From an optimization exercise on the open Yosys and OpenROAD flow, aimed at small area; shortcuts taken in it are not production practice. At most, simulation tests tie the RTL to the original design; equivalence was not proved. Some runs may be left out. An edit can pass the tests and still lose a function that they never use. The RTL of runs 2 to 4 and 7 to 10 was laid out without a check of its function. Power figures rest on the tool's default switching activity, not on a simulated workload.

Fig. 1: run 1, a small window of the routed layout
Window x 59 to 89, y 59 to 89 um. Cells in gray, sequential cells in the stronger gray; small squares are vias.
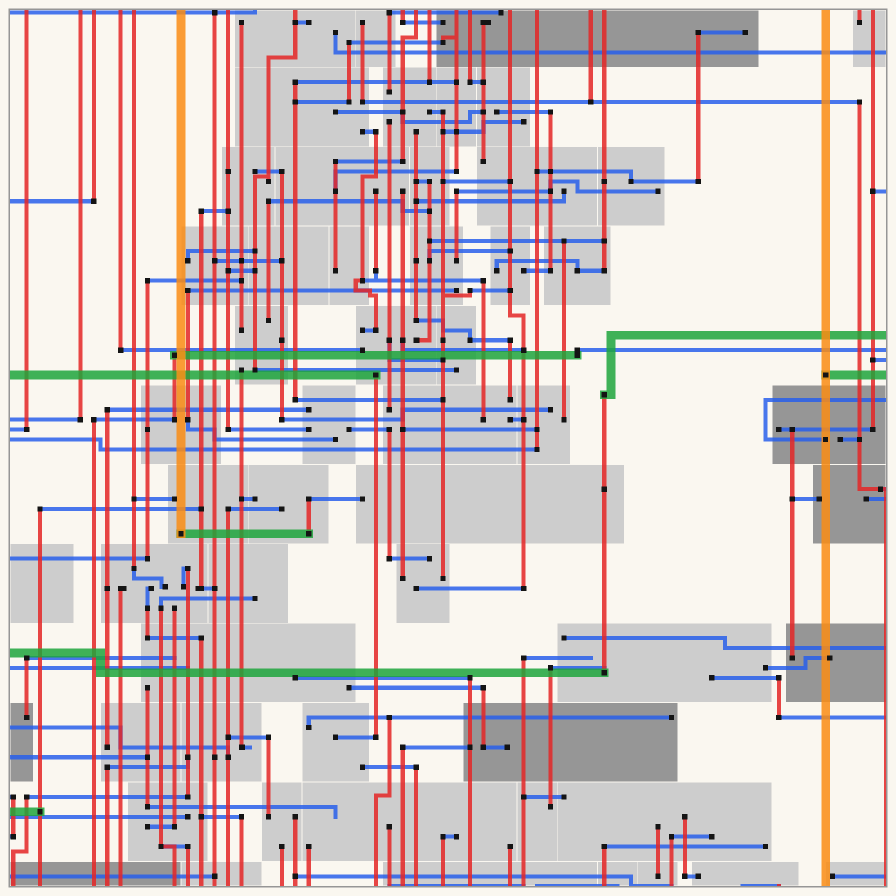
Fig. 2: run 1, routed metal, one color a layer
Scale: 2 px per um. Two of the layers only.
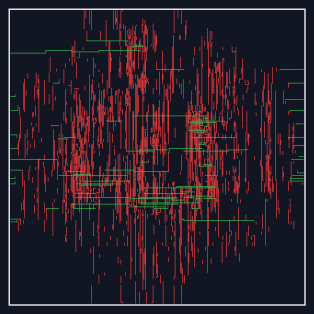
Fig. 3: run 1, the routed nets
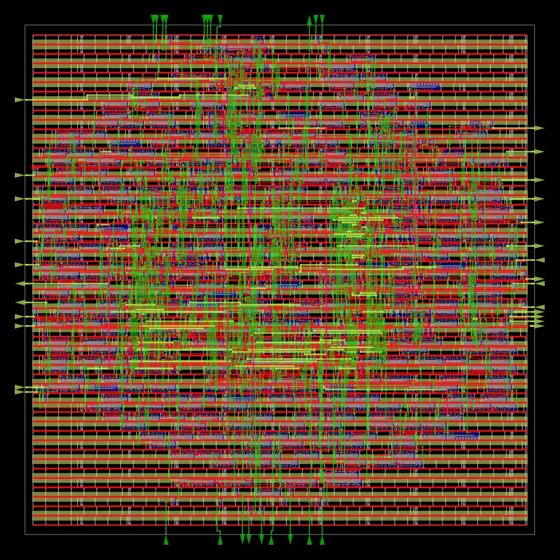
==> flow/design.v <==
`timescale 1 ns / 1 ps
module Shift_filter
				(
				i_clk,
				i_arst_n,
				i_filter,
				i_fop_fin,
				o_filter
				);
input	i_clk;
input	i_arst_n;
input 	[6:0]	i_fop_fin;
input	signed	[17:0]	i_filter;
output	reg signed	[17:0]	o_filter;
reg	[6:0]	phase;
reg		started;		 
reg	[3:0]	tap_k;
reg signed	[17:0]	hold_reg;
reg signed	[17:0]	ring [0:9];
reg signed	[24:0]	acc;
integer i;
wire	take = (phase == i_fop_fin);
always @(posedge i_clk, negedge i_arst_n) begin
	if (!i_arst_n) begin
		phase <= 0;
		started <= 0;
	end else begin
		phase <= take ? 7'd0 : phase + 1'b1;
		if (take)
			started <= 1;
	end
end
always @(posedge i_clk)
	if (!take)
		tap_k <= (tap_k == 0) ? 4'd9 : tap_k - 1'b1;
always @(posedge i_clk)
	if (take)
		hold_reg <= i_filter;
wire	early = ~|phase[6:4];
wire	w_tap = early & (phase[3:0] <= 4'd9);
wire	w_w0 = early & (phase[3:0] >= 4'd1) & (phase[3:0] <= 4'd10);
wire	w_h = early & (phase[3:0] == 4'd11);
wire	first = early & (phase[3:0] == 4'd0);
wire	k0 = (tap_k == 4'd0);
wire	k8 = (tap_k == 4'd9) | (tap_k == 4'd8) | (tap_k == 4'd2) | (tap_k == 4'd1);
wire	k11 = (tap_k == 4'd6) | (tap_k == 4'd4);
wire	k16 = (tap_k == 4'd5);
wire	kw0 = (tap_k == 4'd5) | (tap_k == 4'd3);
wire	ins = w_tap & k0;
always @(posedge i_clk) begin
	ring[0] <= started ? (ins ? hold_reg : ring[9]) : 18'd0;
	for (i = 1; i < 10; i = i + 1)
		ring[i] <= ring[i - 1];
end
wire signed	[17:0]	tap = ring[9];
wire signed	[17:0]	w0 = ring[0];
wire	p2 = w_tap & (k0 | k11);
wire	p3 = w_tap & k8;
wire	p_w0 = w_w0 & kw0;
wire	q_t = w_tap & k0;
wire	q4 = w_tap & (k11 | k16);
wire	[21:0]	p = ({22{p2}} & {{2{tap[17]}}, tap, 2'b0})
			| ({22{p3}} & {tap[17], tap, 3'b0})
			| ({22{p_w0}} & {{4{w0[17]}}, w0})
			| ({22{w_h}} & {{2{hold_reg[17]}}, hold_reg, 2'b0});
wire	[21:0]	q = ({22{q_t}} & {{4{tap[17]}}, tap})
			| ({22{q4}} & {tap, 4'b0})
			| ({22{w_h}} & {{4{hold_reg[17]}}, hold_reg});
wire	[24:0]	a = first ? 25'd16 : acc;
wire	[24:0]	b = ~{{3{p[21]}}, p};
wire	[24:0]	c = {{3{q[21]}}, q};
wire	[24:0]	s = a ^ b ^ c;
wire	[24:0]	m = (a & b) | (a & c) | (b & c);
reg	[1:0]	cs_pend;		 
reg	[1:0]	rc_pend;		 
wire	[24:0]	cy = {m[23:17], cs_pend[1], m[15:9], cs_pend[0], m[7:0], 1'b1};
wire	[24:0]	ci;
wire	[24:0]	sum = s ^ cy ^ ci;
wire	[24:0]	co = (s & cy) | (s & ci) | (cy & ci);
assign	ci = {co[23:17], rc_pend[1], co[15:9], rc_pend[0], co[7:0], 1'b0};
always @(posedge i_clk) begin
	acc <= sum;
	cs_pend <= {m[16], m[8]};
	rc_pend <= {co[16], co[8]};
end
wire	ovf = (acc[24:22] != 3'b000) && (acc[24:22] != 3'b111);
wire	load = started & ~early;
wire	keep_y = load & ~ovf;
wire	set_lo = load & ovf & ~acc[24];		 
wire	set_hi = load & ovf & acc[24];		 
wire	[17:0]	y = {acc[22:6], acc[5] & (|acc[4:0])};
always @(posedge i_clk, negedge i_arst_n)
	if (!i_arst_n)
		o_filter <= 0;
	else
		o_filter <= ({18{keep_y}} & y) | ({18{~load}} & o_filter) | {set_hi, {17{set_lo}}};
endmodule
==> flow/flow/run.sh <==
#!/bin/bash
# The standard layout (standard.sh), with two changes to how it is made:
#  - Yosys's ABC step maps with an area-oriented script (flow/abc_area.script)
#    in place of ORFS's abc_area.script, in a copy of ORFS's scripts folder;
#  - the port buffers are plain buf_1 cells.
set -euo pipefail
rm -rf scripts_local
cp -r "$FLOW_HOME/scripts" scripts_local
cp flow/abc_area.script scripts_local/abc_area.script
bash standard.sh "SCRIPTS_DIR=$PWD/scripts_local" \
	"BUFFER_PORTS_ARGS=-buffer_cell sky130_fd_sc_hd__buf_1" finish > standard_flow.log 2>&1
==> flow/flow/abc_area.script <==
&get -n
&st
&dch
&nf -R 1000
&put
==> flow/standard.sh <==
#!/bin/bash
# synth_recipe.tcl (not shown) runs the flow's synth.tcl, then flattens the netlist and writes it again
# the make line also repeats each setting of config.mk as NAME=value (left out here)
make -C /OpenROAD-flow-scripts/flow DESIGN_CONFIG=/design/flow/config.mk WORK_HOME=/design/flow/orfs CLKGATE_MAP_FILE= SYNTH_SCRIPT=/design/flow/synth_recipe.tcl "${@:-finish}"
==> flow/config.mk <==
export PLATFORM = sky130hd
export DESIGN_NAME = Shift_filter
export DESIGN_NICKNAME = Shift_filter
export VERILOG_FILES = /design/flow/design.v
export SDC_FILE = /design/flow/constraint.sdc
export NUM_CORES = 4
export LEC_CHECK = 0
export ABC_AREA = 1
export CAP_MARGIN = 20
export CORE_MARGIN = 2
export CORE_UTILIZATION = 40
export CTS_BUF_LIST = sky130_fd_sc_hd__clkbuf_16
export CTS_CLUSTER_DIAMETER = 80
export CTS_CLUSTER_SIZE = 30
export SLEW_MARGIN = 20
==> flow/constraint.sdc <==
create_clock -name core_clock -period 7.0 [get_ports {i_clk}]
set_input_delay 1.4000 -clock core_clock [delete_from_list [all_inputs] [get_ports {i_clk}]]
set_output_delay 1.4000 -clock core_clock [all_outputs]
set_load 0.01 [all_outputs]
==> report_table.html, run 1 <==
<table>
<tr><th>Metric</th><th>Value</th></tr>
<tr><th colspan="2">Placed design</th></tr>
<tr><td>Worst setup slack after placement</td><td>256 ps</td></tr>
<tr><td>Dpl cells</td><td>935</td></tr>
<tr><td>Half-perimeter wire length after detailed placement</td><td>11.1 mm</td></tr>
<tr><td>Placer's final routability congestion estimate</td><td>0.813</td></tr>
<tr><td>Instance area after placement</td><td>8830 um^2</td></tr>
<tr><td>Input/output buffers</td><td>44</td></tr>
<tr><th colspan="2">STA</th></tr>
<tr><td>Final setup viols</td><td>0</td></tr>
<tr><td>Transition time of the tightest slew-check pin</td><td>828 ps</td></tr>
<tr><td>Final slew viol count</td><td>0</td></tr>
<tr><td>Upper clock frequency limit</td><td>153 MHz</td></tr>
<tr><td>Final hold slack</td><td>328 ps</td></tr>
<tr><td>Final period utilization</td><td>0.935</td></tr>
<tr><td>RSZ-0062 raised after global routing</td><td>no</td></tr>
<tr><td>Min setup slack post-route</td><td>458 ps</td></tr>
<tr><td>Number of endpoints with negative hold slack in the final report</td><td>0</td></tr>
<tr><td>Fin crit period</td><td>6540 ps</td></tr>
<tr><td>Fin Setup TNS</td><td>0 ps</td></tr>
<tr><th colspan="2">Floorplan</th></tr>
<tr><td>Vert. Die Dim</td><td>147 um</td></tr>
<tr><td>Placement Rows</td><td>52</td></tr>
<tr><td>Core area</td><td>20,200 um^2</td></tr>
<tr><td>Boundary pin count</td><td>45</td></tr>
<tr><td>Width of the die</td><td>147 um</td></tr>
<tr><th colspan="2">Power and ir drop</th></tr>
<tr><td>Cell Pwr Density</td><td>399 nW/um^2</td></tr>
<tr><td>Power Clock</td><td>778 uW</td></tr>
<tr><td>Register share of total power</td><td>0.514</td></tr>
<tr><td>Int Pwr</td><td>2.52 mW</td></tr>
<tr><td>Main power-consuming group</td><td>sequential cells</td></tr>
<tr><td>Combinational Power Share</td><td>0.274</td></tr>
<tr><th colspan="2">Critical path</th></tr>
<tr><td>Source of the worst register-to-register timing path</td><td>phase[0]</td></tr>
<tr><td>WS Path Type</td><td>reg -&gt; reg</td></tr>
<tr><td>Start point of the critical path</td><td>phase[0]</td></tr>
<tr><td>Worst path buffer plus inverter count</td><td>1</td></tr>
<tr><td>Endpoint of the most critical setup path</td><td>acc[16]</td></tr>
<tr><td>Crit path max-delay cell type</td><td>fa_1</td></tr>
<tr><td>Setup slack, reg-to-reg</td><td>460 ps</td></tr>
<tr><td>Highest net fanout along the worst path</td><td>7</td></tr>
<tr><td>Dominant cell type by count on the critical path</td><td>fa_1</td></tr>
<tr><td>Number of cells on the worst reg-to-reg path</td><td>15</td></tr>
<tr><th colspan="2">GRT</th></tr>
<tr><td>Wire length of the first global-routing pass</td><td>25.2 mm</td></tr>
<tr><td>Routing layer with the top usage in global route</td><td>met2</td></tr>
<tr><td>Met2 routing resource usage after global routing</td><td>0.245</td></tr>
<tr><td>Vias in the first global route</td><td>4,917</td></tr>
<tr><td>GRT met3 Usage</td><td>0.0283</td></tr>
<tr><td>GR Overflow Total</td><td>0</td></tr>
<tr><th colspan="2">Worst hold path</th></tr>
<tr><td>Type of the worst min-delay path</td><td>reg -&gt; reg</td></tr>
<tr><td>Count of cells along the worst hold path</td><td>0</td></tr>
<tr><th colspan="2">Detailed routing</th></tr>
<tr><td>Average via count per standard cell</td><td>4.97</td></tr>
<tr><td>Number of design-rule violations left by the first detailed-router iteration</td><td>443</td></tr>
<tr><td>Detailed Routing Iterations Pass 1</td><td>7</td></tr>
<tr><th colspan="2">Clocking</th></tr>
<tr><td>CTS H-Tree Depth</td><td>1</td></tr>
<tr><td>Post-CTS setup buffer count</td><td>0</td></tr>
<tr><td>Post-CTS Resized</td><td>0</td></tr>
<tr><td>Number of hold buffers added after CTS</td><td>0</td></tr>
<tr><td>CTS buffer count</td><td>12</td></tr>
<tr><td>Clock network latency to the later pin of the worst-skew pair</td><td>490 ps</td></tr>
<tr><td>Clock sink count</td><td>257</td></tr>
<tr><th colspan="2">Synthesis</th></tr>
<tr><td>Sequential fraction of the synthesis area</td><td>0.671</td></tr>
<tr><td>Number of warnings reported in the yosys synthesis log</td><td>2</td></tr>
<tr><td>Top cells by count, synth</td><td>dfxtp_1, nand2_1, clkinv_1, fa_1, nor2_1</td></tr>
<tr><td>Synthesized-area fraction occupied by ao, oa, aoi and oai cells</td><td>0.0938</td></tr>
<tr><td>Most area-hungry cell type in the Yosys netlist</td><td>dfxtp_1</td></tr>
<tr><td>Top post-synthesis cells by area</td><td>dfxtp_1, fa_1, edfxtp_1</td></tr>
<tr><td>Main flop type after synthesis</td><td>dfxtp_1</td></tr>
<tr><td>Average instance area after synthesis</td><td>13.5 um^2</td></tr>
<tr><td>Leading cell type by number of instances after synthesis</td><td>dfxtp_1</td></tr>
<tr><td>Cells after Synth</td><td>606</td></tr>
<tr><td>Share of the synthesized area in the top cell type</td><td>0.511</td></tr>
<tr><th colspan="2">Layout</th></tr>
<tr><td>Net count reported at finish</td><td>762</td></tr>
<tr><td>Most frequent cells in the layout</td><td>dfxtp_1, nand2_1, clkinv_1</td></tr>
<tr><td>Number of ordinary inverters in the final layout</td><td>49</td></tr>
<tr><td>Regs by FF count</td><td>ring x180, acc x25</td></tr>
<tr><td>Multi-input combinational area share</td><td>0.276</td></tr>
<tr><td>Signal buffers share of area</td><td>0.0303</td></tr>
<tr><td>Total of clock buffers placed in the layout</td><td>13</td></tr>
<tr><td>Post-Layout Inst Area</td><td>9200 um^2</td></tr>
<tr><td>Commonest non-fill, non-tap cell in the layout</td><td>dfxtp_1</td></tr>
<tr><td>Biggest cell category by area in the final layout</td><td>sequential cells</td></tr>
<tr><td>Final core utilization</td><td>0.456</td></tr>
<tr><td>Flip-flop count of the largest register after layout</td><td>180</td></tr>
<tr><td>Final-layout fill cell count</td><td>1,843</td></tr>
<tr><td>Register with the most flip-flops</td><td>ring</td></tr>
<tr><td>Antenna fix cells</td><td>0</td></tr>
<tr><td>Share of post-route cells with drive strength above 1</td><td>0.0496</td></tr>
<tr><th colspan="2">Outcome</th></tr>
<tr><td>Outcome</td><td>finished clean</td></tr>
<tr><th colspan="2">Job</th></tr>
<tr><td>Max-capacitance violation count</td><td>0</td></tr>
</table>
About Fig. 1:
color	layer
red	met2
green	met3
blue	met1
orange	met4
sequential cells in the window	2
most frequent	buf_4 (6)
cells with their middle in the window	42
netlist names of flops here include	acc (1), tap_k (1)

About Fig. 2:
color	layer	wire length
red	met2	7,500 um
green	met3	982 um
aggregate routed wire length: 15.6 mm
total routing usage reported by global routing: 0.146
average routed wire per standard cell: 16.3 um
detailed-route via count: 4,743

About Fig. 3:
met3 WL post-DR: 981 um
sum of routed wire segments on met1: 6.80 mm
met2 layer wire length in the routed design: 7.50 mm
top layer reached by signal wires: met4

==> run 1 -> run 2 <==
--- a/flow/design.v
+++ b/flow/design.v
@@ -47,8 +47,10 @@
 wire	k16 = (tap_k == 4'd5);
 wire	kw0 = (tap_k == 4'd5) | (tap_k == 4'd3);
 wire	ins = w_tap & k0;
+wire	sel_h = started & ins;
+wire	sel_r = started & ~ins;
 always @(posedge i_clk) begin
-	ring[0] <= started ? (ins ? hold_reg : ring[9]) : 18'd0;
+	ring[0] <= ({18{sel_h}} & hold_reg) | ({18{sel_r}} & ring[9]);
 	for (i = 1; i < 10; i = i + 1)
 		ring[i] <= ring[i - 1];
 end
--- a/flow/config.mk
+++ b/flow/config.mk
@@ -6,10 +6,11 @@
 export NUM_CORES = 4
 export LEC_CHECK = 0
 export ABC_AREA = 1
-export CAP_MARGIN = 20
+export CAP_MARGIN = 0
 export CORE_MARGIN = 2
-export CORE_UTILIZATION = 40
+export CORE_UTILIZATION = 65
 export CTS_BUF_LIST = sky130_fd_sc_hd__clkbuf_16
 export CTS_CLUSTER_DIAMETER = 80
 export CTS_CLUSTER_SIZE = 30
-export SLEW_MARGIN = 20
+export PLACE_DENSITY = 0.8
+export SLEW_MARGIN = 0
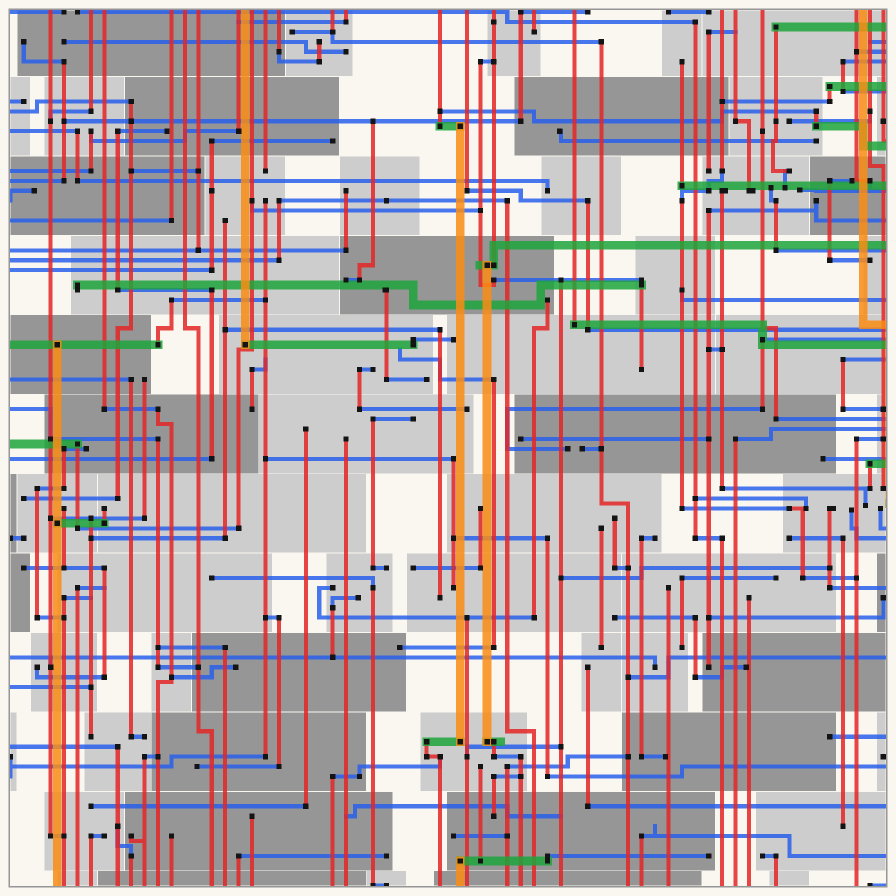
Fig. 4. A small window of the routed layout (run 2).
Window x 43 to 73, y 43 to 73 um. Cells in gray, sequential cells in the stronger gray; small squares are vias.
color	layer
red	met2
orange	met4
blue	met1
green	met3
cells with their middle in the window	46
netlist names of flops here include	acc (7), o_filter (2)
most frequent	dfxtp_1 (10), fa_1 (8)
sequential cells in the window	14

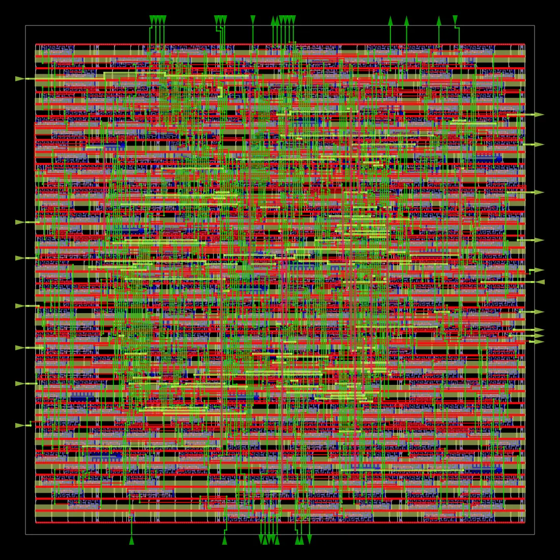
Fig. 5. The routed nets (run 2).
total routing usage reported by global routing: 0.230
met3 WL post-DR: 964 um

==> run 2 against run 1 <==
  * Still clean on timing, DRC and antenna
  * Synthesized cell count fell by 5.6%
  * Wire length fell by 4.8%
  * Sequential power barely moved
  * Hold slack got worse by 13 ps
  * Final cell count fell by 15%
  * Die area fell by 38%
  * Largest cell class unchanged
==> report_table.html, run 2 <==
<table>
<tr><th>Metric</th><th>Value</th></tr>
<tr><th colspan="2">Outcome</th></tr>
<tr><td>Outcome</td><td>finished clean (unchanged)</td></tr>
<tr><th colspan="2">Layout</th></tr>
<tr><td>Share of post-route cells with drive strength above 1</td><td>0.0448 (was 0.0496)</td></tr>
<tr><td>Signal buffers share of area</td><td>0.0284 (was 0.0303)</td></tr>
<tr><td>Antenna fix cells</td><td>0 (unchanged)</td></tr>
<tr><td>Net count reported at finish</td><td>725 (was 762)</td></tr>
<tr><td>Number of ordinary inverters in the final layout</td><td>47 (was 49)</td></tr>
<tr><td>Biggest cell category by area in the final layout</td><td>sequential cells (unchanged)</td></tr>
<tr><td>Commonest non-fill, non-tap cell in the layout</td><td>dfxtp_1 (unchanged)</td></tr>
<tr><td>Regs by FF count</td><td>ring x180, acc x25 (unchanged)</td></tr>
<tr><td>Register with the most flip-flops</td><td>ring (unchanged)</td></tr>
<tr><td>Post-Layout Inst Area</td><td>8970 um^2 (was 9200 um^2)</td></tr>
<tr><td>Final core utilization</td><td>0.741 (was 0.456)</td></tr>
<tr><th colspan="2">STA</th></tr>
<tr><td>Final slew viol count</td><td>0 (unchanged)</td></tr>
<tr><td>Number of endpoints with negative hold slack in the final report</td><td>0 (unchanged)</td></tr>
<tr><td>Final period utilization</td><td>0.906 (was 0.935)</td></tr>
<tr><td>Fin Setup TNS</td><td>0 ps (unchanged)</td></tr>
<tr><td>Min setup slack post-route</td><td>657 ps (was 458 ps)</td></tr>
<tr><td>Fin crit period</td><td>6340 ps (was 6540 ps)</td></tr>
<tr><td>Upper clock frequency limit</td><td>158 MHz (was 153 MHz)</td></tr>
<tr><td>Transition time of the tightest slew-check pin</td><td>1280 ps (was 828 ps)</td></tr>
<tr><td>Final setup viols</td><td>0 (unchanged)</td></tr>
<tr><th colspan="2">Critical path</th></tr>
<tr><td>Crit path max-delay cell type</td><td>fa_1 (unchanged)</td></tr>
<tr><td>WS Path Type</td><td>reg -&gt; reg (unchanged)</td></tr>
<tr><td>Highest net fanout along the worst path</td><td>6 (was 7)</td></tr>
<tr><td>Setup slack, reg-to-reg</td><td>660 ps (was 460 ps)</td></tr>
<tr><td>Dominant cell type by count on the critical path</td><td>fa_1 (unchanged)</td></tr>
<tr><td>Source of the worst register-to-register timing path</td><td>phase[1] (was phase[0])</td></tr>
<tr><td>Endpoint of the most critical setup path</td><td>acc[16] (unchanged)</td></tr>
<tr><td>Worst path buffer plus inverter count</td><td>1 (unchanged)</td></tr>
<tr><th colspan="2">GRT</th></tr>
<tr><td>Vias in the first global route</td><td>4,757 (was 4,917)</td></tr>
<tr><td>GRT met3 Usage</td><td>0.0345 (was 0.0283)</td></tr>
<tr><td>GR Overflow Total</td><td>0 (unchanged)</td></tr>
<tr><td>Routing layer with the top usage in global route</td><td>met2 (unchanged)</td></tr>
<tr><td>Wire length of the first global-routing pass</td><td>23.7 mm (was 25.2 mm)</td></tr>
<tr><th colspan="2">Power and ir drop</th></tr>
<tr><td>Power Clock</td><td>772 uW (was 778 uW)</td></tr>
<tr><td>Main power-consuming group</td><td>sequential cells (unchanged)</td></tr>
<tr><td>Combinational Power Share</td><td>0.282 (was 0.274)</td></tr>
<tr><td>Register share of total power</td><td>0.507 (was 0.514)</td></tr>
<tr><th colspan="2">Synthesis</th></tr>
<tr><td>Synthesized-area fraction occupied by ao, oa, aoi and oai cells</td><td>0.0988 (was 0.0938)</td></tr>
<tr><td>Main flop type after synthesis</td><td>dfxtp_1 (unchanged)</td></tr>
<tr><td>Cells after Synth</td><td>572 (was 606)</td></tr>
<tr><td>Share of the synthesized area in the top cell type</td><td>0.515 (was 0.511)</td></tr>
<tr><td>Leading cell type by number of instances after synthesis</td><td>dfxtp_1 (unchanged)</td></tr>
<tr><td>Top cells by count, synth</td><td>dfxtp_1, nand2_1, clkinv_1, fa_1, dfrtp_1 (was dfxtp_1, nand2_1, clkinv_1, fa_1, nor2_1)</td></tr>
<tr><td>Top post-synthesis cells by area</td><td>dfxtp_1, fa_1, edfxtp_1 (unchanged)</td></tr>
<tr><td>Most area-hungry cell type in the Yosys netlist</td><td>dfxtp_1 (unchanged)</td></tr>
<tr><td>Sequential fraction of the synthesis area</td><td>0.676 (was 0.671)</td></tr>
<tr><th colspan="2">Detailed routing</th></tr>
<tr><td>Detailed Routing Iterations Pass 1</td><td>10 (was 7)</td></tr>
<tr><td>Sum of routed wire segments on met1</td><td>6.09 mm (was 6.80 mm)</td></tr>
<tr><td>Met2 layer wire length in the routed design</td><td>7.39 mm (was 7.50 mm)</td></tr>
<tr><td>Average routed wire per standard cell</td><td>18.2 um (was 16.3 um)</td></tr>
<tr><th colspan="2">Worst hold path</th></tr>
<tr><td>Type of the worst min-delay path</td><td>reg -&gt; reg (unchanged)</td></tr>
<tr><td>Count of cells along the worst hold path</td><td>0 (unchanged)</td></tr>
<tr><th colspan="2">Floorplan</th></tr>
<tr><td>Vert. Die Dim</td><td>116 um (was 147 um)</td></tr>
<tr><td>Core area</td><td>12,100 um^2 (was 20,200 um^2)</td></tr>
<tr><td>Boundary pin count</td><td>45 (unchanged)</td></tr>
<tr><td>Placement Rows</td><td>40 (was 52)</td></tr>
<tr><td>Width of the die</td><td>116 um (was 147 um)</td></tr>
<tr><th colspan="2">Clocking</th></tr>
<tr><td>Post-CTS Resized</td><td>0 (unchanged)</td></tr>
<tr><td>Post-CTS setup buffer count</td><td>0 (unchanged)</td></tr>
<tr><td>Clock sink count</td><td>257 (unchanged)</td></tr>
<tr><td>Clock network latency to the later pin of the worst-skew pair</td><td>480 ps (was 490 ps)</td></tr>
<tr><th colspan="2">Placed design</th></tr>
<tr><td>Worst setup slack after placement</td><td>766 ps (was 256 ps)</td></tr>
<tr><td>Instance area after placement</td><td>8610 um^2 (was 8830 um^2)</td></tr>
<tr><td>Half-perimeter wire length after detailed placement</td><td>10.3 mm (was 11.1 mm)</td></tr>
<tr><td>Dpl cells</td><td>796 (was 935)</td></tr>
<tr><td>Placer's final routability congestion estimate</td><td>0.867 (was 0.813)</td></tr>
</table>
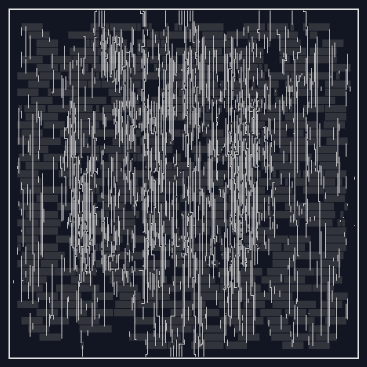
Fig. 6. Met2 routing (run 2).
Scale: 3 px per um. Cells faint in the background.
nets with wire on the layer	644
wire length on this layer	7,390 um
longest straight run	53.7 um
aggregate routed wire length: 14.9 mm
met2 routing resource usage after global routing: 0.396
detailed-route via count: 4,629

==> run 2 -> run 3 <==
--- a/flow/config.mk
+++ b/flow/config.mk
@@ -10,7 +10,7 @@
 export CORE_MARGIN = 2
 export CORE_UTILIZATION = 65
 export CTS_BUF_LIST = sky130_fd_sc_hd__clkbuf_16
-export CTS_CLUSTER_DIAMETER = 80
-export CTS_CLUSTER_SIZE = 30
+export CTS_CLUSTER_DIAMETER = 60
+export CTS_CLUSTER_SIZE = 36
 export PLACE_DENSITY = 0.8
 export SLEW_MARGIN = 0
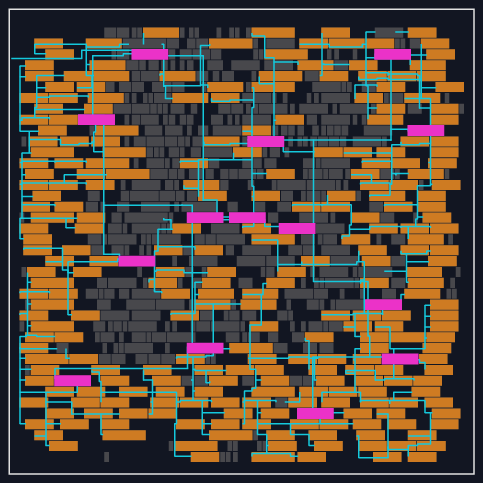
Fig. 7. Clock network drawn from the DEF (run 3).
Scale: 4 px per um.
[magenta] cells driving clock nets | count: 14
[cyan] clock wires | length: 2,170 um
[orange] flip-flops | count: 257
routed clock nets	15
flops lie	spread over the die
clock network latency to the later pin of the worst-skew pair: 480 ps
largest clock skew in the final design: 18.1 ps

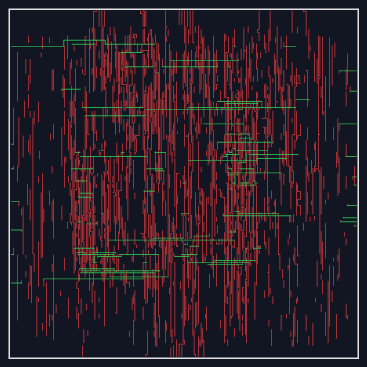
Fig. 8. Routed metal, one color a layer (run 3).
Scale: 3 px per um. Two of the layers only.
aggregate routed wire length: 15.2 mm
detailed-route via count: 4,678
total routing usage reported by global routing: 0.236
average routed wire per standard cell: 18.6 um

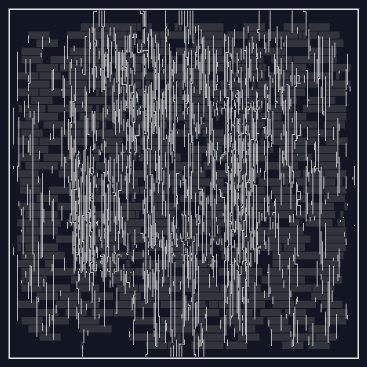
Fig. 9. Met2 routing (run 3).
Scale: 3 px per um. Cells faint in the background.
nets with wire on the layer	648
longest straight run	47.1 um
met2 routing resource usage after global routing: 0.406

==> run 3 against run 2 <==
  * Largest power group unchanged
  * Clock power rose by 25%
  * Critical path depth rose by 4
  * Clock skew fell by 17 ps
  * First-iteration DRC count rose by 8.8%
  * Wire length rose by 2.5%
  * Power rose by 5.7%
  * Hold slack improved by 10 ps
  * Synthesized cell count did not move
  * Synthesized area did not move
  * Combinational power barely moved
  * Die area did not move
  * Sequential share of layout area fell by 1.1 points
==> report_table.html, run 3 <==
<table>
<tr><th>Metric</th><th>Value</th></tr>
<tr><th colspan="2">STA</th></tr>
<tr><td>RSZ-0062 raised after global routing</td><td>no (unchanged)</td></tr>
<tr><td>Fin Setup TNS</td><td>0 ps (unchanged)</td></tr>
<tr><td>Final hold slack</td><td>326 ps (was 316 ps)</td></tr>
<tr><td>Transition time of the tightest slew-check pin</td><td>1220 ps (was 1280 ps)</td></tr>
<tr><th colspan="2">Floorplan</th></tr>
<tr><td>Boundary pin count</td><td>45 (unchanged)</td></tr>
<tr><td>Vert. Die Dim</td><td>116 um (unchanged)</td></tr>
<tr><td>Placement Rows</td><td>40 (unchanged)</td></tr>
<tr><td>Width of the die</td><td>116 um (unchanged)</td></tr>
<tr><th colspan="2">Critical path</th></tr>
<tr><td>Highest net fanout along the worst path</td><td>20 (was 6)</td></tr>
<tr><td>Endpoint of the most critical setup path</td><td>acc[24] (was acc[16])</td></tr>
<tr><td>Source of the worst register-to-register timing path</td><td>phase[4] (was phase[1])</td></tr>
<tr><td>Crit path max-delay cell type</td><td>fa_1 (unchanged)</td></tr>
<tr><td>WS Path Type</td><td>reg -&gt; reg (unchanged)</td></tr>
<tr><td>Worst path buffer plus inverter count</td><td>2 (was 1)</td></tr>
<tr><th colspan="2">Detailed routing</th></tr>
<tr><td>Detailed Routing Iterations Pass 1</td><td>8 (was 10)</td></tr>
<tr><td>Sum of routed wire segments on met1</td><td>6.26 mm (was 6.09 mm)</td></tr>
<tr><td>Average via count per standard cell</td><td>5.70 (was 5.67)</td></tr>
<tr><td>Met2 layer wire length in the routed design</td><td>7.59 mm (was 7.39 mm)</td></tr>
<tr><td>Top layer reached by signal wires</td><td>met4 (unchanged)</td></tr>
<tr><td>Number of design-rule violations left by the first detailed-router iteration</td><td>458 (was 421)</td></tr>
<tr><th colspan="2">Power and ir drop</th></tr>
<tr><td>Combinational Power Share</td><td>0.271 (was 0.282)</td></tr>
<tr><td>Register share of total power</td><td>0.480 (was 0.507)</td></tr>
<tr><td>Main power-consuming group</td><td>sequential cells (unchanged)</td></tr>
<tr><th colspan="2">Layout</th></tr>
<tr><td>Commonest non-fill, non-tap cell in the layout</td><td>dfxtp_1 (unchanged)</td></tr>
<tr><td>Final core utilization</td><td>0.754 (was 0.741)</td></tr>
<tr><td>Signal buffers share of area</td><td>0.0279 (was 0.0284)</td></tr>
<tr><td>Total of clock buffers placed in the layout</td><td>15 (was 13)</td></tr>
<tr><td>Regs by FF count</td><td>ring x180, acc x25 (unchanged)</td></tr>
<tr><td>Number of ordinary inverters in the final layout</td><td>47 (unchanged)</td></tr>
<tr><td>Register with the most flip-flops</td><td>ring (unchanged)</td></tr>
<tr><th colspan="2">Placed design</th></tr>
<tr><td>Placer's final routability congestion estimate</td><td>0.867 (unchanged)</td></tr>
<tr><td>Worst setup slack after placement</td><td>766 ps (unchanged)</td></tr>
<tr><th colspan="2">Clocking</th></tr>
<tr><td>Number of hold buffers added after CTS</td><td>0 (unchanged)</td></tr>
<tr><th colspan="2">Synthesis</th></tr>
<tr><td>Cells after Synth</td><td>572 (unchanged)</td></tr>
<tr><td>Sequential fraction of the synthesis area</td><td>0.676 (unchanged)</td></tr>
<tr><td>Number of warnings reported in the yosys synthesis log</td><td>2 (unchanged)</td></tr>
<tr><td>Average instance area after synthesis</td><td>14.2 um^2 (unchanged)</td></tr>
<tr><th colspan="2">Worst hold path</th></tr>
<tr><td>Count of cells along the worst hold path</td><td>0 (unchanged)</td></tr>
<tr><th colspan="2">Outcome</th></tr>
<tr><td>Outcome</td><td>finished clean (unchanged)</td></tr>
<tr><th colspan="2">GRT</th></tr>
<tr><td>Routing layer with the top usage in global route</td><td>met2 (unchanged)</td></tr>
</table>
==> run 3 -> run 4 <==
--- a/flow/config.mk
+++ b/flow/config.mk
@@ -9,8 +9,8 @@
 export CAP_MARGIN = 0
 export CORE_MARGIN = 2
 export CORE_UTILIZATION = 65
-export CTS_BUF_LIST = sky130_fd_sc_hd__clkbuf_16
-export CTS_CLUSTER_DIAMETER = 60
-export CTS_CLUSTER_SIZE = 36
+export CTS_BUF_LIST = sky130_fd_sc_hd__clkbuf_8
+export CTS_CLUSTER_DIAMETER = 50
+export CTS_CLUSTER_SIZE = 20
 export PLACE_DENSITY = 0.8
 export SLEW_MARGIN = 0
==> run 4 against run 3 <==
  * Clock-buffer cell count grew 5
  * Wire length fell by 2.9%
  * Critical path type unchanged
  * Via count down 1.0%
  * Still clean
==> report_table.html, run 4 <==
<table>
<tr><th>Metric</th><th>Value</th></tr>
<tr><th colspan="2">Clocking</th></tr>
<tr><td>Post-CTS setup buffer count</td><td>0 (unchanged)</td></tr>
<tr><td>Post-CTS Resized</td><td>0 (unchanged)</td></tr>
<tr><td>Clock sink count</td><td>257 (unchanged)</td></tr>
<tr><th colspan="2">STA</th></tr>
<tr><td>Upper clock frequency limit</td><td>159 MHz (was 160 MHz)</td></tr>
<tr><td>Transition time of the tightest slew-check pin</td><td>1250 ps (was 1220 ps)</td></tr>
<tr><td>Min setup slack post-route</td><td>713 ps (was 751 ps)</td></tr>
<tr><td>Final period utilization</td><td>0.898 (was 0.893)</td></tr>
<tr><td>Number of endpoints with negative hold slack in the final report</td><td>0 (unchanged)</td></tr>
<tr><td>Fin crit period</td><td>6290 ps (was 6250 ps)</td></tr>
<tr><td>Final slew viol count</td><td>0 (unchanged)</td></tr>
<tr><th colspan="2">Floorplan</th></tr>
<tr><td>Boundary pin count</td><td>45 (unchanged)</td></tr>
<tr><th colspan="2">GRT</th></tr>
<tr><td>Wire length of the first global-routing pass</td><td>23.8 mm (was 24.3 mm)</td></tr>
<tr><td>GRT met3 Usage</td><td>0.0350 (was 0.0387)</td></tr>
<tr><td>GR Overflow Total</td><td>0 (unchanged)</td></tr>
<tr><th colspan="2">Critical path</th></tr>
<tr><td>Setup slack, reg-to-reg</td><td>710 ps (was 750 ps)</td></tr>
<tr><td>Crit path max-delay cell type</td><td>fa_1 (unchanged)</td></tr>
<tr><td>Endpoint of the most critical setup path</td><td>acc[24] (unchanged)</td></tr>
<tr><td>Dominant cell type by count on the critical path</td><td>fa_1 (unchanged)</td></tr>
<tr><th colspan="2">Layout</th></tr>
<tr><td>Number of ordinary inverters in the final layout</td><td>47 (unchanged)</td></tr>
<tr><td>Total of clock buffers placed in the layout</td><td>20 (was 15)</td></tr>
<tr><td>Post-Layout Inst Area</td><td>8960 um^2 (was 9140 um^2)</td></tr>
<tr><td>Final core utilization</td><td>0.740 (was 0.754)</td></tr>
<tr><td>Register with the most flip-flops</td><td>ring (unchanged)</td></tr>
<tr><td>Net count reported at finish</td><td>731 (was 727)</td></tr>
<tr><td>Multi-input combinational area share</td><td>0.276 (was 0.271)</td></tr>
<tr><th colspan="2">Placed design</th></tr>
<tr><td>Instance area after placement</td><td>8610 um^2 (unchanged)</td></tr>
<tr><td>Input/output buffers</td><td>44 (unchanged)</td></tr>
<tr><td>Placer's final routability congestion estimate</td><td>0.867 (unchanged)</td></tr>
<tr><th colspan="2">Outcome</th></tr>
<tr><td>Outcome</td><td>finished clean (unchanged)</td></tr>
<tr><th colspan="2">Synthesis</th></tr>
<tr><td>Main flop type after synthesis</td><td>dfxtp_1 (unchanged)</td></tr>
<tr><td>Share of the synthesized area in the top cell type</td><td>0.515 (unchanged)</td></tr>
<tr><td>Sequential fraction of the synthesis area</td><td>0.676 (unchanged)</td></tr>
<tr><td>Synthesized-area fraction occupied by ao, oa, aoi and oai cells</td><td>0.0988 (unchanged)</td></tr>
<tr><td>Average instance area after synthesis</td><td>14.2 um^2 (unchanged)</td></tr>
<tr><td>Top cells by count, synth</td><td>dfxtp_1, nand2_1, clkinv_1, fa_1, dfrtp_1 (unchanged)</td></tr>
<tr><th colspan="2">Worst hold path</th></tr>
<tr><td>Type of the worst min-delay path</td><td>reg -&gt; reg (unchanged)</td></tr>
<tr><th colspan="2">Power and ir drop</th></tr>
<tr><td>Cell Pwr Density</td><td>404 nW/um^2 (was 424 nW/um^2)</td></tr>
<tr><td>Power Clock</td><td>735 uW (was 964 uW)</td></tr>
<tr><th colspan="2">Detailed routing</th></tr>
<tr><td>Average via count per standard cell</td><td>5.59 (was 5.70)</td></tr>
<tr><td>Detailed Routing Iterations Pass 1</td><td>6 (was 8)</td></tr>
<tr><th colspan="2">Job</th></tr>
<tr><td>Max-capacitance violation count</td><td>0 (unchanged)</td></tr>
</table>
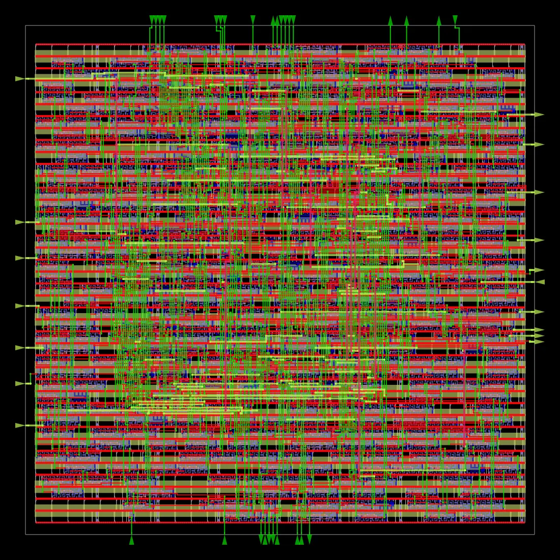
Fig. 10. The routed nets (run 4).
sum of routed wire segments on met1: 5.97 mm
aggregate routed wire length: 14.8 mm
met2 layer wire length in the routed design: 7.36 mm

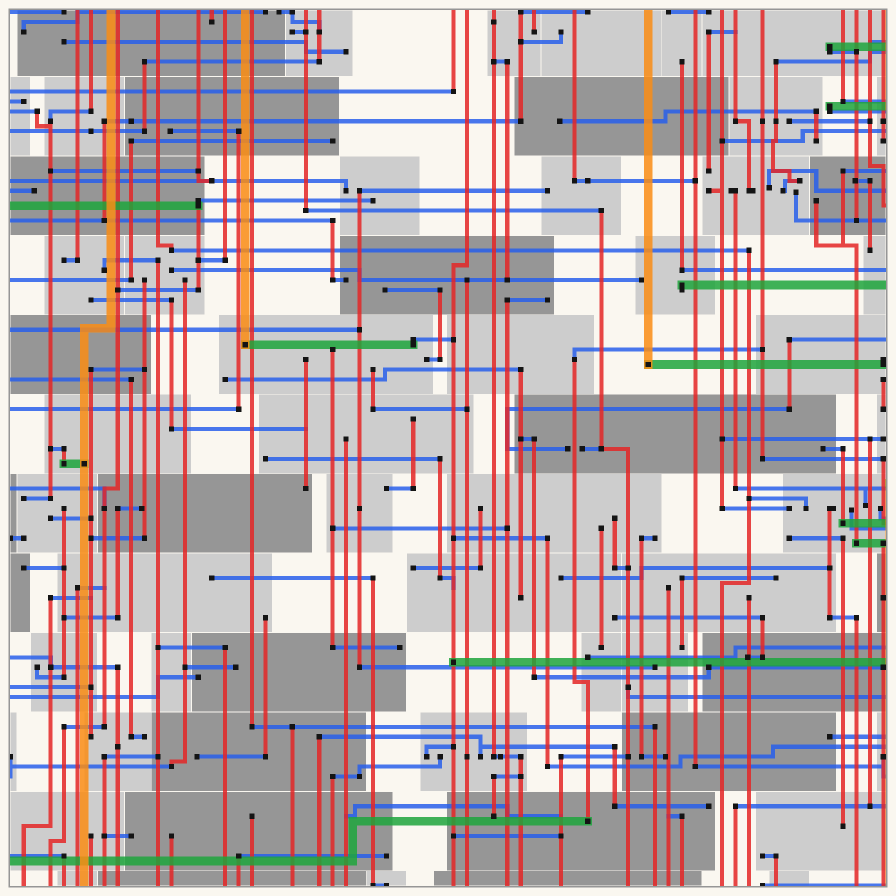
Fig. 11. A small window of the routed layout (run 4).
Window x 43 to 73, y 43 to 73 um. Cells in gray, sequential cells in the stronger gray; small squares are vias.

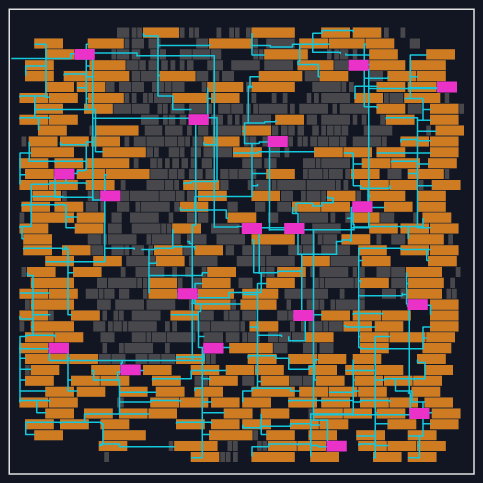
Fig. 12. Clock network drawn from the DEF (run 4).
Scale: 4 px per um.
[orange] flip-flops | count: 257
[magenta] cells driving clock nets | count: 18
[cyan] clock wires | length: 2,330 um
flops lie	spread over the die
clock network latency to the later pin of the worst-skew pair: 520 ps
largest clock skew in the final design: 22.3 ps

Fig. 13: run 4, met2 routing
Scale: 3 px per um. Cells faint in the background.
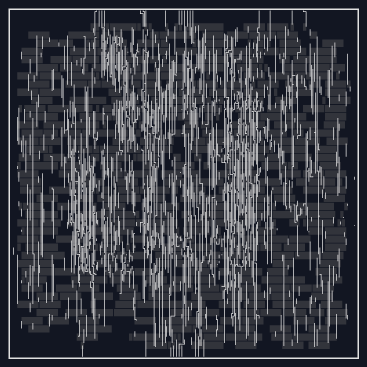

==> run 4 -> run 5 <==
--- a/flow/design.v
+++ b/flow/design.v
@@ -37,10 +37,10 @@
 	if (take)
 		hold_reg <= i_filter;
 wire	early = ~|phase[6:4];
-wire	w_tap = early & (phase[3:0] <= 4'd9);
-wire	w_w0 = early & (phase[3:0] >= 4'd1) & (phase[3:0] <= 4'd10);
-wire	w_h = early & (phase[3:0] == 4'd11);
 wire	first = early & (phase[3:0] == 4'd0);
+wire	w_tap = early & (phase[3:0] >= 4'd1) & (phase[3:0] <= 4'd10);
+wire	w_w0 = early & (phase[3:0] >= 4'd2) & (phase[3:0] <= 4'd11);
+wire	w_h = first;
 wire	k0 = (tap_k == 4'd0);
 wire	k8 = (tap_k == 4'd9) | (tap_k == 4'd8) | (tap_k == 4'd2) | (tap_k == 4'd1);
 wire	k11 = (tap_k == 4'd6) | (tap_k == 4'd4);
==> flow/flow/run.sh (replaced) <==
#!/bin/bash
# The standard layout (standard.sh), with three changes to how it is made:
#  - Yosys's ABC step maps with an area-oriented script (flow/abc_area.script)
#    in place of ORFS's abc_area.script, in a copy of ORFS's scripts folder;
#  - the port buffers are plain buf_1 cells;
#  - clock tree synthesis runs with the options in flow/cts_args (no dummy loads).
set -euo pipefail
rm -rf scripts_local
cp -r "$FLOW_HOME/scripts" scripts_local
cp flow/abc_area.script scripts_local/abc_area.script
bash standard.sh "SCRIPTS_DIR=$PWD/scripts_local" \
	"BUFFER_PORTS_ARGS=-buffer_cell sky130_fd_sc_hd__buf_1" \
	"CTS_ARGS=$(cat flow/cts_args)" finish > standard_flow.log 2>&1
==> flow/flow/cts_args (new file) <==
-sink_clustering_enable -repair_clock_nets -sink_clustering_size 16 -sink_clustering_max_diameter 45 -buf_list sky130_fd_sc_hd__clkbuf_8 -dont_use_dummy_load
--- a/flow/config.mk
+++ b/flow/config.mk
@@ -9,8 +9,5 @@
 export CAP_MARGIN = 0
 export CORE_MARGIN = 2
 export CORE_UTILIZATION = 65
-export CTS_BUF_LIST = sky130_fd_sc_hd__clkbuf_8
-export CTS_CLUSTER_DIAMETER = 50
-export CTS_CLUSTER_SIZE = 20
 export PLACE_DENSITY = 0.8
 export SLEW_MARGIN = 0
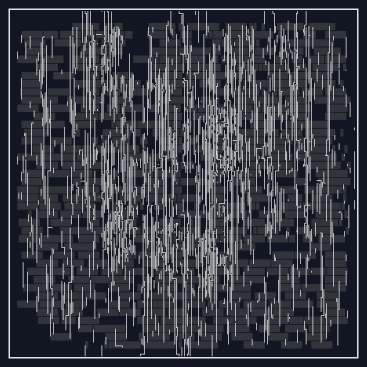
Fig. 14. Met2 routing (run 5).
Scale: 3 px per um. Cells faint in the background.
aggregate routed wire length: 15.2 mm
met2 routing resource usage after global routing: 0.407

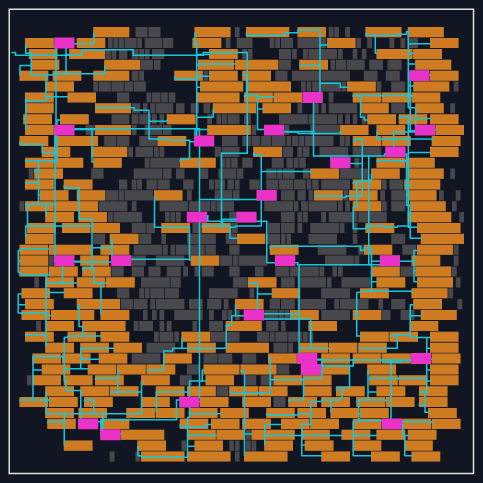
Fig. 15. Clock network drawn from the DEF (run 5).
Scale: 4 px per um.
[cyan] clock wires | length: 2,280 um
[orange] flip-flops | count: 257
[magenta] cells driving clock nets | count: 24
routed clock nets	25
flops lie	spread over the die
part of the total power dissipated in the clock network: 0.194
largest clock skew in the final design: 54.4 ps
Power Clock: 721 uW

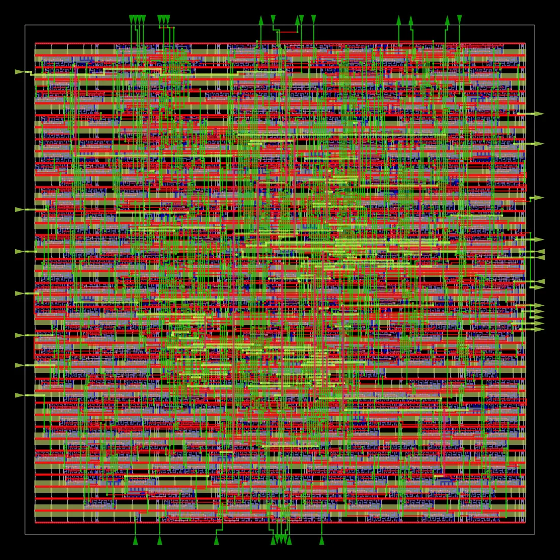
Fig. 16. The routed nets (run 5).
average routed wire per standard cell: 18.5 um
met3 WL post-DR: 1.03 mm

==> run 5 against run 4 <==
  * Clock power shrank 2%
  * Synthesized area shrank 0.22%
  * Setup slack lost 350 ps
  * Sequential share of layout area grew 0.30 points
  * Clock skew grew 32 ps
  * Register-to-register slack lost 350 ps
  * Sequential power is essentially flat
  * Design area shrank 0.49%
  * Clock-buffer cell count grew 4
  * Wire length grew 2.4%
  * Critical path depth shrank 3
  * Flip-flop and latch count is the same
==> report_table.html, run 5 <==
<table>
<tr><th>Metric</th><th>Value</th></tr>
<tr><th colspan="2">Placed design</th></tr>
<tr><td>Placer's final routability congestion estimate</td><td>0.883 (was 0.867)</td></tr>
<tr><td>Input/output buffers</td><td>44 (unchanged)</td></tr>
<tr><td>Dpl cells</td><td>794 (was 796)</td></tr>
<tr><td>Half-perimeter wire length after detailed placement</td><td>10.5 mm (was 10.3 mm)</td></tr>
<tr><td>Instance area after placement</td><td>8590 um^2 (was 8610 um^2)</td></tr>
<tr><td>Worst setup slack after placement</td><td>453 ps (was 766 ps)</td></tr>
<tr><th colspan="2">GRT</th></tr>
<tr><td>Met1 track demand over resource</td><td>0.308 (was 0.299)</td></tr>
<tr><td>GRT met3 Usage</td><td>0.0361 (was 0.0350)</td></tr>
<tr><td>Total routing usage reported by global routing</td><td>0.234 (was 0.230)</td></tr>
<tr><td>Initial antenna violation count</td><td>0 (unchanged)</td></tr>
<tr><td>Routing layer with the top usage in global route</td><td>met2 (unchanged)</td></tr>
<tr><td>Wire length of the first global-routing pass</td><td>24.0 mm (was 23.8 mm)</td></tr>
<tr><td>GR Overflow Total</td><td>0 (unchanged)</td></tr>
<tr><td>Vias in the first global route</td><td>4,846 (was 4,843)</td></tr>
<tr><th colspan="2">STA</th></tr>
<tr><td>Upper clock frequency limit</td><td>151 MHz (was 159 MHz)</td></tr>
<tr><td>Final slew viol count</td><td>0 (unchanged)</td></tr>
<tr><td>Final hold slack</td><td>287 ps (was 331 ps)</td></tr>
<tr><td>Min setup slack post-route</td><td>359 ps (was 713 ps)</td></tr>
<tr><td>Fin Setup TNS</td><td>0 ps (unchanged)</td></tr>
<tr><td>Transition time of the tightest slew-check pin</td><td>1120 ps (was 1250 ps)</td></tr>
<tr><td>Final period utilization</td><td>0.949 (was 0.898)</td></tr>
<tr><td>Fin crit period</td><td>6640 ps (was 6290 ps)</td></tr>
<tr><td>Slew headroom</td><td>0.247 (was 0.166)</td></tr>
<tr><td>Final setup viols</td><td>0 (unchanged)</td></tr>
<tr><td>RSZ-0062 raised after global routing</td><td>no (unchanged)</td></tr>
<tr><td>Number of endpoints with negative hold slack in the final report</td><td>0 (unchanged)</td></tr>
<tr><th colspan="2">Floorplan</th></tr>
<tr><td>Die area</td><td>13,400 um^2 (about the same)</td></tr>
<tr><td>Placement Rows</td><td>40 (unchanged)</td></tr>
<tr><td>Boundary pin count</td><td>45 (unchanged)</td></tr>
<tr><td>Core area</td><td>12,100 um^2 (unchanged)</td></tr>
<tr><td>N_taps</td><td>168 (unchanged)</td></tr>
<tr><td>Vert. Die Dim</td><td>116 um (about the same)</td></tr>
<tr><td>Width of the die</td><td>116 um (about the same)</td></tr>
<tr><th colspan="2">Outcome</th></tr>
<tr><td>Outcome</td><td>finished clean (unchanged)</td></tr>
<tr><th colspan="2">Layout</th></tr>
<tr><td>Final core utilization</td><td>0.736 (was 0.740)</td></tr>
<tr><td>Total of clock buffers placed in the layout</td><td>24 (was 20)</td></tr>
<tr><td>Flip-flop count of the largest register after layout</td><td>180 (unchanged)</td></tr>
<tr><td>Antenna fix cells</td><td>0 (unchanged)</td></tr>
<tr><td>Number of ordinary inverters in the final layout</td><td>49 (was 47)</td></tr>
<tr><td>Multi-input combinational area share</td><td>0.275 (was 0.276)</td></tr>
<tr><td>Signal buffers share of area</td><td>0.0278 (was 0.0285)</td></tr>
<tr><td>Net count reported at finish</td><td>734 (was 731)</td></tr>
<tr><td>Combined area of the multi-input logic cells</td><td>2450 um^2 (was 2470 um^2)</td></tr>
<tr><td>Share of post-route cells with drive strength above 1</td><td>0.0600 (was 0.0621)</td></tr>
<tr><td>Register with the most flip-flops</td><td>ring (unchanged)</td></tr>
<tr><td>Final-layout fill cell count</td><td>832 (was 815)</td></tr>
<tr><td>Most frequent cells in the layout</td><td>dfxtp_1, nand2_1, clkinv_1 (was dfxtp_1, nand2_1, clkinv_1, fa_1, buf_1)</td></tr>
<tr><td>Commonest non-fill, non-tap cell in the layout</td><td>dfxtp_1 (unchanged)</td></tr>
<tr><td>Regs by FF count</td><td>ring x180, acc x25 (unchanged)</td></tr>
<tr><td>Biggest cell category by area in the final layout</td><td>sequential cells (unchanged)</td></tr>
<tr><td>Post-Layout Inst Area</td><td>8920 um^2 (was 8960 um^2)</td></tr>
<tr><th colspan="2">Power and ir drop</th></tr>
<tr><td>Combinational Power Share</td><td>0.305 (was 0.284)</td></tr>
<tr><td>Cell Pwr Density</td><td>416 nW/um^2 (was 404 nW/um^2)</td></tr>
<tr><td>Sw Ratio</td><td>0.323 (was 0.325)</td></tr>
<tr><td>Register share of total power</td><td>0.501 (was 0.513)</td></tr>
<tr><td>Int Pwr</td><td>2.51 mW (was 2.44 mW)</td></tr>
<tr><td>Main power-consuming group</td><td>sequential cells (unchanged)</td></tr>
<tr><td>Combinational-cell power consumption</td><td>1.13 mW (was 1.03 mW)</td></tr>
<tr><th colspan="2">Worst hold path</th></tr>
<tr><td>Terminating pin of the worst hold path</td><td>ring[2][16] (was ring[2][9])</td></tr>
<tr><td>Type of the worst min-delay path</td><td>reg -&gt; reg (unchanged)</td></tr>
<tr><td>Hold wc startpoint</td><td>ring[1][16] (was ring[1][9])</td></tr>
<tr><td>Count of cells along the worst hold path</td><td>0 (unchanged)</td></tr>
<tr><th colspan="2">Synthesis</th></tr>
<tr><td>Main flop type after synthesis</td><td>dfxtp_1 (unchanged)</td></tr>
<tr><td>Leading cell type by number of instances after synthesis</td><td>dfxtp_1 (unchanged)</td></tr>
<tr><td>Cells after Synth</td><td>571 (was 572)</td></tr>
<tr><td>Count of unique library cells instantiated by Yosys</td><td>33 (was 38)</td></tr>
<tr><td>Most area-hungry cell type in the Yosys netlist</td><td>dfxtp_1 (unchanged)</td></tr>
<tr><td>Synthesized-area fraction occupied by ao, oa, aoi and oai cells</td><td>0.0995 (was 0.0988)</td></tr>
<tr><td>Synth async-reset ratio</td><td>0.101 (unchanged)</td></tr>
<tr><td>Sequential fraction of the synthesis area</td><td>0.678 (was 0.676)</td></tr>
<tr><td>Fraction of synthesized area in multiplexers</td><td>0.00278 (was 0.00277)</td></tr>
<tr><td>Share of the synthesized area in the top cell type</td><td>0.516 (was 0.515)</td></tr>
<tr><td>Top cells by count, synth</td><td>dfxtp_1, nand2_1, clkinv_1, fa_1, dfrtp_1 (unchanged)</td></tr>
<tr><td>Top post-synthesis cells by area</td><td>dfxtp_1, fa_1, edfxtp_1 (unchanged)</td></tr>
<tr><td>Number of warnings reported in the yosys synthesis log</td><td>2 (unchanged)</td></tr>
<tr><td>Average instance area after synthesis</td><td>14.2 um^2 (about the same)</td></tr>
<tr><th colspan="2">Detailed routing</th></tr>
<tr><td>Average via count per standard cell</td><td>5.66 (was 5.59)</td></tr>
<tr><td>Detailed-route via count</td><td>4,633 (was 4,631)</td></tr>
<tr><td>Sum of routed wire segments on met1</td><td>6.32 mm (was 5.97 mm)</td></tr>
<tr><td>Met2 layer wire length in the routed design</td><td>7.43 mm (was 7.36 mm)</td></tr>
<tr><td>Number of design-rule violations left by the first detailed-router iteration</td><td>484 (was 465)</td></tr>
<tr><td>Top layer reached by signal wires</td><td>met4 (unchanged)</td></tr>
<tr><td>Detailed Routing Iterations Pass 1</td><td>7 (was 6)</td></tr>
<tr><th colspan="2">Clocking</th></tr>
<tr><td>CTS clk-pin slew, worst paths</td><td>90 ps (was 110 ps)</td></tr>
<tr><td>Clock network latency to the later pin of the worst-skew pair</td><td>520 ps (about the same)</td></tr>
<tr><td>CTS H-Tree Depth</td><td>1 (unchanged)</td></tr>
<tr><td>Number of hold buffers added after CTS</td><td>0 (unchanged)</td></tr>
<tr><td>TritonCTS clock tree</td><td>built (unchanged)</td></tr>
<tr><td>CTS buffer count</td><td>24 (was 18)</td></tr>
<tr><td>Clock sink count</td><td>257 (unchanged)</td></tr>
<tr><td>Max clock buf depth</td><td>3 (unchanged)</td></tr>
<tr><td>Post-CTS Resized</td><td>0 (unchanged)</td></tr>
<tr><td>Post-CTS setup buffer count</td><td>0 (unchanged)</td></tr>
<tr><td>CTS Root Cell</td><td>clkbuf_8 (unchanged)</td></tr>
<tr><th colspan="2">Critical path</th></tr>
<tr><td>Crit path max-delay cell type</td><td>fa_1 (unchanged)</td></tr>
<tr><td>Number of cells on the worst reg-to-reg path</td><td>16 (was 19)</td></tr>
<tr><td>Setup slack, reg-to-reg</td><td>360 ps (was 710 ps)</td></tr>
<tr><td>Worst path buffer plus inverter count</td><td>3 (was 2)</td></tr>
<tr><td>Worst setup SP type</td><td>register (unchanged)</td></tr>
<tr><td>Source of the worst register-to-register timing path</td><td>phase[1] (was phase[4])</td></tr>
<tr><td>Dominant cell type by count on the critical path</td><td>fa_1 (unchanged)</td></tr>
<tr><td>CP arrival</td><td>6990 ps (was 6720 ps)</td></tr>
<tr><td>Crit-path leading delay family</td><td>adder cells (unchanged)</td></tr>
<tr><td>Crit. End Element</td><td>register (unchanged)</td></tr>
<tr><td>Highest net fanout along the worst path</td><td>20 (unchanged)</td></tr>
<tr><td>Endpoint of the most critical setup path</td><td>acc[16] (was acc[24])</td></tr>
<tr><td>WS Path Type</td><td>reg -&gt; reg (unchanged)</td></tr>
<tr><td>Start point of the critical path</td><td>phase[1] (was phase[4])</td></tr>
<tr><th colspan="2">Job</th></tr>
<tr><td>Max-capacitance violation count</td><td>0 (unchanged)</td></tr>
</table>
==> run 5 -> run 6 <==
==> flow/flow/cts_args (replaced) <==
-sink_clustering_enable -repair_clock_nets -sink_clustering_size 30 -sink_clustering_max_diameter 80 -buf_list sky130_fd_sc_hd__clkbuf_16 -dont_use_dummy_load
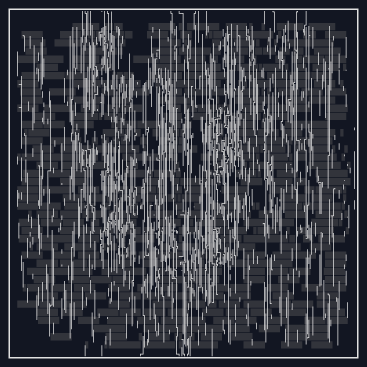
Fig. 17. Met2 routing (run 6).
Scale: 3 px per um. Cells faint in the background.
main direction	vertical
wire length on this layer	7,450 um
nets with wire on the layer	630
detailed-route via count: 4,587
met2 routing resource usage after global routing: 0.404

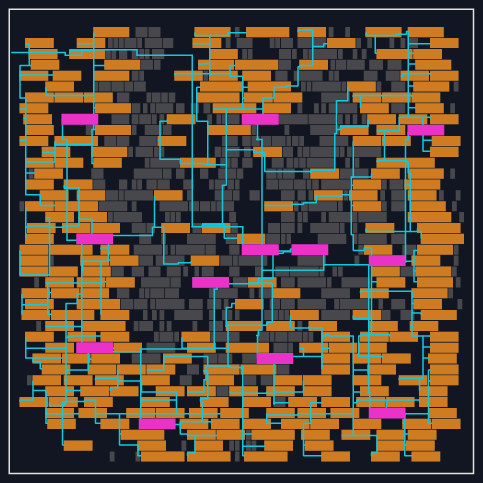
Fig. 18. Clock network drawn from the DEF (run 6).
Scale: 4 px per um.
[orange] flip-flops | count: 257
[magenta] cells driving clock nets | count: 12
[cyan] clock wires | length: 2,100 um
routed clock nets	13
clock network latency to the later pin of the worst-skew pair: 480 ps
part of the total power dissipated in the clock network: 0.193
Power Clock: 711 uW

==> run 6 against run 5 <==
  * Still clean
  * Flip-flop and latch count stayed put
  * Hold slack better by 10 ps
  * Core utilization is 0.25 points lower
  * Clock power is 1% lower
  * Final cell count is 1.5% lower
  * Design area is 0.34% lower
==> report_table.html, run 6 <==
<table>
<tr><th>Metric</th><th>Value</th></tr>
<tr><th colspan="2">Synthesis</th></tr>
<tr><td>Cells after Synth</td><td>571 (unchanged)</td></tr>
<tr><td>Share of the synthesized area in the top cell type</td><td>0.516 (unchanged)</td></tr>
<tr><td>Most area-hungry cell type in the Yosys netlist</td><td>dfxtp_1 (unchanged)</td></tr>
<tr><td>Fraction of synthesized area in multiplexers</td><td>0.00278 (unchanged)</td></tr>
<tr><td>Average instance area after synthesis</td><td>14.2 um^2 (unchanged)</td></tr>
<tr><td>Synth async-reset ratio</td><td>0.101 (unchanged)</td></tr>
<tr><td>Sequential fraction of the synthesis area</td><td>0.678 (unchanged)</td></tr>
<tr><td>Leading cell type by number of instances after synthesis</td><td>dfxtp_1 (unchanged)</td></tr>
<tr><td>Top cells by count, synth</td><td>dfxtp_1, nand2_1, clkinv_1, fa_1, dfrtp_1 (unchanged)</td></tr>
<tr><td>Main flop type after synthesis</td><td>dfxtp_1 (unchanged)</td></tr>
<tr><td>Top post-synthesis cells by area</td><td>dfxtp_1, fa_1, edfxtp_1 (unchanged)</td></tr>
<tr><th colspan="2">Layout</th></tr>
<tr><td>Commonest non-fill, non-tap cell in the layout</td><td>dfxtp_1 (unchanged)</td></tr>
<tr><td>Flip-flop count of the largest register after layout</td><td>180 (unchanged)</td></tr>
<tr><td>Antenna fix cells</td><td>0 (unchanged)</td></tr>
<tr><td>Register with the most flip-flops</td><td>ring (unchanged)</td></tr>
<tr><td>Biggest cell category by area in the final layout</td><td>sequential cells (unchanged)</td></tr>
<tr><td>Combined area of the multi-input logic cells</td><td>2450 um^2 (unchanged)</td></tr>
<tr><td>Final core utilization</td><td>0.734 (was 0.736)</td></tr>
<tr><td>Share of post-route cells with drive strength above 1</td><td>0.0423 (was 0.0600)</td></tr>
<tr><td>Signal buffers share of area</td><td>0.0279 (was 0.0278)</td></tr>
<tr><td>Post-Layout Inst Area</td><td>8890 um^2 (was 8920 um^2)</td></tr>
<tr><td>Net count reported at finish</td><td>722 (was 734)</td></tr>
<tr><th colspan="2">GRT</th></tr>
<tr><td>Vias in the first global route</td><td>4,716 (was 4,846)</td></tr>
<tr><td>GRT met3 Usage</td><td>0.0303 (was 0.0361)</td></tr>
<tr><td>Routing layer with the top usage in global route</td><td>met2 (unchanged)</td></tr>
<tr><td>GR Overflow Total</td><td>0 (unchanged)</td></tr>
<tr><td>Wire length of the first global-routing pass</td><td>23.8 mm (was 24.0 mm)</td></tr>
<tr><td>Met1 track demand over resource</td><td>0.309 (was 0.308)</td></tr>
<tr><th colspan="2">Clocking</th></tr>
<tr><td>CTS Root Cell</td><td>clkbuf_16 (was clkbuf_8)</td></tr>
<tr><td>Number of hold buffers added after CTS</td><td>0 (unchanged)</td></tr>
<tr><td>Clock sink count</td><td>257 (unchanged)</td></tr>
<tr><td>Post-CTS setup buffer count</td><td>0 (unchanged)</td></tr>
<tr><td>CTS clk-pin slew, worst paths</td><td>100 ps (was 90 ps)</td></tr>
<tr><th colspan="2">Power and ir drop</th></tr>
<tr><td>Cell Pwr Density</td><td>414 nW/um^2 (was 416 nW/um^2)</td></tr>
<tr><td>Register share of total power</td><td>0.505 (was 0.501)</td></tr>
<tr><td>Sw Ratio</td><td>0.318 (was 0.323)</td></tr>
<tr><td>Int Pwr</td><td>2.51 mW (about the same)</td></tr>
<tr><td>Combinational-cell power consumption</td><td>1.11 mW (was 1.13 mW)</td></tr>
<tr><th colspan="2">Critical path</th></tr>
<tr><td>WS Path Type</td><td>reg -&gt; reg (unchanged)</td></tr>
<tr><td>Crit path max-delay cell type</td><td>fa_1 (unchanged)</td></tr>
<tr><td>Highest net fanout along the worst path</td><td>20 (unchanged)</td></tr>
<tr><td>Setup slack, reg-to-reg</td><td>460 ps (was 360 ps)</td></tr>
<tr><td>Dominant cell type by count on the critical path</td><td>fa_1 (unchanged)</td></tr>
<tr><td>Worst setup SP type</td><td>register (unchanged)</td></tr>
<tr><td>Crit. End Element</td><td>register (unchanged)</td></tr>
<tr><td>Start point of the critical path</td><td>phase[1] (unchanged)</td></tr>
<tr><td>Worst path buffer plus inverter count</td><td>3 (unchanged)</td></tr>
<tr><td>Endpoint of the most critical setup path</td><td>acc[16] (unchanged)</td></tr>
<tr><td>Number of cells on the worst reg-to-reg path</td><td>16 (unchanged)</td></tr>
<tr><td>Source of the worst register-to-register timing path</td><td>phase[1] (unchanged)</td></tr>
<tr><th colspan="2">Detailed routing</th></tr>
<tr><td>Sum of routed wire segments on met1</td><td>6.15 mm (was 6.32 mm)</td></tr>
<tr><td>Met3 WL post-DR</td><td>893 um (was 1.03 mm)</td></tr>
<tr><td>Number of design-rule violations left by the first detailed-router iteration</td><td>479 (was 484)</td></tr>
<tr><td>Top layer reached by signal wires</td><td>met4 (unchanged)</td></tr>
<tr><td>Average via count per standard cell</td><td>5.69 (was 5.66)</td></tr>
<tr><th colspan="2">Floorplan</th></tr>
<tr><td>Core area</td><td>12,100 um^2 (unchanged)</td></tr>
<tr><td>N_taps</td><td>168 (unchanged)</td></tr>
<tr><td>Placement Rows</td><td>40 (unchanged)</td></tr>
<tr><td>Vert. Die Dim</td><td>116 um (unchanged)</td></tr>
<tr><td>Boundary pin count</td><td>45 (unchanged)</td></tr>
<tr><th colspan="2">STA</th></tr>
<tr><td>RSZ-0062 raised after global routing</td><td>no (unchanged)</td></tr>
<tr><td>Min setup slack post-route</td><td>464 ps (was 359 ps)</td></tr>
<tr><td>Final hold slack</td><td>298 ps (was 287 ps)</td></tr>
<tr><td>Number of endpoints with negative hold slack in the final report</td><td>0 (unchanged)</td></tr>
<tr><td>Final slew viol count</td><td>0 (unchanged)</td></tr>
<tr><td>Upper clock frequency limit</td><td>153 MHz (was 151 MHz)</td></tr>
<tr><td>Final setup viols</td><td>0 (unchanged)</td></tr>
<tr><td>Fin Setup TNS</td><td>0 ps (unchanged)</td></tr>
<tr><td>Final period utilization</td><td>0.934 (was 0.949)</td></tr>
<tr><th colspan="2">Placed design</th></tr>
<tr><td>Worst setup slack after placement</td><td>453 ps (unchanged)</td></tr>
<tr><td>Placer's final routability congestion estimate</td><td>0.883 (unchanged)</td></tr>
<tr><td>Input/output buffers</td><td>44 (unchanged)</td></tr>
<tr><td>Instance area after placement</td><td>8590 um^2 (unchanged)</td></tr>
<tr><td>Dpl cells</td><td>794 (unchanged)</td></tr>
<tr><th colspan="2">Outcome</th></tr>
<tr><td>Outcome</td><td>finished clean (unchanged)</td></tr>
<tr><th colspan="2">Job</th></tr>
<tr><td>Max-capacitance violation count</td><td>0 (unchanged)</td></tr>
<tr><th colspan="2">Worst hold path</th></tr>
<tr><td>Hold wc startpoint</td><td>ring[6][6] (was ring[1][16])</td></tr>
<tr><td>Terminating pin of the worst hold path</td><td>ring[7][6] (was ring[2][16])</td></tr>
<tr><td>Count of cells along the worst hold path</td><td>0 (unchanged)</td></tr>
</table>
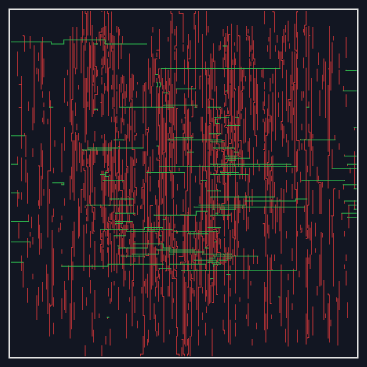
Fig. 19. Routed metal, one color a layer (run 6).
Scale: 3 px per um. Two of the layers only.
average routed wire per standard cell: 18.5 um
aggregate routed wire length: 14.9 mm
total routing usage reported by global routing: 0.232

==> run 6 -> run 7 <==
==> flow/design.v (replaced) <==
`timescale 1 ns / 1 ps
module Shift_filter
				(
				i_clk,
				i_arst_n,
				i_filter,
				i_fop_fin,
				o_filter
				);
input	i_clk;
input	i_arst_n;
input 	[6:0]	i_fop_fin;
input	signed	[17:0]	i_filter;
output	reg signed	[17:0]	o_filter;
reg	[6:0]	phase;
reg		started;		 
reg	[3:0]	tap_k;
reg signed	[17:0]	hold_reg;
reg signed	[17:0]	ring [0:9];
reg signed	[24:0]	acc;
integer i;
wire	take = (phase == i_fop_fin);
always @(posedge i_clk, negedge i_arst_n) begin
	if (!i_arst_n) begin
		phase <= 0;
		started <= 0;
	end else begin
		phase <= take ? 7'd0 : phase + 1'b1;
		if (take)
			started <= 1;
	end
end
always @(posedge i_clk)
	if (!take)
		tap_k <= (tap_k == 0) ? 4'd9 : tap_k - 1'b1;
always @(posedge i_clk)
	if (take)
		hold_reg <= i_filter;
wire	early = ~|phase[6:4];
wire	w_tap = early & (phase[3:0] <= 4'd9);
wire	w_w0 = early & (phase[3:0] >= 4'd1) & (phase[3:0] <= 4'd10);
wire	w_h = early & (phase[3:0] == 4'd11);
wire	first = early & (phase[3:0] == 4'd0);
wire	k0 = (tap_k == 4'd0);
wire	k8 = (tap_k == 4'd9) | (tap_k == 4'd8) | (tap_k == 4'd2) | (tap_k == 4'd1);
wire	k11 = (tap_k == 4'd6) | (tap_k == 4'd4);
wire	k16 = (tap_k == 4'd5);
wire	kw0 = (tap_k == 4'd5) | (tap_k == 4'd3);
wire	ins = w_tap & k0;
always @(posedge i_clk) begin
	ring[0] <= started ? (ins ? hold_reg : ring[9]) : 18'd0;
	for (i = 1; i < 10; i = i + 1)
		ring[i] <= ring[i - 1];
end
wire signed	[17:0]	tap = ring[9];
wire signed	[17:0]	w0 = ring[0];
wire	p2 = w_tap & (k0 | k11);
wire	p3 = w_tap & k8;
wire	p_w0 = w_w0 & kw0;
wire	q_t = w_tap & k0;
wire	q4 = w_tap & (k11 | k16);
wire	[21:0]	p = ({22{p2}} & {{2{tap[17]}}, tap, 2'b0})
			| ({22{p3}} & {tap[17], tap, 3'b0})
			| ({22{p_w0}} & {{4{w0[17]}}, w0})
			| ({22{w_h}} & {{2{hold_reg[17]}}, hold_reg, 2'b0});
wire	[21:0]	q = ({22{q_t}} & {{4{tap[17]}}, tap})
			| ({22{q4}} & {tap, 4'b0})
			| ({22{w_h}} & {{4{hold_reg[17]}}, hold_reg});
wire	active = early & (phase[3:0] <= 4'd11);
wire	[24:0]	a = first ? 25'd16 : acc;
wire	[24:0]	b = {25{active}} & ~{{3{p[21]}}, p};
wire	[24:0]	c = {{3{q[21]}}, q};
wire	[24:0]	s = a ^ b ^ c;
wire	[24:0]	cy = {(a[23:0] & b[23:0]) | (a[23:0] & c[23:0]) | (b[23:0] & c[23:0]), active};
reg	[1:0]	cpend;
wire	[25:0]	ci;
wire	[24:0]	sum = s ^ cy ^ ci[24:0];
wire	[24:0]	co = (s & cy) | (s & ci[24:0]) | (cy & ci[24:0]);
assign	ci = {co[24:17], cpend[1], co[15:9], cpend[0], co[7:0], 1'b0};
always @(posedge i_clk) begin
	acc <= sum;
	cpend <= {co[16], co[8]};
end
wire	[17:0]	y = {acc[22:6], acc[5] & (|acc[4:0])};
wire	ovf = (acc[24:22] != 3'b000) && (acc[24:22] != 3'b111);
always @(posedge i_clk, negedge i_arst_n)
	if (!i_arst_n)
		o_filter <= 0;
	else if (started & ~early)
		o_filter <= ovf ? {acc[24], {17{~acc[24]}}} : y;
endmodule
==> flow/run.sh (new file) <==
#!/bin/bash
# synth_recipe.tcl (not shown) runs the flow's synth.tcl, then flattens the netlist and writes it again
# the make line also repeats each setting of config.mk as NAME=value (left out here)
make -C /OpenROAD-flow-scripts/flow DESIGN_CONFIG=/design/flow/config.mk WORK_HOME=/design/flow/orfs CLKGATE_MAP_FILE= SYNTH_SCRIPT=/design/flow/synth_recipe.tcl finish
--- a/flow/config.mk
+++ b/flow/config.mk
@@ -6,8 +6,7 @@
 export NUM_CORES = 4
 export LEC_CHECK = 0
 export ABC_AREA = 1
-export CAP_MARGIN = 0
+export CAP_MARGIN = 20
 export CORE_MARGIN = 2
-export CORE_UTILIZATION = 65
-export PLACE_DENSITY = 0.8
-export SLEW_MARGIN = 0
+export CORE_UTILIZATION = 40
+export SLEW_MARGIN = 20
removed: flow/flow/run.sh
removed: flow/flow/abc_area.script
removed: flow/flow/cts_args
removed: flow/standard.sh
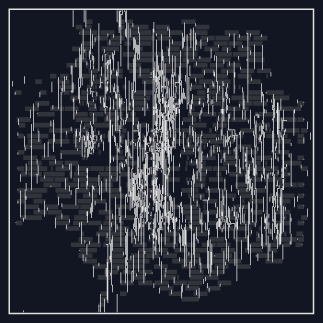
Fig. 20. Met2 routing (run 7).
Scale: 2 px per um. Cells faint in the background.
main direction	vertical
wire length on this layer	6,580 um
nets with wire on the layer	716
detailed-route via count: 5,180
met2 routing resource usage after global routing: 0.213
aggregate routed wire length: 16.0 mm

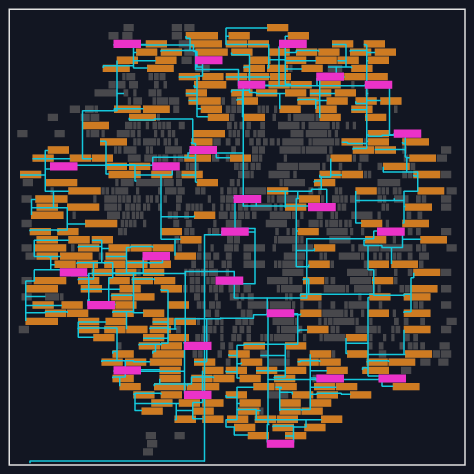
Fig. 21. Clock network drawn from the DEF (run 7).
Scale: 3 px per um.
clock network latency to the later pin of the worst-skew pair: 510 ps
Power Clock: 1.28 mW
largest clock skew in the final design: 14.0 ps
part of the total power dissipated in the clock network: 0.315

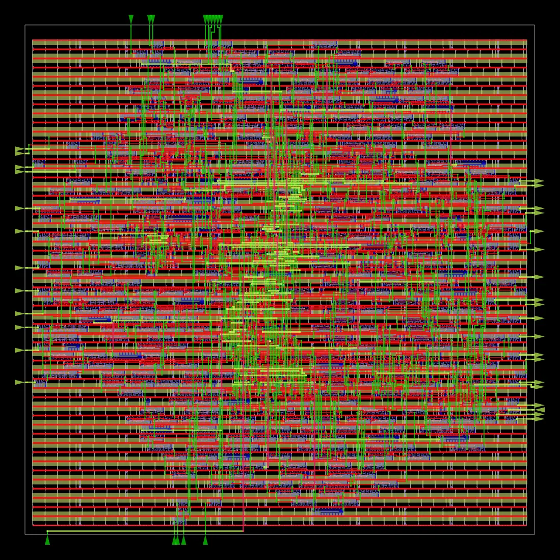
Fig. 22. The routed nets (run 7).
sum of routed wire segments on met1: 7.84 mm
total routing usage reported by global routing: 0.145
met3 WL post-DR: 1.19 mm

==> run 7 against run 6 <==
  * Still clean on timing, DRC and antenna
  * Fmax increased by 6.3%
  * Non-clock buffer count decreased by 4
  * Sequential share of layout area decreased by 8.4 points
  * Synthesized area increased by 7.1%
  * Critical path type unchanged
  * Largest cell class unchanged
  * Largest power group unchanged
==> report_table.html, run 7 <==
<table>
<tr><th>Metric</th><th>Value</th></tr>
<tr><th colspan="2">Outcome</th></tr>
<tr><td>Outcome</td><td>finished clean (unchanged)</td></tr>
<tr><th colspan="2">Layout</th></tr>
<tr><td>Post-Layout Inst Area</td><td>10,200 um^2 (was 8890 um^2)</td></tr>
<tr><td>Total of clock buffers placed in the layout</td><td>33 (was 12)</td></tr>
<tr><td>Number of ordinary inverters in the final layout</td><td>107 (was 49)</td></tr>
<tr><td>Combined area of the multi-input logic cells</td><td>2720 um^2 (was 2450 um^2)</td></tr>
<tr><td>Final core utilization</td><td>0.483 (was 0.734)</td></tr>
<tr><td>Antenna fix cells</td><td>0 (unchanged)</td></tr>
<tr><td>Signal buffers share of area</td><td>0.0483 (was 0.0279)</td></tr>
<tr><td>Register with the most flip-flops</td><td>ring (unchanged)</td></tr>
<tr><td>Multi-input combinational area share</td><td>0.266 (was 0.276)</td></tr>
<tr><td>Regs by FF count</td><td>ring x180, acc x25 (unchanged)</td></tr>
<tr><td>Flip-flop count of the largest register after layout</td><td>180 (unchanged)</td></tr>
<tr><td>Share of post-route cells with drive strength above 1</td><td>0.0767 (was 0.0423)</td></tr>
<tr><td>Commonest non-fill, non-tap cell in the layout</td><td>dfxtp_1 (unchanged)</td></tr>
<tr><td>Biggest cell category by area in the final layout</td><td>sequential cells (unchanged)</td></tr>
<tr><th colspan="2">Floorplan</th></tr>
<tr><td>Die area</td><td>22,900 um^2 (was 13,400 um^2)</td></tr>
<tr><td>Core area</td><td>21,200 um^2 (was 12,100 um^2)</td></tr>
<tr><td>Width of the die</td><td>151 um (was 116 um)</td></tr>
<tr><td>N_taps</td><td>275 (was 168)</td></tr>
<tr><td>Placement Rows</td><td>53 (was 40)</td></tr>
<tr><th colspan="2">Critical path</th></tr>
<tr><td>Dominant cell type by count on the critical path</td><td>fa_1 (unchanged)</td></tr>
<tr><td>Number of cells on the worst reg-to-reg path</td><td>24 (was 16)</td></tr>
<tr><td>Crit-path leading delay family</td><td>adder cells (unchanged)</td></tr>
<tr><td>Worst setup SP type</td><td>register (unchanged)</td></tr>
<tr><td>Highest net fanout along the worst path</td><td>21 (was 20)</td></tr>
<tr><td>Endpoint of the most critical setup path</td><td>acc[24] (was acc[16])</td></tr>
<tr><td>Crit path max-delay cell type</td><td>fa_1 (unchanged)</td></tr>
<tr><td>Worst path buffer plus inverter count</td><td>6 (was 3)</td></tr>
<tr><td>CP arrival</td><td>6560 ps (was 6890 ps)</td></tr>
<tr><td>Source of the worst register-to-register timing path</td><td>phase[4] (was phase[1])</td></tr>
<tr><td>Crit. End Element</td><td>register (unchanged)</td></tr>
<tr><th colspan="2">Synthesis</th></tr>
<tr><td>Average instance area after synthesis</td><td>11.4 um^2 (was 14.2 um^2)</td></tr>
<tr><td>Main flop type after synthesis</td><td>dfxtp_1 (unchanged)</td></tr>
<tr><td>Count of unique library cells instantiated by Yosys</td><td>40 (was 33)</td></tr>
<tr><td>Number of warnings reported in the yosys synthesis log</td><td>2 (unchanged)</td></tr>
<tr><td>Leading cell type by number of instances after synthesis</td><td>dfxtp_1 (unchanged)</td></tr>
<tr><td>Cells after Synth</td><td>759 (was 571)</td></tr>
<tr><td>Most area-hungry cell type in the Yosys netlist</td><td>dfxtp_1 (unchanged)</td></tr>
<tr><td>Share of the synthesized area in the top cell type</td><td>0.477 (was 0.516)</td></tr>
<tr><td>Sequential fraction of the synthesis area</td><td>0.628 (was 0.678)</td></tr>
<tr><td>Synthesized-area fraction occupied by ao, oa, aoi and oai cells</td><td>0.0937 (was 0.0995)</td></tr>
<tr><td>Top cells by count, synth</td><td>dfxtp_1, inv_1, nand2_1, a21oi_1, fa_1 (was dfxtp_1, nand2_1, clkinv_1, fa_1, dfrtp_1)</td></tr>
<tr><td>Top post-synthesis cells by area</td><td>dfxtp_1, fa_1, edfxtp_1 (unchanged)</td></tr>
<tr><td>Fraction of synthesized area in multiplexers</td><td>0 (was 0.00278)</td></tr>
<tr><th colspan="2">STA</th></tr>
<tr><td>Min setup slack post-route</td><td>849 ps (was 464 ps)</td></tr>
<tr><td>Slew headroom</td><td>0.608 (was 0.244)</td></tr>
<tr><td>Fin crit period</td><td>6150 ps (was 6540 ps)</td></tr>
<tr><td>Final slew viol count</td><td>0 (unchanged)</td></tr>
<tr><td>Upper clock frequency limit</td><td>163 MHz (was 153 MHz)</td></tr>
<tr><td>Number of endpoints with negative hold slack in the final report</td><td>0 (unchanged)</td></tr>
<tr><td>Transition time of the tightest slew-check pin</td><td>587 ps (was 1130 ps)</td></tr>
<tr><td>Final hold slack</td><td>322 ps (was 298 ps)</td></tr>
<tr><th colspan="2">GRT</th></tr>
<tr><td>Wire length of the first global-routing pass</td><td>25.9 mm (was 23.8 mm)</td></tr>
<tr><td>GRT met3 Usage</td><td>0.0322 (was 0.0303)</td></tr>
<tr><th colspan="2">Worst hold path</th></tr>
<tr><td>Hold wc startpoint</td><td>ring[5][10] (was ring[6][6])</td></tr>
<tr><td>Type of the worst min-delay path</td><td>reg -&gt; reg (unchanged)</td></tr>
<tr><td>Terminating pin of the worst hold path</td><td>ring[6][10] (was ring[7][6])</td></tr>
<tr><th colspan="2">Power and ir drop</th></tr>
<tr><td>Register share of total power</td><td>0.444 (was 0.505)</td></tr>
<tr><td>Combinational Power Share</td><td>0.240 (was 0.302)</td></tr>
<tr><td>Int Pwr</td><td>2.84 mW (was 2.51 mW)</td></tr>
<tr><td>Main power-consuming group</td><td>sequential cells (unchanged)</td></tr>
<tr><td>Combinational-cell power consumption</td><td>979 uW (was 1.11 mW)</td></tr>
<tr><td>Sw Ratio</td><td>0.302 (was 0.318)</td></tr>
<tr><th colspan="2">Clocking</th></tr>
<tr><td>CTS Root Cell</td><td>clkbuf_16 (unchanged)</td></tr>
<tr><td>Post-CTS setup buffer count</td><td>0 (unchanged)</td></tr>
<tr><td>CTS H-Tree Depth</td><td>1 (unchanged)</td></tr>
<tr><td>CTS clk-pin slew, worst paths</td><td>60 ps (was 100 ps)</td></tr>
<tr><td>Post-CTS Resized</td><td>0 (unchanged)</td></tr>
<tr><td>Clock sink count</td><td>255 (was 257)</td></tr>
<tr><td>Max clock buf depth</td><td>3 (unchanged)</td></tr>
<tr><td>Number of hold buffers added after CTS</td><td>0 (unchanged)</td></tr>
<tr><td>CTS buffer count</td><td>25 (was 12)</td></tr>
<tr><th colspan="2">Job</th></tr>
<tr><td>Max-capacitance violation count</td><td>0 (unchanged)</td></tr>
<tr><th colspan="2">Detailed routing</th></tr>
<tr><td>Detailed Routing Iterations Pass 1</td><td>5 (was 8)</td></tr>
<tr><td>Average via count per standard cell</td><td>4.67 (was 5.69)</td></tr>
<tr><td>Average routed wire per standard cell</td><td>14.4 um (was 18.5 um)</td></tr>
<tr><td>Top layer reached by signal wires</td><td>met4 (unchanged)</td></tr>
<tr><td>Number of design-rule violations left by the first detailed-router iteration</td><td>366 (was 479)</td></tr>
<tr><th colspan="2">Placed design</th></tr>
<tr><td>Placer's final routability congestion estimate</td><td>0.925 (was 0.883)</td></tr>
<tr><td>Dpl cells</td><td>1,065 (was 794)</td></tr>
<tr><td>Instance area after placement</td><td>9410 um^2 (was 8590 um^2)</td></tr>
<tr><td>Input/output buffers</td><td>44 (unchanged)</td></tr>
</table>
Fig. 23: run 7, routed metal, one color a layer
Scale: 2 px per um. Two of the layers only.
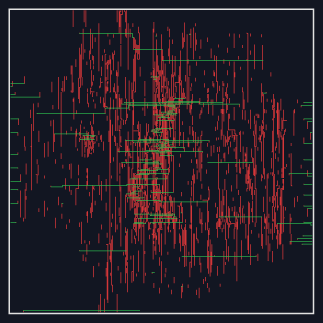

==> run 7 -> run 8 <==
--- a/flow/config.mk
+++ b/flow/config.mk
@@ -9,4 +9,5 @@
 export CAP_MARGIN = 20
 export CORE_MARGIN = 2
 export CORE_UTILIZATION = 40
+export CTS_BUF_LIST = sky130_fd_sc_hd__clkbuf_4
 export SLEW_MARGIN = 20
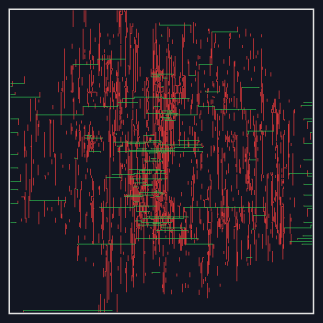
Fig. 24. Routed metal, one color a layer (run 8).
Scale: 2 px per um. Two of the layers only.
average routed wire per standard cell: 13.7 um
detailed-route via count: 5,406
total routing usage reported by global routing: 0.149
aggregate routed wire length: 16.2 mm

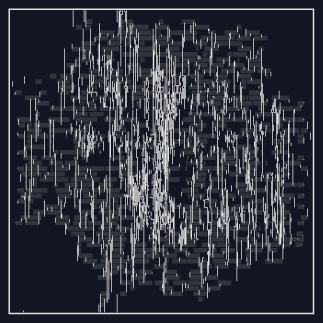
Fig. 25. Met2 routing (run 8).
Scale: 2 px per um. Cells faint in the background.
met2 routing resource usage after global routing: 0.215

==> run 8 against run 7 <==
  * Critical path type unchanged
  * Hold slack worse by 14 ps
  * Clock skew grew 21 ps
  * Synthesized area did not move
  * Die area is the same
  * Via count is 4.4% higher
  * Sequential share of layout area did not move
  * Final cell count up 6.1%
  * Fmax increased by 0.65%
  * Still clean on timing, DRC and antenna
  * Core utilization unchanged
  * First-iteration DRC count decreased by 15%
  * Global-route usage is 0.41 points higher
==> report_table.html, run 8 <==
<table>
<tr><th>Metric</th><th>Value</th></tr>
<tr><th colspan="2">GRT</th></tr>
<tr><td>Initial antenna violation count</td><td>1 (was 0)</td></tr>
<tr><td>Vias in the first global route</td><td>5,417 (was 5,119)</td></tr>
<tr><td>Wire length of the first global-routing pass</td><td>26.3 mm (was 25.9 mm)</td></tr>
<tr><td>Met1 track demand over resource</td><td>0.208 (was 0.213)</td></tr>
<tr><th colspan="2">Clocking</th></tr>
<tr><td>CTS H-Tree Depth</td><td>2 (was 1)</td></tr>
<tr><td>Post-CTS setup buffer count</td><td>0 (unchanged)</td></tr>
<tr><td>CTS Root Cell</td><td>clkbuf_4 (was clkbuf_16)</td></tr>
<tr><td>Clock sink count</td><td>255 (unchanged)</td></tr>
<tr><td>CTS buffer count</td><td>60 (was 25)</td></tr>
<tr><td>Post-CTS Resized</td><td>0 (unchanged)</td></tr>
<tr><td>CTS clk-pin slew, worst paths</td><td>70 ps (was 60 ps)</td></tr>
<tr><td>Number of hold buffers added after CTS</td><td>0 (unchanged)</td></tr>
<tr><td>TritonCTS clock tree</td><td>built (unchanged)</td></tr>
<tr><td>Max clock buf depth</td><td>3 (unchanged)</td></tr>
<tr><th colspan="2">STA</th></tr>
<tr><td>Upper clock frequency limit</td><td>164 MHz (was 163 MHz)</td></tr>
<tr><td>Final slew viol count</td><td>0 (unchanged)</td></tr>
<tr><td>Final setup viols</td><td>0 (unchanged)</td></tr>
<tr><td>Final period utilization</td><td>0.873 (was 0.879)</td></tr>
<tr><td>RSZ-0062 raised after global routing</td><td>no (unchanged)</td></tr>
<tr><td>Transition time of the tightest slew-check pin</td><td>584 ps (was 587 ps)</td></tr>
<tr><td>Slew headroom</td><td>0.610 (was 0.608)</td></tr>
<tr><td>Fin Setup TNS</td><td>0 ps (unchanged)</td></tr>
<tr><td>Fin crit period</td><td>6110 ps (was 6150 ps)</td></tr>
<tr><td>Final hold slack</td><td>307 ps (was 322 ps)</td></tr>
<tr><td>Min setup slack post-route</td><td>889 ps (was 849 ps)</td></tr>
<tr><th colspan="2">Placed design</th></tr>
<tr><td>Instance area after placement</td><td>9410 um^2 (unchanged)</td></tr>
<tr><td>Half-perimeter wire length after detailed placement</td><td>11.5 mm (unchanged)</td></tr>
<tr><td>Dpl cells</td><td>1,065 (unchanged)</td></tr>
<tr><td>Placer's final routability congestion estimate</td><td>0.925 (unchanged)</td></tr>
<tr><td>Input/output buffers</td><td>44 (unchanged)</td></tr>
<tr><td>Worst setup slack after placement</td><td>882 ps (unchanged)</td></tr>
<tr><th colspan="2">Synthesis</th></tr>
<tr><td>Main flop type after synthesis</td><td>dfxtp_1 (unchanged)</td></tr>
<tr><td>Share of the synthesized area in the top cell type</td><td>0.477 (unchanged)</td></tr>
<tr><td>Count of unique library cells instantiated by Yosys</td><td>40 (unchanged)</td></tr>
<tr><td>Most area-hungry cell type in the Yosys netlist</td><td>dfxtp_1 (unchanged)</td></tr>
<tr><td>Top post-synthesis cells by area</td><td>dfxtp_1, fa_1, edfxtp_1 (unchanged)</td></tr>
<tr><td>Number of warnings reported in the yosys synthesis log</td><td>2 (unchanged)</td></tr>
<tr><td>Average instance area after synthesis</td><td>11.4 um^2 (unchanged)</td></tr>
<tr><td>Cells after Synth</td><td>759 (unchanged)</td></tr>
<tr><td>Fraction of synthesized area in multiplexers</td><td>0 (unchanged)</td></tr>
<tr><td>Sequential fraction of the synthesis area</td><td>0.628 (unchanged)</td></tr>
<tr><td>Leading cell type by number of instances after synthesis</td><td>dfxtp_1 (unchanged)</td></tr>
<tr><td>Synthesized-area fraction occupied by ao, oa, aoi and oai cells</td><td>0.0937 (unchanged)</td></tr>
<tr><td>Synth async-reset ratio</td><td>0.102 (unchanged)</td></tr>
<tr><td>Top cells by count, synth</td><td>dfxtp_1, inv_1, nand2_1, a21oi_1, fa_1 (unchanged)</td></tr>
<tr><th colspan="2">Critical path</th></tr>
<tr><td>Dominant cell type by count on the critical path</td><td>fa_1 (unchanged)</td></tr>
<tr><td>Source of the worst register-to-register timing path</td><td>phase[4] (unchanged)</td></tr>
<tr><td>Start point of the critical path</td><td>phase[4] (unchanged)</td></tr>
<tr><td>Worst setup SP type</td><td>register (unchanged)</td></tr>
<tr><td>WS Path Type</td><td>reg -&gt; reg (unchanged)</td></tr>
<tr><td>Crit-path leading delay family</td><td>adder cells (unchanged)</td></tr>
<tr><td>Crit path max-delay cell type</td><td>fa_1 (unchanged)</td></tr>
<tr><td>Setup slack, reg-to-reg</td><td>890 ps (was 850 ps)</td></tr>
<tr><td>Worst path buffer plus inverter count</td><td>6 (unchanged)</td></tr>
<tr><td>Highest net fanout along the worst path</td><td>21 (unchanged)</td></tr>
<tr><td>CP arrival</td><td>6690 ps (was 6560 ps)</td></tr>
<tr><th colspan="2">Layout</th></tr>
<tr><td>Combined area of the multi-input logic cells</td><td>2720 um^2 (unchanged)</td></tr>
<tr><td>Multi-input combinational area share</td><td>0.266 (unchanged)</td></tr>
<tr><td>Final-layout fill cell count</td><td>1,954 (was 1,917)</td></tr>
<tr><td>Share of post-route cells with drive strength above 1</td><td>0.130 (was 0.0767)</td></tr>
<tr><td>Regs by FF count</td><td>ring x180, acc x25 (unchanged)</td></tr>
<tr><td>Signal buffers share of area</td><td>0.0483 (unchanged)</td></tr>
<tr><td>Commonest non-fill, non-tap cell in the layout</td><td>dfxtp_1 (unchanged)</td></tr>
<tr><td>Final core utilization</td><td>0.483 (unchanged)</td></tr>
<tr><td>Register with the most flip-flops</td><td>ring (unchanged)</td></tr>
<tr><td>Number of ordinary inverters in the final layout</td><td>107 (unchanged)</td></tr>
<tr><td>Antenna fix cells</td><td>1 (was 0)</td></tr>
<tr><td>Net count reported at finish</td><td>937 (was 902)</td></tr>
<tr><td>Flip-flop count of the largest register after layout</td><td>180 (unchanged)</td></tr>
<tr><td>Total of clock buffers placed in the layout</td><td>86 (was 33)</td></tr>
<tr><td>Biggest cell category by area in the final layout</td><td>sequential cells (unchanged)</td></tr>
<tr><th colspan="2">Outcome</th></tr>
<tr><td>Outcome</td><td>finished clean (unchanged)</td></tr>
<tr><th colspan="2">Floorplan</th></tr>
<tr><td>Vert. Die Dim</td><td>151 um (unchanged)</td></tr>
<tr><td>Placement Rows</td><td>53 (unchanged)</td></tr>
<tr><td>Core area</td><td>21,200 um^2 (unchanged)</td></tr>
<tr><td>Boundary pin count</td><td>45 (unchanged)</td></tr>
<tr><td>N_taps</td><td>275 (unchanged)</td></tr>
<tr><td>Effective utilization at floorplan</td><td>0.411 (unchanged)</td></tr>
<tr><td>Die area</td><td>22,900 um^2 (unchanged)</td></tr>
<tr><th colspan="2">Detailed routing</th></tr>
<tr><td>Number of design-rule violations left by the first detailed-router iteration</td><td>312 (was 366)</td></tr>
<tr><td>Met2 layer wire length in the routed design</td><td>6.81 mm (was 6.58 mm)</td></tr>
<tr><td>Sum of routed wire segments on met1</td><td>7.85 mm (was 7.84 mm)</td></tr>
<tr><td>Met3 WL post-DR</td><td>1.11 mm (was 1.19 mm)</td></tr>
<tr><td>Average via count per standard cell</td><td>4.59 (was 4.67)</td></tr>
<tr><td>Detailed Routing Iterations Pass 1</td><td>7 (was 5)</td></tr>
<tr><td>Detailed-route DRC error count</td><td>0 (unchanged)</td></tr>
<tr><td>Top layer reached by signal wires</td><td>met4 (unchanged)</td></tr>
<tr><th colspan="2">Worst hold path</th></tr>
<tr><td>Count of cells along the worst hold path</td><td>0 (unchanged)</td></tr>
<tr><td>Type of the worst min-delay path</td><td>reg -&gt; reg (unchanged)</td></tr>
<tr><td>Hold wc startpoint</td><td>ring[1][14] (was ring[5][10])</td></tr>
<tr><td>Terminating pin of the worst hold path</td><td>ring[2][14] (was ring[6][10])</td></tr>
<tr><th colspan="2">Power and ir drop</th></tr>
<tr><td>Int Pwr</td><td>2.73 mW (was 2.84 mW)</td></tr>
<tr><td>Combinational Power Share</td><td>0.246 (was 0.240)</td></tr>
<tr><td>Sw Ratio</td><td>0.313 (was 0.302)</td></tr>
<tr><td>Main power-consuming group</td><td>sequential cells (unchanged)</td></tr>
<tr><td>Register share of total power</td><td>0.456 (was 0.444)</td></tr>
<tr><td>Cell Pwr Density</td><td>389 nW/um^2 (was 399 nW/um^2)</td></tr>
<tr><th colspan="2">Job</th></tr>
<tr><td>Max-capacitance violation count</td><td>0 (unchanged)</td></tr>
</table>
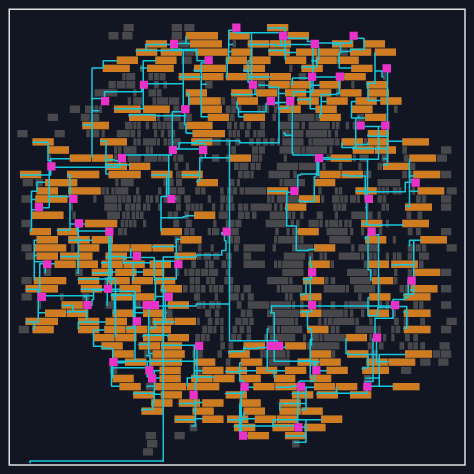
Fig. 26. Clock network drawn from the DEF (run 8).
Scale: 3 px per um.
[magenta] cells driving clock nets | count: 60
[cyan] clock wires | length: 2,970 um
[orange] flip-flops | count: 255
flops lie	spread over the die
clock network latency to the later pin of the worst-skew pair: 680 ps
part of the total power dissipated in the clock network: 0.299
Power Clock: 1.19 mW

==> run 8 -> run 9 <==
--- a/flow/config.mk
+++ b/flow/config.mk
@@ -9,5 +9,7 @@
 export CAP_MARGIN = 20
 export CORE_MARGIN = 2
 export CORE_UTILIZATION = 40
-export CTS_BUF_LIST = sky130_fd_sc_hd__clkbuf_4
+export CTS_BUF_LIST = sky130_fd_sc_hd__clkbuf_16
+export CTS_CLUSTER_DIAMETER = 80
+export CTS_CLUSTER_SIZE = 30
 export SLEW_MARGIN = 20
==> run 9 against run 8 <==
  * Highest routed layer unchanged
  * Synthesized area unchanged
  * Hold slack got worse by 11 ps
  * Combinational power about the same
  * Fmax down 0.42%
  * Sequential power barely moved
  * Still clean
  * Wire length down 4.0%
  * Largest cell class unchanged
  * Clock skew decreased by 2.0 ps
==> report_table.html, run 9 <==
<table>
<tr><th>Metric</th><th>Value</th></tr>
<tr><th colspan="2">Layout</th></tr>
<tr><td>Combined area of the multi-input logic cells</td><td>2720 um^2 (unchanged)</td></tr>
<tr><td>Regs by FF count</td><td>ring x180, acc x25 (unchanged)</td></tr>
<tr><td>Antenna fix cells</td><td>0 (was 1)</td></tr>
<tr><td>Final-layout fill cell count</td><td>1,941 (was 1,954)</td></tr>
<tr><td>Post-Layout Inst Area</td><td>9810 um^2 (was 10,200 um^2)</td></tr>
<tr><td>Net count reported at finish</td><td>890 (was 937)</td></tr>
<tr><td>Total of clock buffers placed in the layout</td><td>13 (was 86)</td></tr>
<tr><td>Most frequent cells in the layout</td><td>dfxtp_1, inv_1, nand2_1 (unchanged)</td></tr>
<tr><td>Multi-input combinational area share</td><td>0.277 (was 0.266)</td></tr>
<tr><td>Commonest non-fill, non-tap cell in the layout</td><td>dfxtp_1 (unchanged)</td></tr>
<tr><td>Register with the most flip-flops</td><td>ring (unchanged)</td></tr>
<tr><td>Biggest cell category by area in the final layout</td><td>sequential cells (unchanged)</td></tr>
<tr><td>Signal buffers share of area</td><td>0.0503 (was 0.0483)</td></tr>
<tr><td>Number of ordinary inverters in the final layout</td><td>107 (unchanged)</td></tr>
<tr><td>Flip-flop count of the largest register after layout</td><td>180 (unchanged)</td></tr>
<tr><th colspan="2">Clocking</th></tr>
<tr><td>Clock network latency to the later pin of the worst-skew pair</td><td>500 ps (was 680 ps)</td></tr>
<tr><td>CTS Root Cell</td><td>clkbuf_16 (was clkbuf_4)</td></tr>
<tr><td>Max clock buf depth</td><td>3 (unchanged)</td></tr>
<tr><td>Post-CTS setup buffer count</td><td>0 (unchanged)</td></tr>
<tr><td>Clock sink count</td><td>255 (unchanged)</td></tr>
<tr><td>Post-CTS Resized</td><td>0 (unchanged)</td></tr>
<tr><td>CTS clk-pin slew, worst paths</td><td>110 ps (was 70 ps)</td></tr>
<tr><td>CTS H-Tree Depth</td><td>1 (was 2)</td></tr>
<tr><td>Number of hold buffers added after CTS</td><td>0 (unchanged)</td></tr>
<tr><td>TritonCTS clock tree</td><td>built (unchanged)</td></tr>
<tr><td>CTS buffer count</td><td>13 (was 60)</td></tr>
<tr><th colspan="2">Synthesis</th></tr>
<tr><td>Main flop type after synthesis</td><td>dfxtp_1 (unchanged)</td></tr>
<tr><td>Top cells by count, synth</td><td>dfxtp_1, inv_1, nand2_1, a21oi_1, fa_1 (unchanged)</td></tr>
<tr><td>Synthesized-area fraction occupied by ao, oa, aoi and oai cells</td><td>0.0937 (unchanged)</td></tr>
<tr><td>Cells after Synth</td><td>759 (unchanged)</td></tr>
<tr><td>Sequential fraction of the synthesis area</td><td>0.628 (unchanged)</td></tr>
<tr><td>Fraction of synthesized area in multiplexers</td><td>0 (unchanged)</td></tr>
<tr><td>Share of the synthesized area in the top cell type</td><td>0.477 (unchanged)</td></tr>
<tr><td>Most area-hungry cell type in the Yosys netlist</td><td>dfxtp_1 (unchanged)</td></tr>
<tr><td>Leading cell type by number of instances after synthesis</td><td>dfxtp_1 (unchanged)</td></tr>
<tr><td>Number of warnings reported in the yosys synthesis log</td><td>2 (unchanged)</td></tr>
<tr><td>Count of unique library cells instantiated by Yosys</td><td>40 (unchanged)</td></tr>
<tr><td>Top post-synthesis cells by area</td><td>dfxtp_1, fa_1, edfxtp_1 (unchanged)</td></tr>
<tr><td>Synth async-reset ratio</td><td>0.102 (unchanged)</td></tr>
<tr><td>Average instance area after synthesis</td><td>11.4 um^2 (unchanged)</td></tr>
<tr><th colspan="2">GRT</th></tr>
<tr><td>Initial antenna violation count</td><td>0 (was 1)</td></tr>
<tr><td>Vias in the first global route</td><td>4,968 (was 5,417)</td></tr>
<tr><td>GR Overflow Total</td><td>0 (unchanged)</td></tr>
<tr><td>GRT met3 Usage</td><td>0.0262 (was 0.0401)</td></tr>
<tr><td>Wire length of the first global-routing pass</td><td>25.2 mm (was 26.3 mm)</td></tr>
<tr><td>Total routing usage reported by global routing</td><td>0.141 (was 0.149)</td></tr>
<tr><td>Routing layer with the top usage in global route</td><td>met1 (was met2)</td></tr>
<tr><td>Met1 track demand over resource</td><td>0.212 (was 0.208)</td></tr>
<tr><th colspan="2">Floorplan</th></tr>
<tr><td>Die area</td><td>22,900 um^2 (unchanged)</td></tr>
<tr><td>Width of the die</td><td>151 um (unchanged)</td></tr>
<tr><td>Core area</td><td>21,200 um^2 (unchanged)</td></tr>
<tr><td>Placement Rows</td><td>53 (unchanged)</td></tr>
<tr><td>N_taps</td><td>275 (unchanged)</td></tr>
<tr><td>Vert. Die Dim</td><td>151 um (unchanged)</td></tr>
<tr><td>Effective utilization at floorplan</td><td>0.411 (unchanged)</td></tr>
<tr><th colspan="2">Detailed routing</th></tr>
<tr><td>Top layer reached by signal wires</td><td>met4 (unchanged)</td></tr>
<tr><td>Number of design-rule violations left by the first detailed-router iteration</td><td>327 (was 312)</td></tr>
<tr><td>Detailed-route DRC error count</td><td>0 (unchanged)</td></tr>
<tr><td>Average via count per standard cell</td><td>4.66 (was 4.59)</td></tr>
<tr><td>Met3 WL post-DR</td><td>984 um (was 1.11 mm)</td></tr>
<tr><td>Average routed wire per standard cell</td><td>14.3 um (was 13.7 um)</td></tr>
<tr><td>Detailed Routing Iterations Pass 1</td><td>5 (was 7)</td></tr>
<tr><th colspan="2">Critical path</th></tr>
<tr><td>Worst path buffer plus inverter count</td><td>6 (unchanged)</td></tr>
<tr><td>Number of cells on the worst reg-to-reg path</td><td>24 (unchanged)</td></tr>
<tr><td>Start point of the critical path</td><td>phase[4] (unchanged)</td></tr>
<tr><td>CP arrival</td><td>6530 ps (was 6690 ps)</td></tr>
<tr><td>Critical path data required time</td><td>7390 ps (was 7580 ps)</td></tr>
<tr><td>Crit path max-delay cell type</td><td>fa_1 (unchanged)</td></tr>
<tr><td>Highest net fanout along the worst path</td><td>21 (unchanged)</td></tr>
<tr><td>Crit. End Element</td><td>register (unchanged)</td></tr>
<tr><td>Source of the worst register-to-register timing path</td><td>phase[4] (unchanged)</td></tr>
<tr><td>Crit-path leading delay family</td><td>adder cells (unchanged)</td></tr>
<tr><td>Endpoint of the most critical setup path</td><td>acc[24] (unchanged)</td></tr>
<tr><td>Worst setup SP type</td><td>register (unchanged)</td></tr>
<tr><td>Dominant cell type by count on the critical path</td><td>fa_1 (unchanged)</td></tr>
<tr><td>Setup slack, reg-to-reg</td><td>860 ps (was 890 ps)</td></tr>
<tr><th colspan="2">Outcome</th></tr>
<tr><td>Outcome</td><td>finished clean (unchanged)</td></tr>
<tr><th colspan="2">STA</th></tr>
<tr><td>Transition time of the tightest slew-check pin</td><td>564 ps (was 584 ps)</td></tr>
<tr><td>Final slew viol count</td><td>0 (unchanged)</td></tr>
<tr><td>Final hold slack</td><td>297 ps (was 307 ps)</td></tr>
<tr><td>Upper clock frequency limit</td><td>163 MHz (was 164 MHz)</td></tr>
<tr><td>RSZ-0062 raised after global routing</td><td>no (unchanged)</td></tr>
<tr><td>Number of endpoints with negative hold slack in the final report</td><td>0 (unchanged)</td></tr>
<tr><td>Fin Setup TNS</td><td>0 ps (unchanged)</td></tr>
<tr><td>Fin crit period</td><td>6140 ps (was 6110 ps)</td></tr>
<tr><td>Final period utilization</td><td>0.877 (was 0.873)</td></tr>
<tr><td>Slew headroom</td><td>0.622 (was 0.610)</td></tr>
<tr><td>Largest clock skew in the final design</td><td>32.8 ps (was 34.8 ps)</td></tr>
<tr><td>Min setup slack post-route</td><td>863 ps (was 889 ps)</td></tr>
<tr><th colspan="2">Power and ir drop</th></tr>
<tr><td>Int Pwr</td><td>2.44 mW (was 2.73 mW)</td></tr>
<tr><td>Combinational Power Share</td><td>0.271 (was 0.246)</td></tr>
<tr><td>Combinational-cell power consumption</td><td>975 uW (about the same)</td></tr>
<tr><td>Cell Pwr Density</td><td>367 nW/um^2 (was 389 nW/um^2)</td></tr>
<tr><td>Register share of total power</td><td>0.502 (was 0.456)</td></tr>
<tr><td>Main power-consuming group</td><td>sequential cells (unchanged)</td></tr>
<tr><td>Power Clock</td><td>820 uW (was 1.19 mW)</td></tr>
<tr><td>Sw Ratio</td><td>0.322 (was 0.313)</td></tr>
<tr><td>Leak pwr</td><td>4.06 nW (was 4.32 nW)</td></tr>
<tr><td>Part of the total power dissipated in the clock network</td><td>0.228 (was 0.299)</td></tr>
<tr><th colspan="2">Worst hold path</th></tr>
<tr><td>Terminating pin of the worst hold path</td><td>ring[6][6] (was ring[2][14])</td></tr>
<tr><td>Hold wc startpoint</td><td>ring[5][6] (was ring[1][14])</td></tr>
<tr><th colspan="2">Placed design</th></tr>
<tr><td>Placer's final routability congestion estimate</td><td>0.925 (unchanged)</td></tr>
<tr><td>Dpl cells</td><td>1,065 (unchanged)</td></tr>
<tr><td>Input/output buffers</td><td>44 (unchanged)</td></tr>
<tr><td>Half-perimeter wire length after detailed placement</td><td>11.5 mm (unchanged)</td></tr>
<tr><td>Worst setup slack after placement</td><td>882 ps (unchanged)</td></tr>
<tr><th colspan="2">Job</th></tr>
<tr><td>Max-capacitance violation count</td><td>0 (unchanged)</td></tr>
</table>
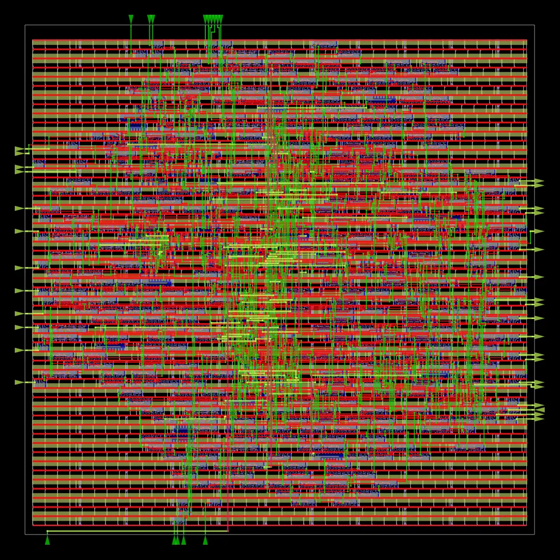
Fig. 27. The routed nets (run 9).
detailed-route via count: 5,060
met2 layer wire length in the routed design: 6.43 mm
sum of routed wire segments on met1: 7.82 mm

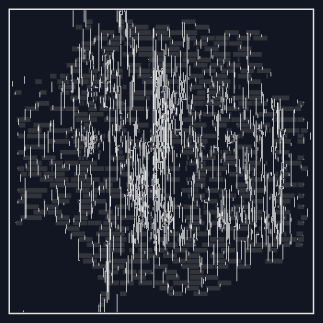
Fig. 28. Met2 routing (run 9).
Scale: 2 px per um. Cells faint in the background.
wire length on this layer	6,430 um
main direction	vertical
longest straight run	77.0 um
met2 routing resource usage after global routing: 0.208
aggregate routed wire length: 15.5 mm

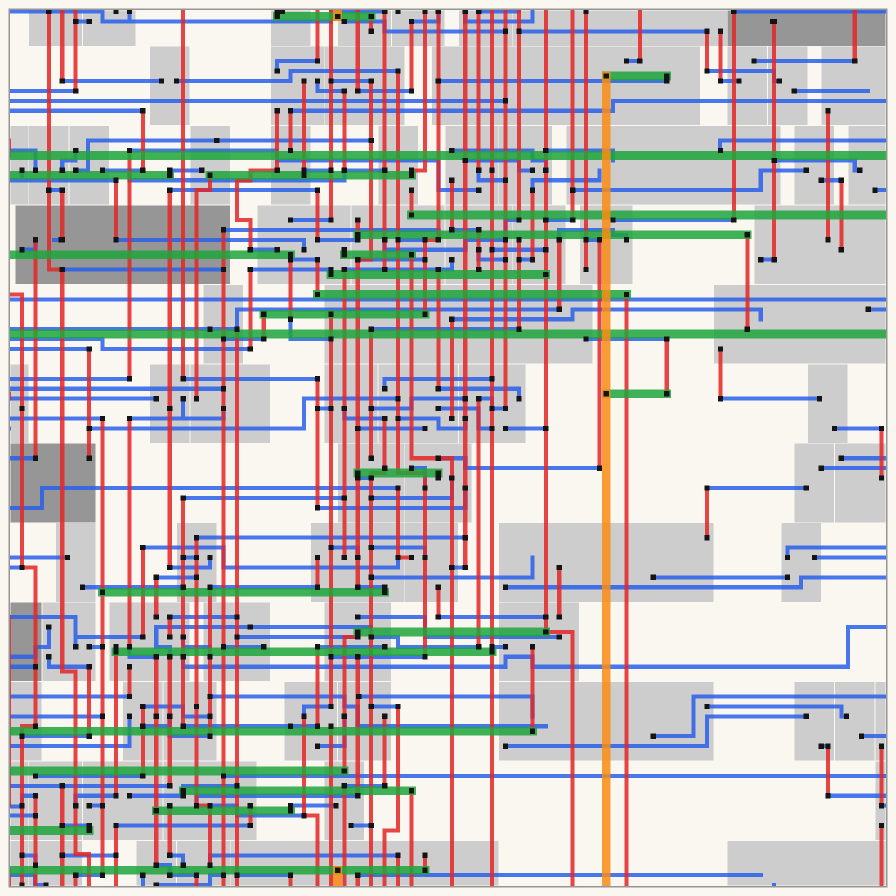
Fig. 29. A small window of the routed layout (run 9).
Window x 61 to 91, y 61 to 91 um. Cells in gray, sequential cells in the stronger gray; small squares are vias.
color	layer
orange	met4
blue	met1
red	met2
green	met3
netlist names of flops here include	ring (1)
sequential cells in the window	1
most frequent	inv_1 (12), a21oi_1 (8)
cells with their middle in the window	63

==> run 9 -> run 10 <==
--- a/flow/config.mk
+++ b/flow/config.mk
@@ -10,6 +10,6 @@
 export CORE_MARGIN = 2
 export CORE_UTILIZATION = 40
 export CTS_BUF_LIST = sky130_fd_sc_hd__clkbuf_16
-export CTS_CLUSTER_DIAMETER = 80
-export CTS_CLUSTER_SIZE = 30
+export CTS_CLUSTER_DIAMETER = 60
+export CTS_CLUSTER_SIZE = 24
 export SLEW_MARGIN = 20
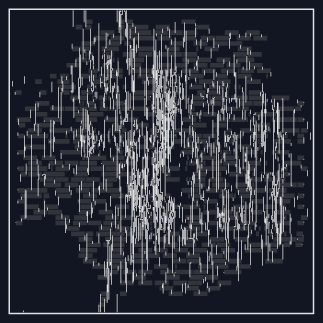
Fig. 30. Met2 routing (run 10).
Scale: 2 px per um. Cells faint in the background.
longest straight run	51.0 um
share of all routed wire	41%
aggregate routed wire length: 15.7 mm
detailed-route via count: 5,142

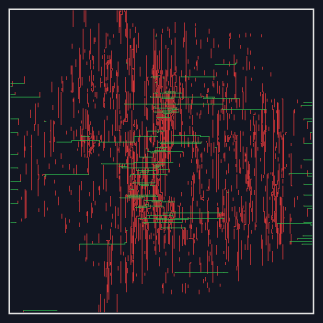
Fig. 31. Routed metal, one color a layer (run 10).
Scale: 2 px per um. Two of the layers only.
total routing usage reported by global routing: 0.142
average routed wire per standard cell: 14.3 um

==> run 10 against run 9 <==
  * Die area is the same
  * Largest cell class unchanged
  * Core utilization grew 0.99 points
  * Largest power group unchanged
  * Sequential share of layout area shrank 1.2 points
==> report_table.html, run 10 <==
<table>
<tr><th>Metric</th><th>Value</th></tr>
<tr><th colspan="2">Power and ir drop</th></tr>
<tr><td>Leak pwr</td><td>4.16 nW (was 4.06 nW)</td></tr>
<tr><td>Main power-consuming group</td><td>sequential cells (unchanged)</td></tr>
<tr><td>Combinational-cell power consumption</td><td>979 uW (was 975 uW)</td></tr>
<tr><td>Register share of total power</td><td>0.469 (was 0.502)</td></tr>
<tr><th colspan="2">STA</th></tr>
<tr><td>Transition time of the tightest slew-check pin</td><td>570 ps (was 564 ps)</td></tr>
<tr><td>Min setup slack post-route</td><td>834 ps (was 863 ps)</td></tr>
<tr><td>Slew headroom</td><td>0.618 (was 0.622)</td></tr>
<tr><td>Final setup viols</td><td>0 (unchanged)</td></tr>
<tr><td>Final hold slack</td><td>317 ps (was 297 ps)</td></tr>
<tr><td>Number of endpoints with negative hold slack in the final report</td><td>0 (unchanged)</td></tr>
<tr><td>Upper clock frequency limit</td><td>162 MHz (was 163 MHz)</td></tr>
<tr><th colspan="2">Critical path</th></tr>
<tr><td>Crit path max-delay cell type</td><td>fa_1 (unchanged)</td></tr>
<tr><td>Highest net fanout along the worst path</td><td>21 (unchanged)</td></tr>
<tr><td>WS Path Type</td><td>reg -&gt; reg (unchanged)</td></tr>
<tr><td>Number of cells on the worst reg-to-reg path</td><td>24 (unchanged)</td></tr>
<tr><td>Start point of the critical path</td><td>phase[4] (unchanged)</td></tr>
<tr><td>Worst path buffer plus inverter count</td><td>6 (unchanged)</td></tr>
<tr><td>Endpoint of the most critical setup path</td><td>acc[24] (unchanged)</td></tr>
<tr><td>Dominant cell type by count on the critical path</td><td>fa_1 (unchanged)</td></tr>
<tr><td>Setup slack, reg-to-reg</td><td>830 ps (was 860 ps)</td></tr>
<tr><td>CP arrival</td><td>6570 ps (was 6530 ps)</td></tr>
<tr><th colspan="2">Detailed routing</th></tr>
<tr><td>Sum of routed wire segments on met1</td><td>7.88 mm (was 7.82 mm)</td></tr>
<tr><td>Number of design-rule violations left by the first detailed-router iteration</td><td>316 (was 327)</td></tr>
<tr><td>Detailed-route DRC error count</td><td>0 (unchanged)</td></tr>
<tr><td>Top layer reached by signal wires</td><td>met4 (unchanged)</td></tr>
<tr><td>Detailed Routing Iterations Pass 1</td><td>5 (unchanged)</td></tr>
<tr><th colspan="2">Layout</th></tr>
<tr><td>Regs by FF count</td><td>ring x180, acc x25 (unchanged)</td></tr>
<tr><td>Share of post-route cells with drive strength above 1</td><td>0.0646 (was 0.0530)</td></tr>
<tr><td>Total of clock buffers placed in the layout</td><td>19 (was 13)</td></tr>
<tr><td>Biggest cell category by area in the final layout</td><td>sequential cells (unchanged)</td></tr>
<tr><td>Post-Layout Inst Area</td><td>10,000 um^2 (was 9810 um^2)</td></tr>
<tr><td>Register with the most flip-flops</td><td>ring (unchanged)</td></tr>
<tr><td>Signal buffers share of area</td><td>0.0492 (was 0.0503)</td></tr>
<tr><td>Multi-input combinational area share</td><td>0.271 (was 0.277)</td></tr>
<tr><td>Combined area of the multi-input logic cells</td><td>2720 um^2 (unchanged)</td></tr>
<tr><th colspan="2">Synthesis</th></tr>
<tr><td>Synthesized-area fraction occupied by ao, oa, aoi and oai cells</td><td>0.0937 (unchanged)</td></tr>
<tr><td>Most area-hungry cell type in the Yosys netlist</td><td>dfxtp_1 (unchanged)</td></tr>
<tr><td>Top post-synthesis cells by area</td><td>dfxtp_1, fa_1, edfxtp_1 (unchanged)</td></tr>
<tr><td>Fraction of synthesized area in multiplexers</td><td>0 (unchanged)</td></tr>
<tr><td>Share of the synthesized area in the top cell type</td><td>0.477 (unchanged)</td></tr>
<tr><td>Count of unique library cells instantiated by Yosys</td><td>40 (unchanged)</td></tr>
<tr><td>Sequential fraction of the synthesis area</td><td>0.628 (unchanged)</td></tr>
<tr><td>Top cells by count, synth</td><td>dfxtp_1, inv_1, nand2_1, a21oi_1, fa_1 (unchanged)</td></tr>
<tr><th colspan="2">Clocking</th></tr>
<tr><td>Clock sink count</td><td>255 (unchanged)</td></tr>
<tr><td>CTS Root Cell</td><td>clkbuf_16 (unchanged)</td></tr>
<tr><td>Post-CTS setup buffer count</td><td>0 (unchanged)</td></tr>
<tr><td>Max clock buf depth</td><td>3 (unchanged)</td></tr>
<tr><td>Number of hold buffers added after CTS</td><td>0 (unchanged)</td></tr>
<tr><th colspan="2">Floorplan</th></tr>
<tr><td>N_taps</td><td>275 (unchanged)</td></tr>
<tr><td>Effective utilization at floorplan</td><td>0.411 (unchanged)</td></tr>
<tr><td>Vert. Die Dim</td><td>151 um (unchanged)</td></tr>
<tr><th colspan="2">Placed design</th></tr>
<tr><td>Input/output buffers</td><td>44 (unchanged)</td></tr>
<tr><td>Half-perimeter wire length after detailed placement</td><td>11.5 mm (unchanged)</td></tr>
<tr><th colspan="2">Job</th></tr>
<tr><td>Max-capacitance violation count</td><td>0 (unchanged)</td></tr>
<tr><th colspan="2">GRT</th></tr>
<tr><td>Met2 routing resource usage after global routing</td><td>0.208 (about the same)</td></tr>
<tr><td>GR Overflow Total</td><td>0 (unchanged)</td></tr>
<tr><td>Wire length of the first global-routing pass</td><td>25.3 mm (was 25.2 mm)</td></tr>
<tr><td>Met1 track demand over resource</td><td>0.208 (was 0.212)</td></tr>
<tr><td>Routing layer with the top usage in global route</td><td>met2 (was met1)</td></tr>
<tr><th colspan="2">Worst hold path</th></tr>
<tr><td>Terminating pin of the worst hold path</td><td>ring[2][3] (was ring[6][6])</td></tr>
<tr><td>Hold wc startpoint</td><td>ring[1][3] (was ring[5][6])</td></tr>
<tr><th colspan="2">Outcome</th></tr>
<tr><td>Outcome</td><td>finished clean (unchanged)</td></tr>
</table>
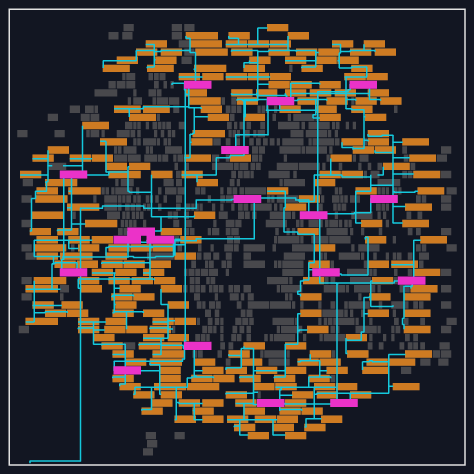
Fig. 32. Clock network drawn from the DEF (run 10).
Scale: 3 px per um.
[cyan] clock wires | length: 2,580 um
[magenta] cells driving clock nets | count: 18
[orange] flip-flops | count: 255
flops lie	spread over the die
routed clock nets	19
Power Clock: 1.07 mW
part of the total power dissipated in the clock network: 0.277
clock network latency to the later pin of the worst-skew pair: 500 ps


==> gallery <==
Clock network drawn from the DEF.
(a)
Scale: 4 px per um.
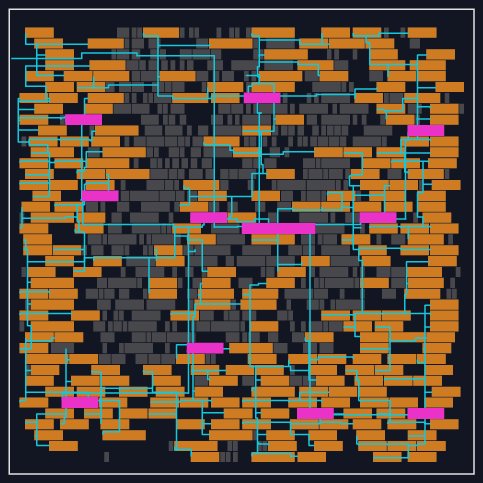
(b)
Scale: 3 px per um.
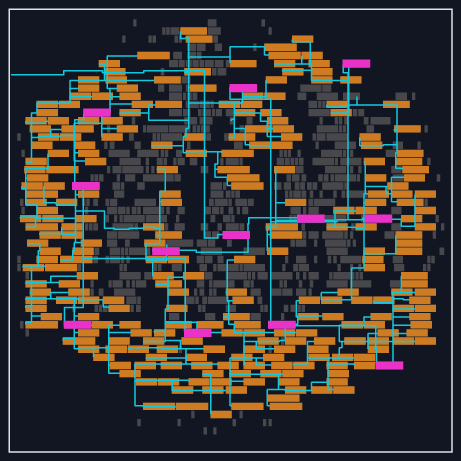
(c)
Scale: 3 px per um.
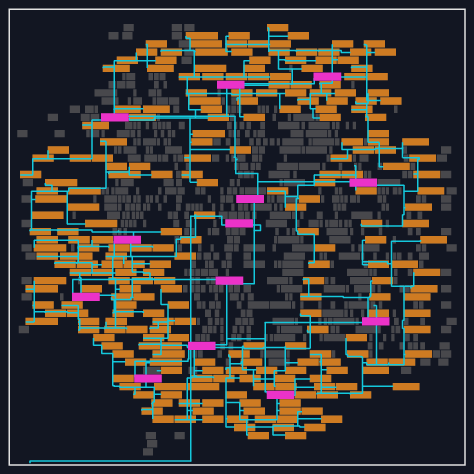
- run 1 = (b)
- run 2 = (a)
- run 9 = (c)

Key to (a):
[cyan] clock wires | length: 2,180 um
[magenta] cells driving clock nets | count: 12
[orange] flip-flops | count: 257
flops lie	spread over the die
routed clock nets	13


==> screenshots <==
The routed nets.
panel A
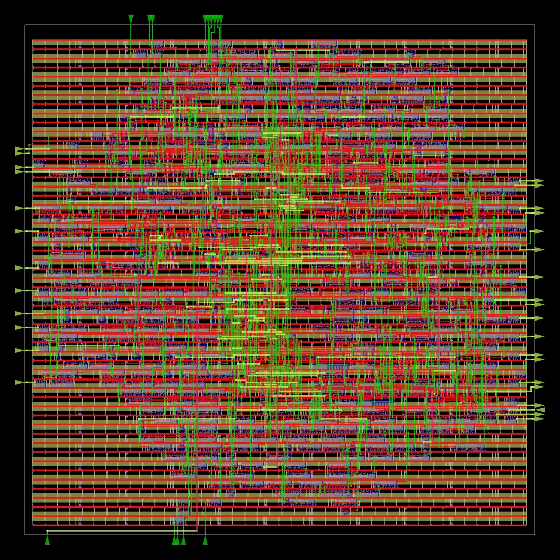
panel B
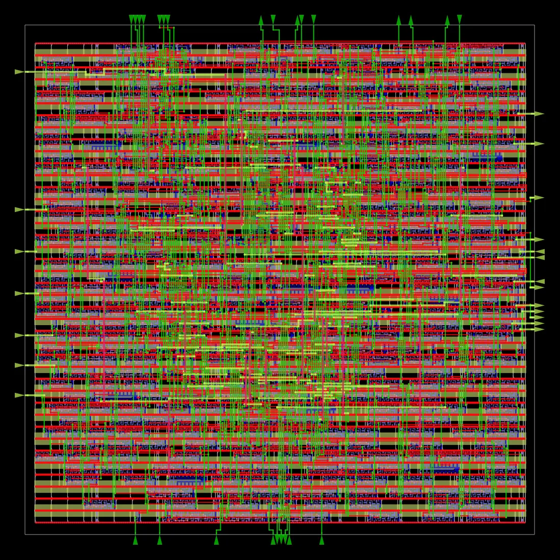
panel C
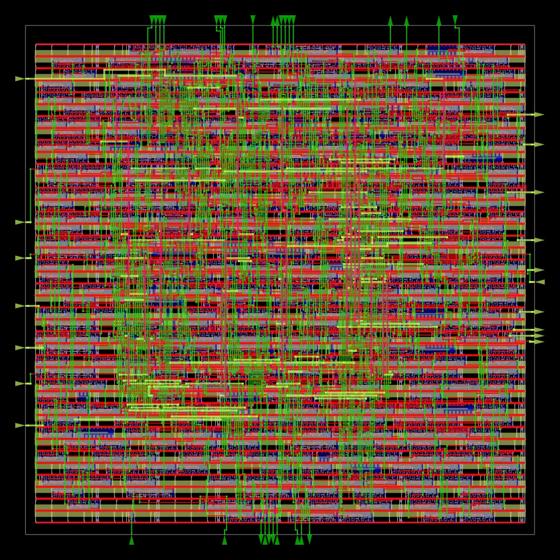
For run 3, see panel C.
For run 6, see panel B.
For run 8, see panel A.
The one with the least wire per cell is panel A.

-- re-timing with driven ports --
No port has a modelled driver above. Below, the same layouts with a new extraction and two added sets of constraints. Step 1 (the two cells are an assumption about what drives the block):
set clk [get_ports {i_clk}]
set_driving_cell -lib_cell sky130_fd_sc_hd__clkbuf_16 $clk
set_driving_cell -lib_cell sky130_fd_sc_hd__buf_2 [delete_from_list [all_inputs] $clk]
Step 2 times the ports against the registers' clock, not the clock port: input delays grow and output delays shrink by t, the midpoint of the rising clock arrivals with the driver on. Slacks: ideal ports / drivers / drivers and shift; pairs: ideal ports / drivers.
run	shift t [ns]	setup WS [ns]	worst setup path at the end	latest minus earliest clock arrival (ns)	pins driven straight from the clock port
run 1	0.519	0.458 / 0.458 / 0.458	register to register	0.028 / 0.028	1
run 2	0.506	0.657 / 0.657 / 0.657	register to register	0.034 / 0.035	1
run 3	0.517	0.751 / 0.751 / 0.751	register to register	0.018 / 0.018	1
run 4	0.549	0.713 / 0.713 / 0.713	register to register	0.023 / 0.022	1
run 5	0.532	0.359 / 0.359 / 0.359	register to register	0.055 / 0.055	1
run 6	0.494	0.464 / 0.464 / 0.464	register to register	0.061 / 0.061	1
run 7	0.546	0.849 / 0.849 / 0.849	register to register	0.015 / 0.015	1
run 8	0.701	0.889 / 0.889 / 0.889	register to register	0.034 / 0.035	1
run 9	0.524	0.863 / 0.863 / 0.863	register to register	0.033 / 0.033	1
run 10	0.538	0.834 / 0.834 / 0.834	register to register	0.016 / 0.015	1
After both steps setup and hold are still met in every run listed.
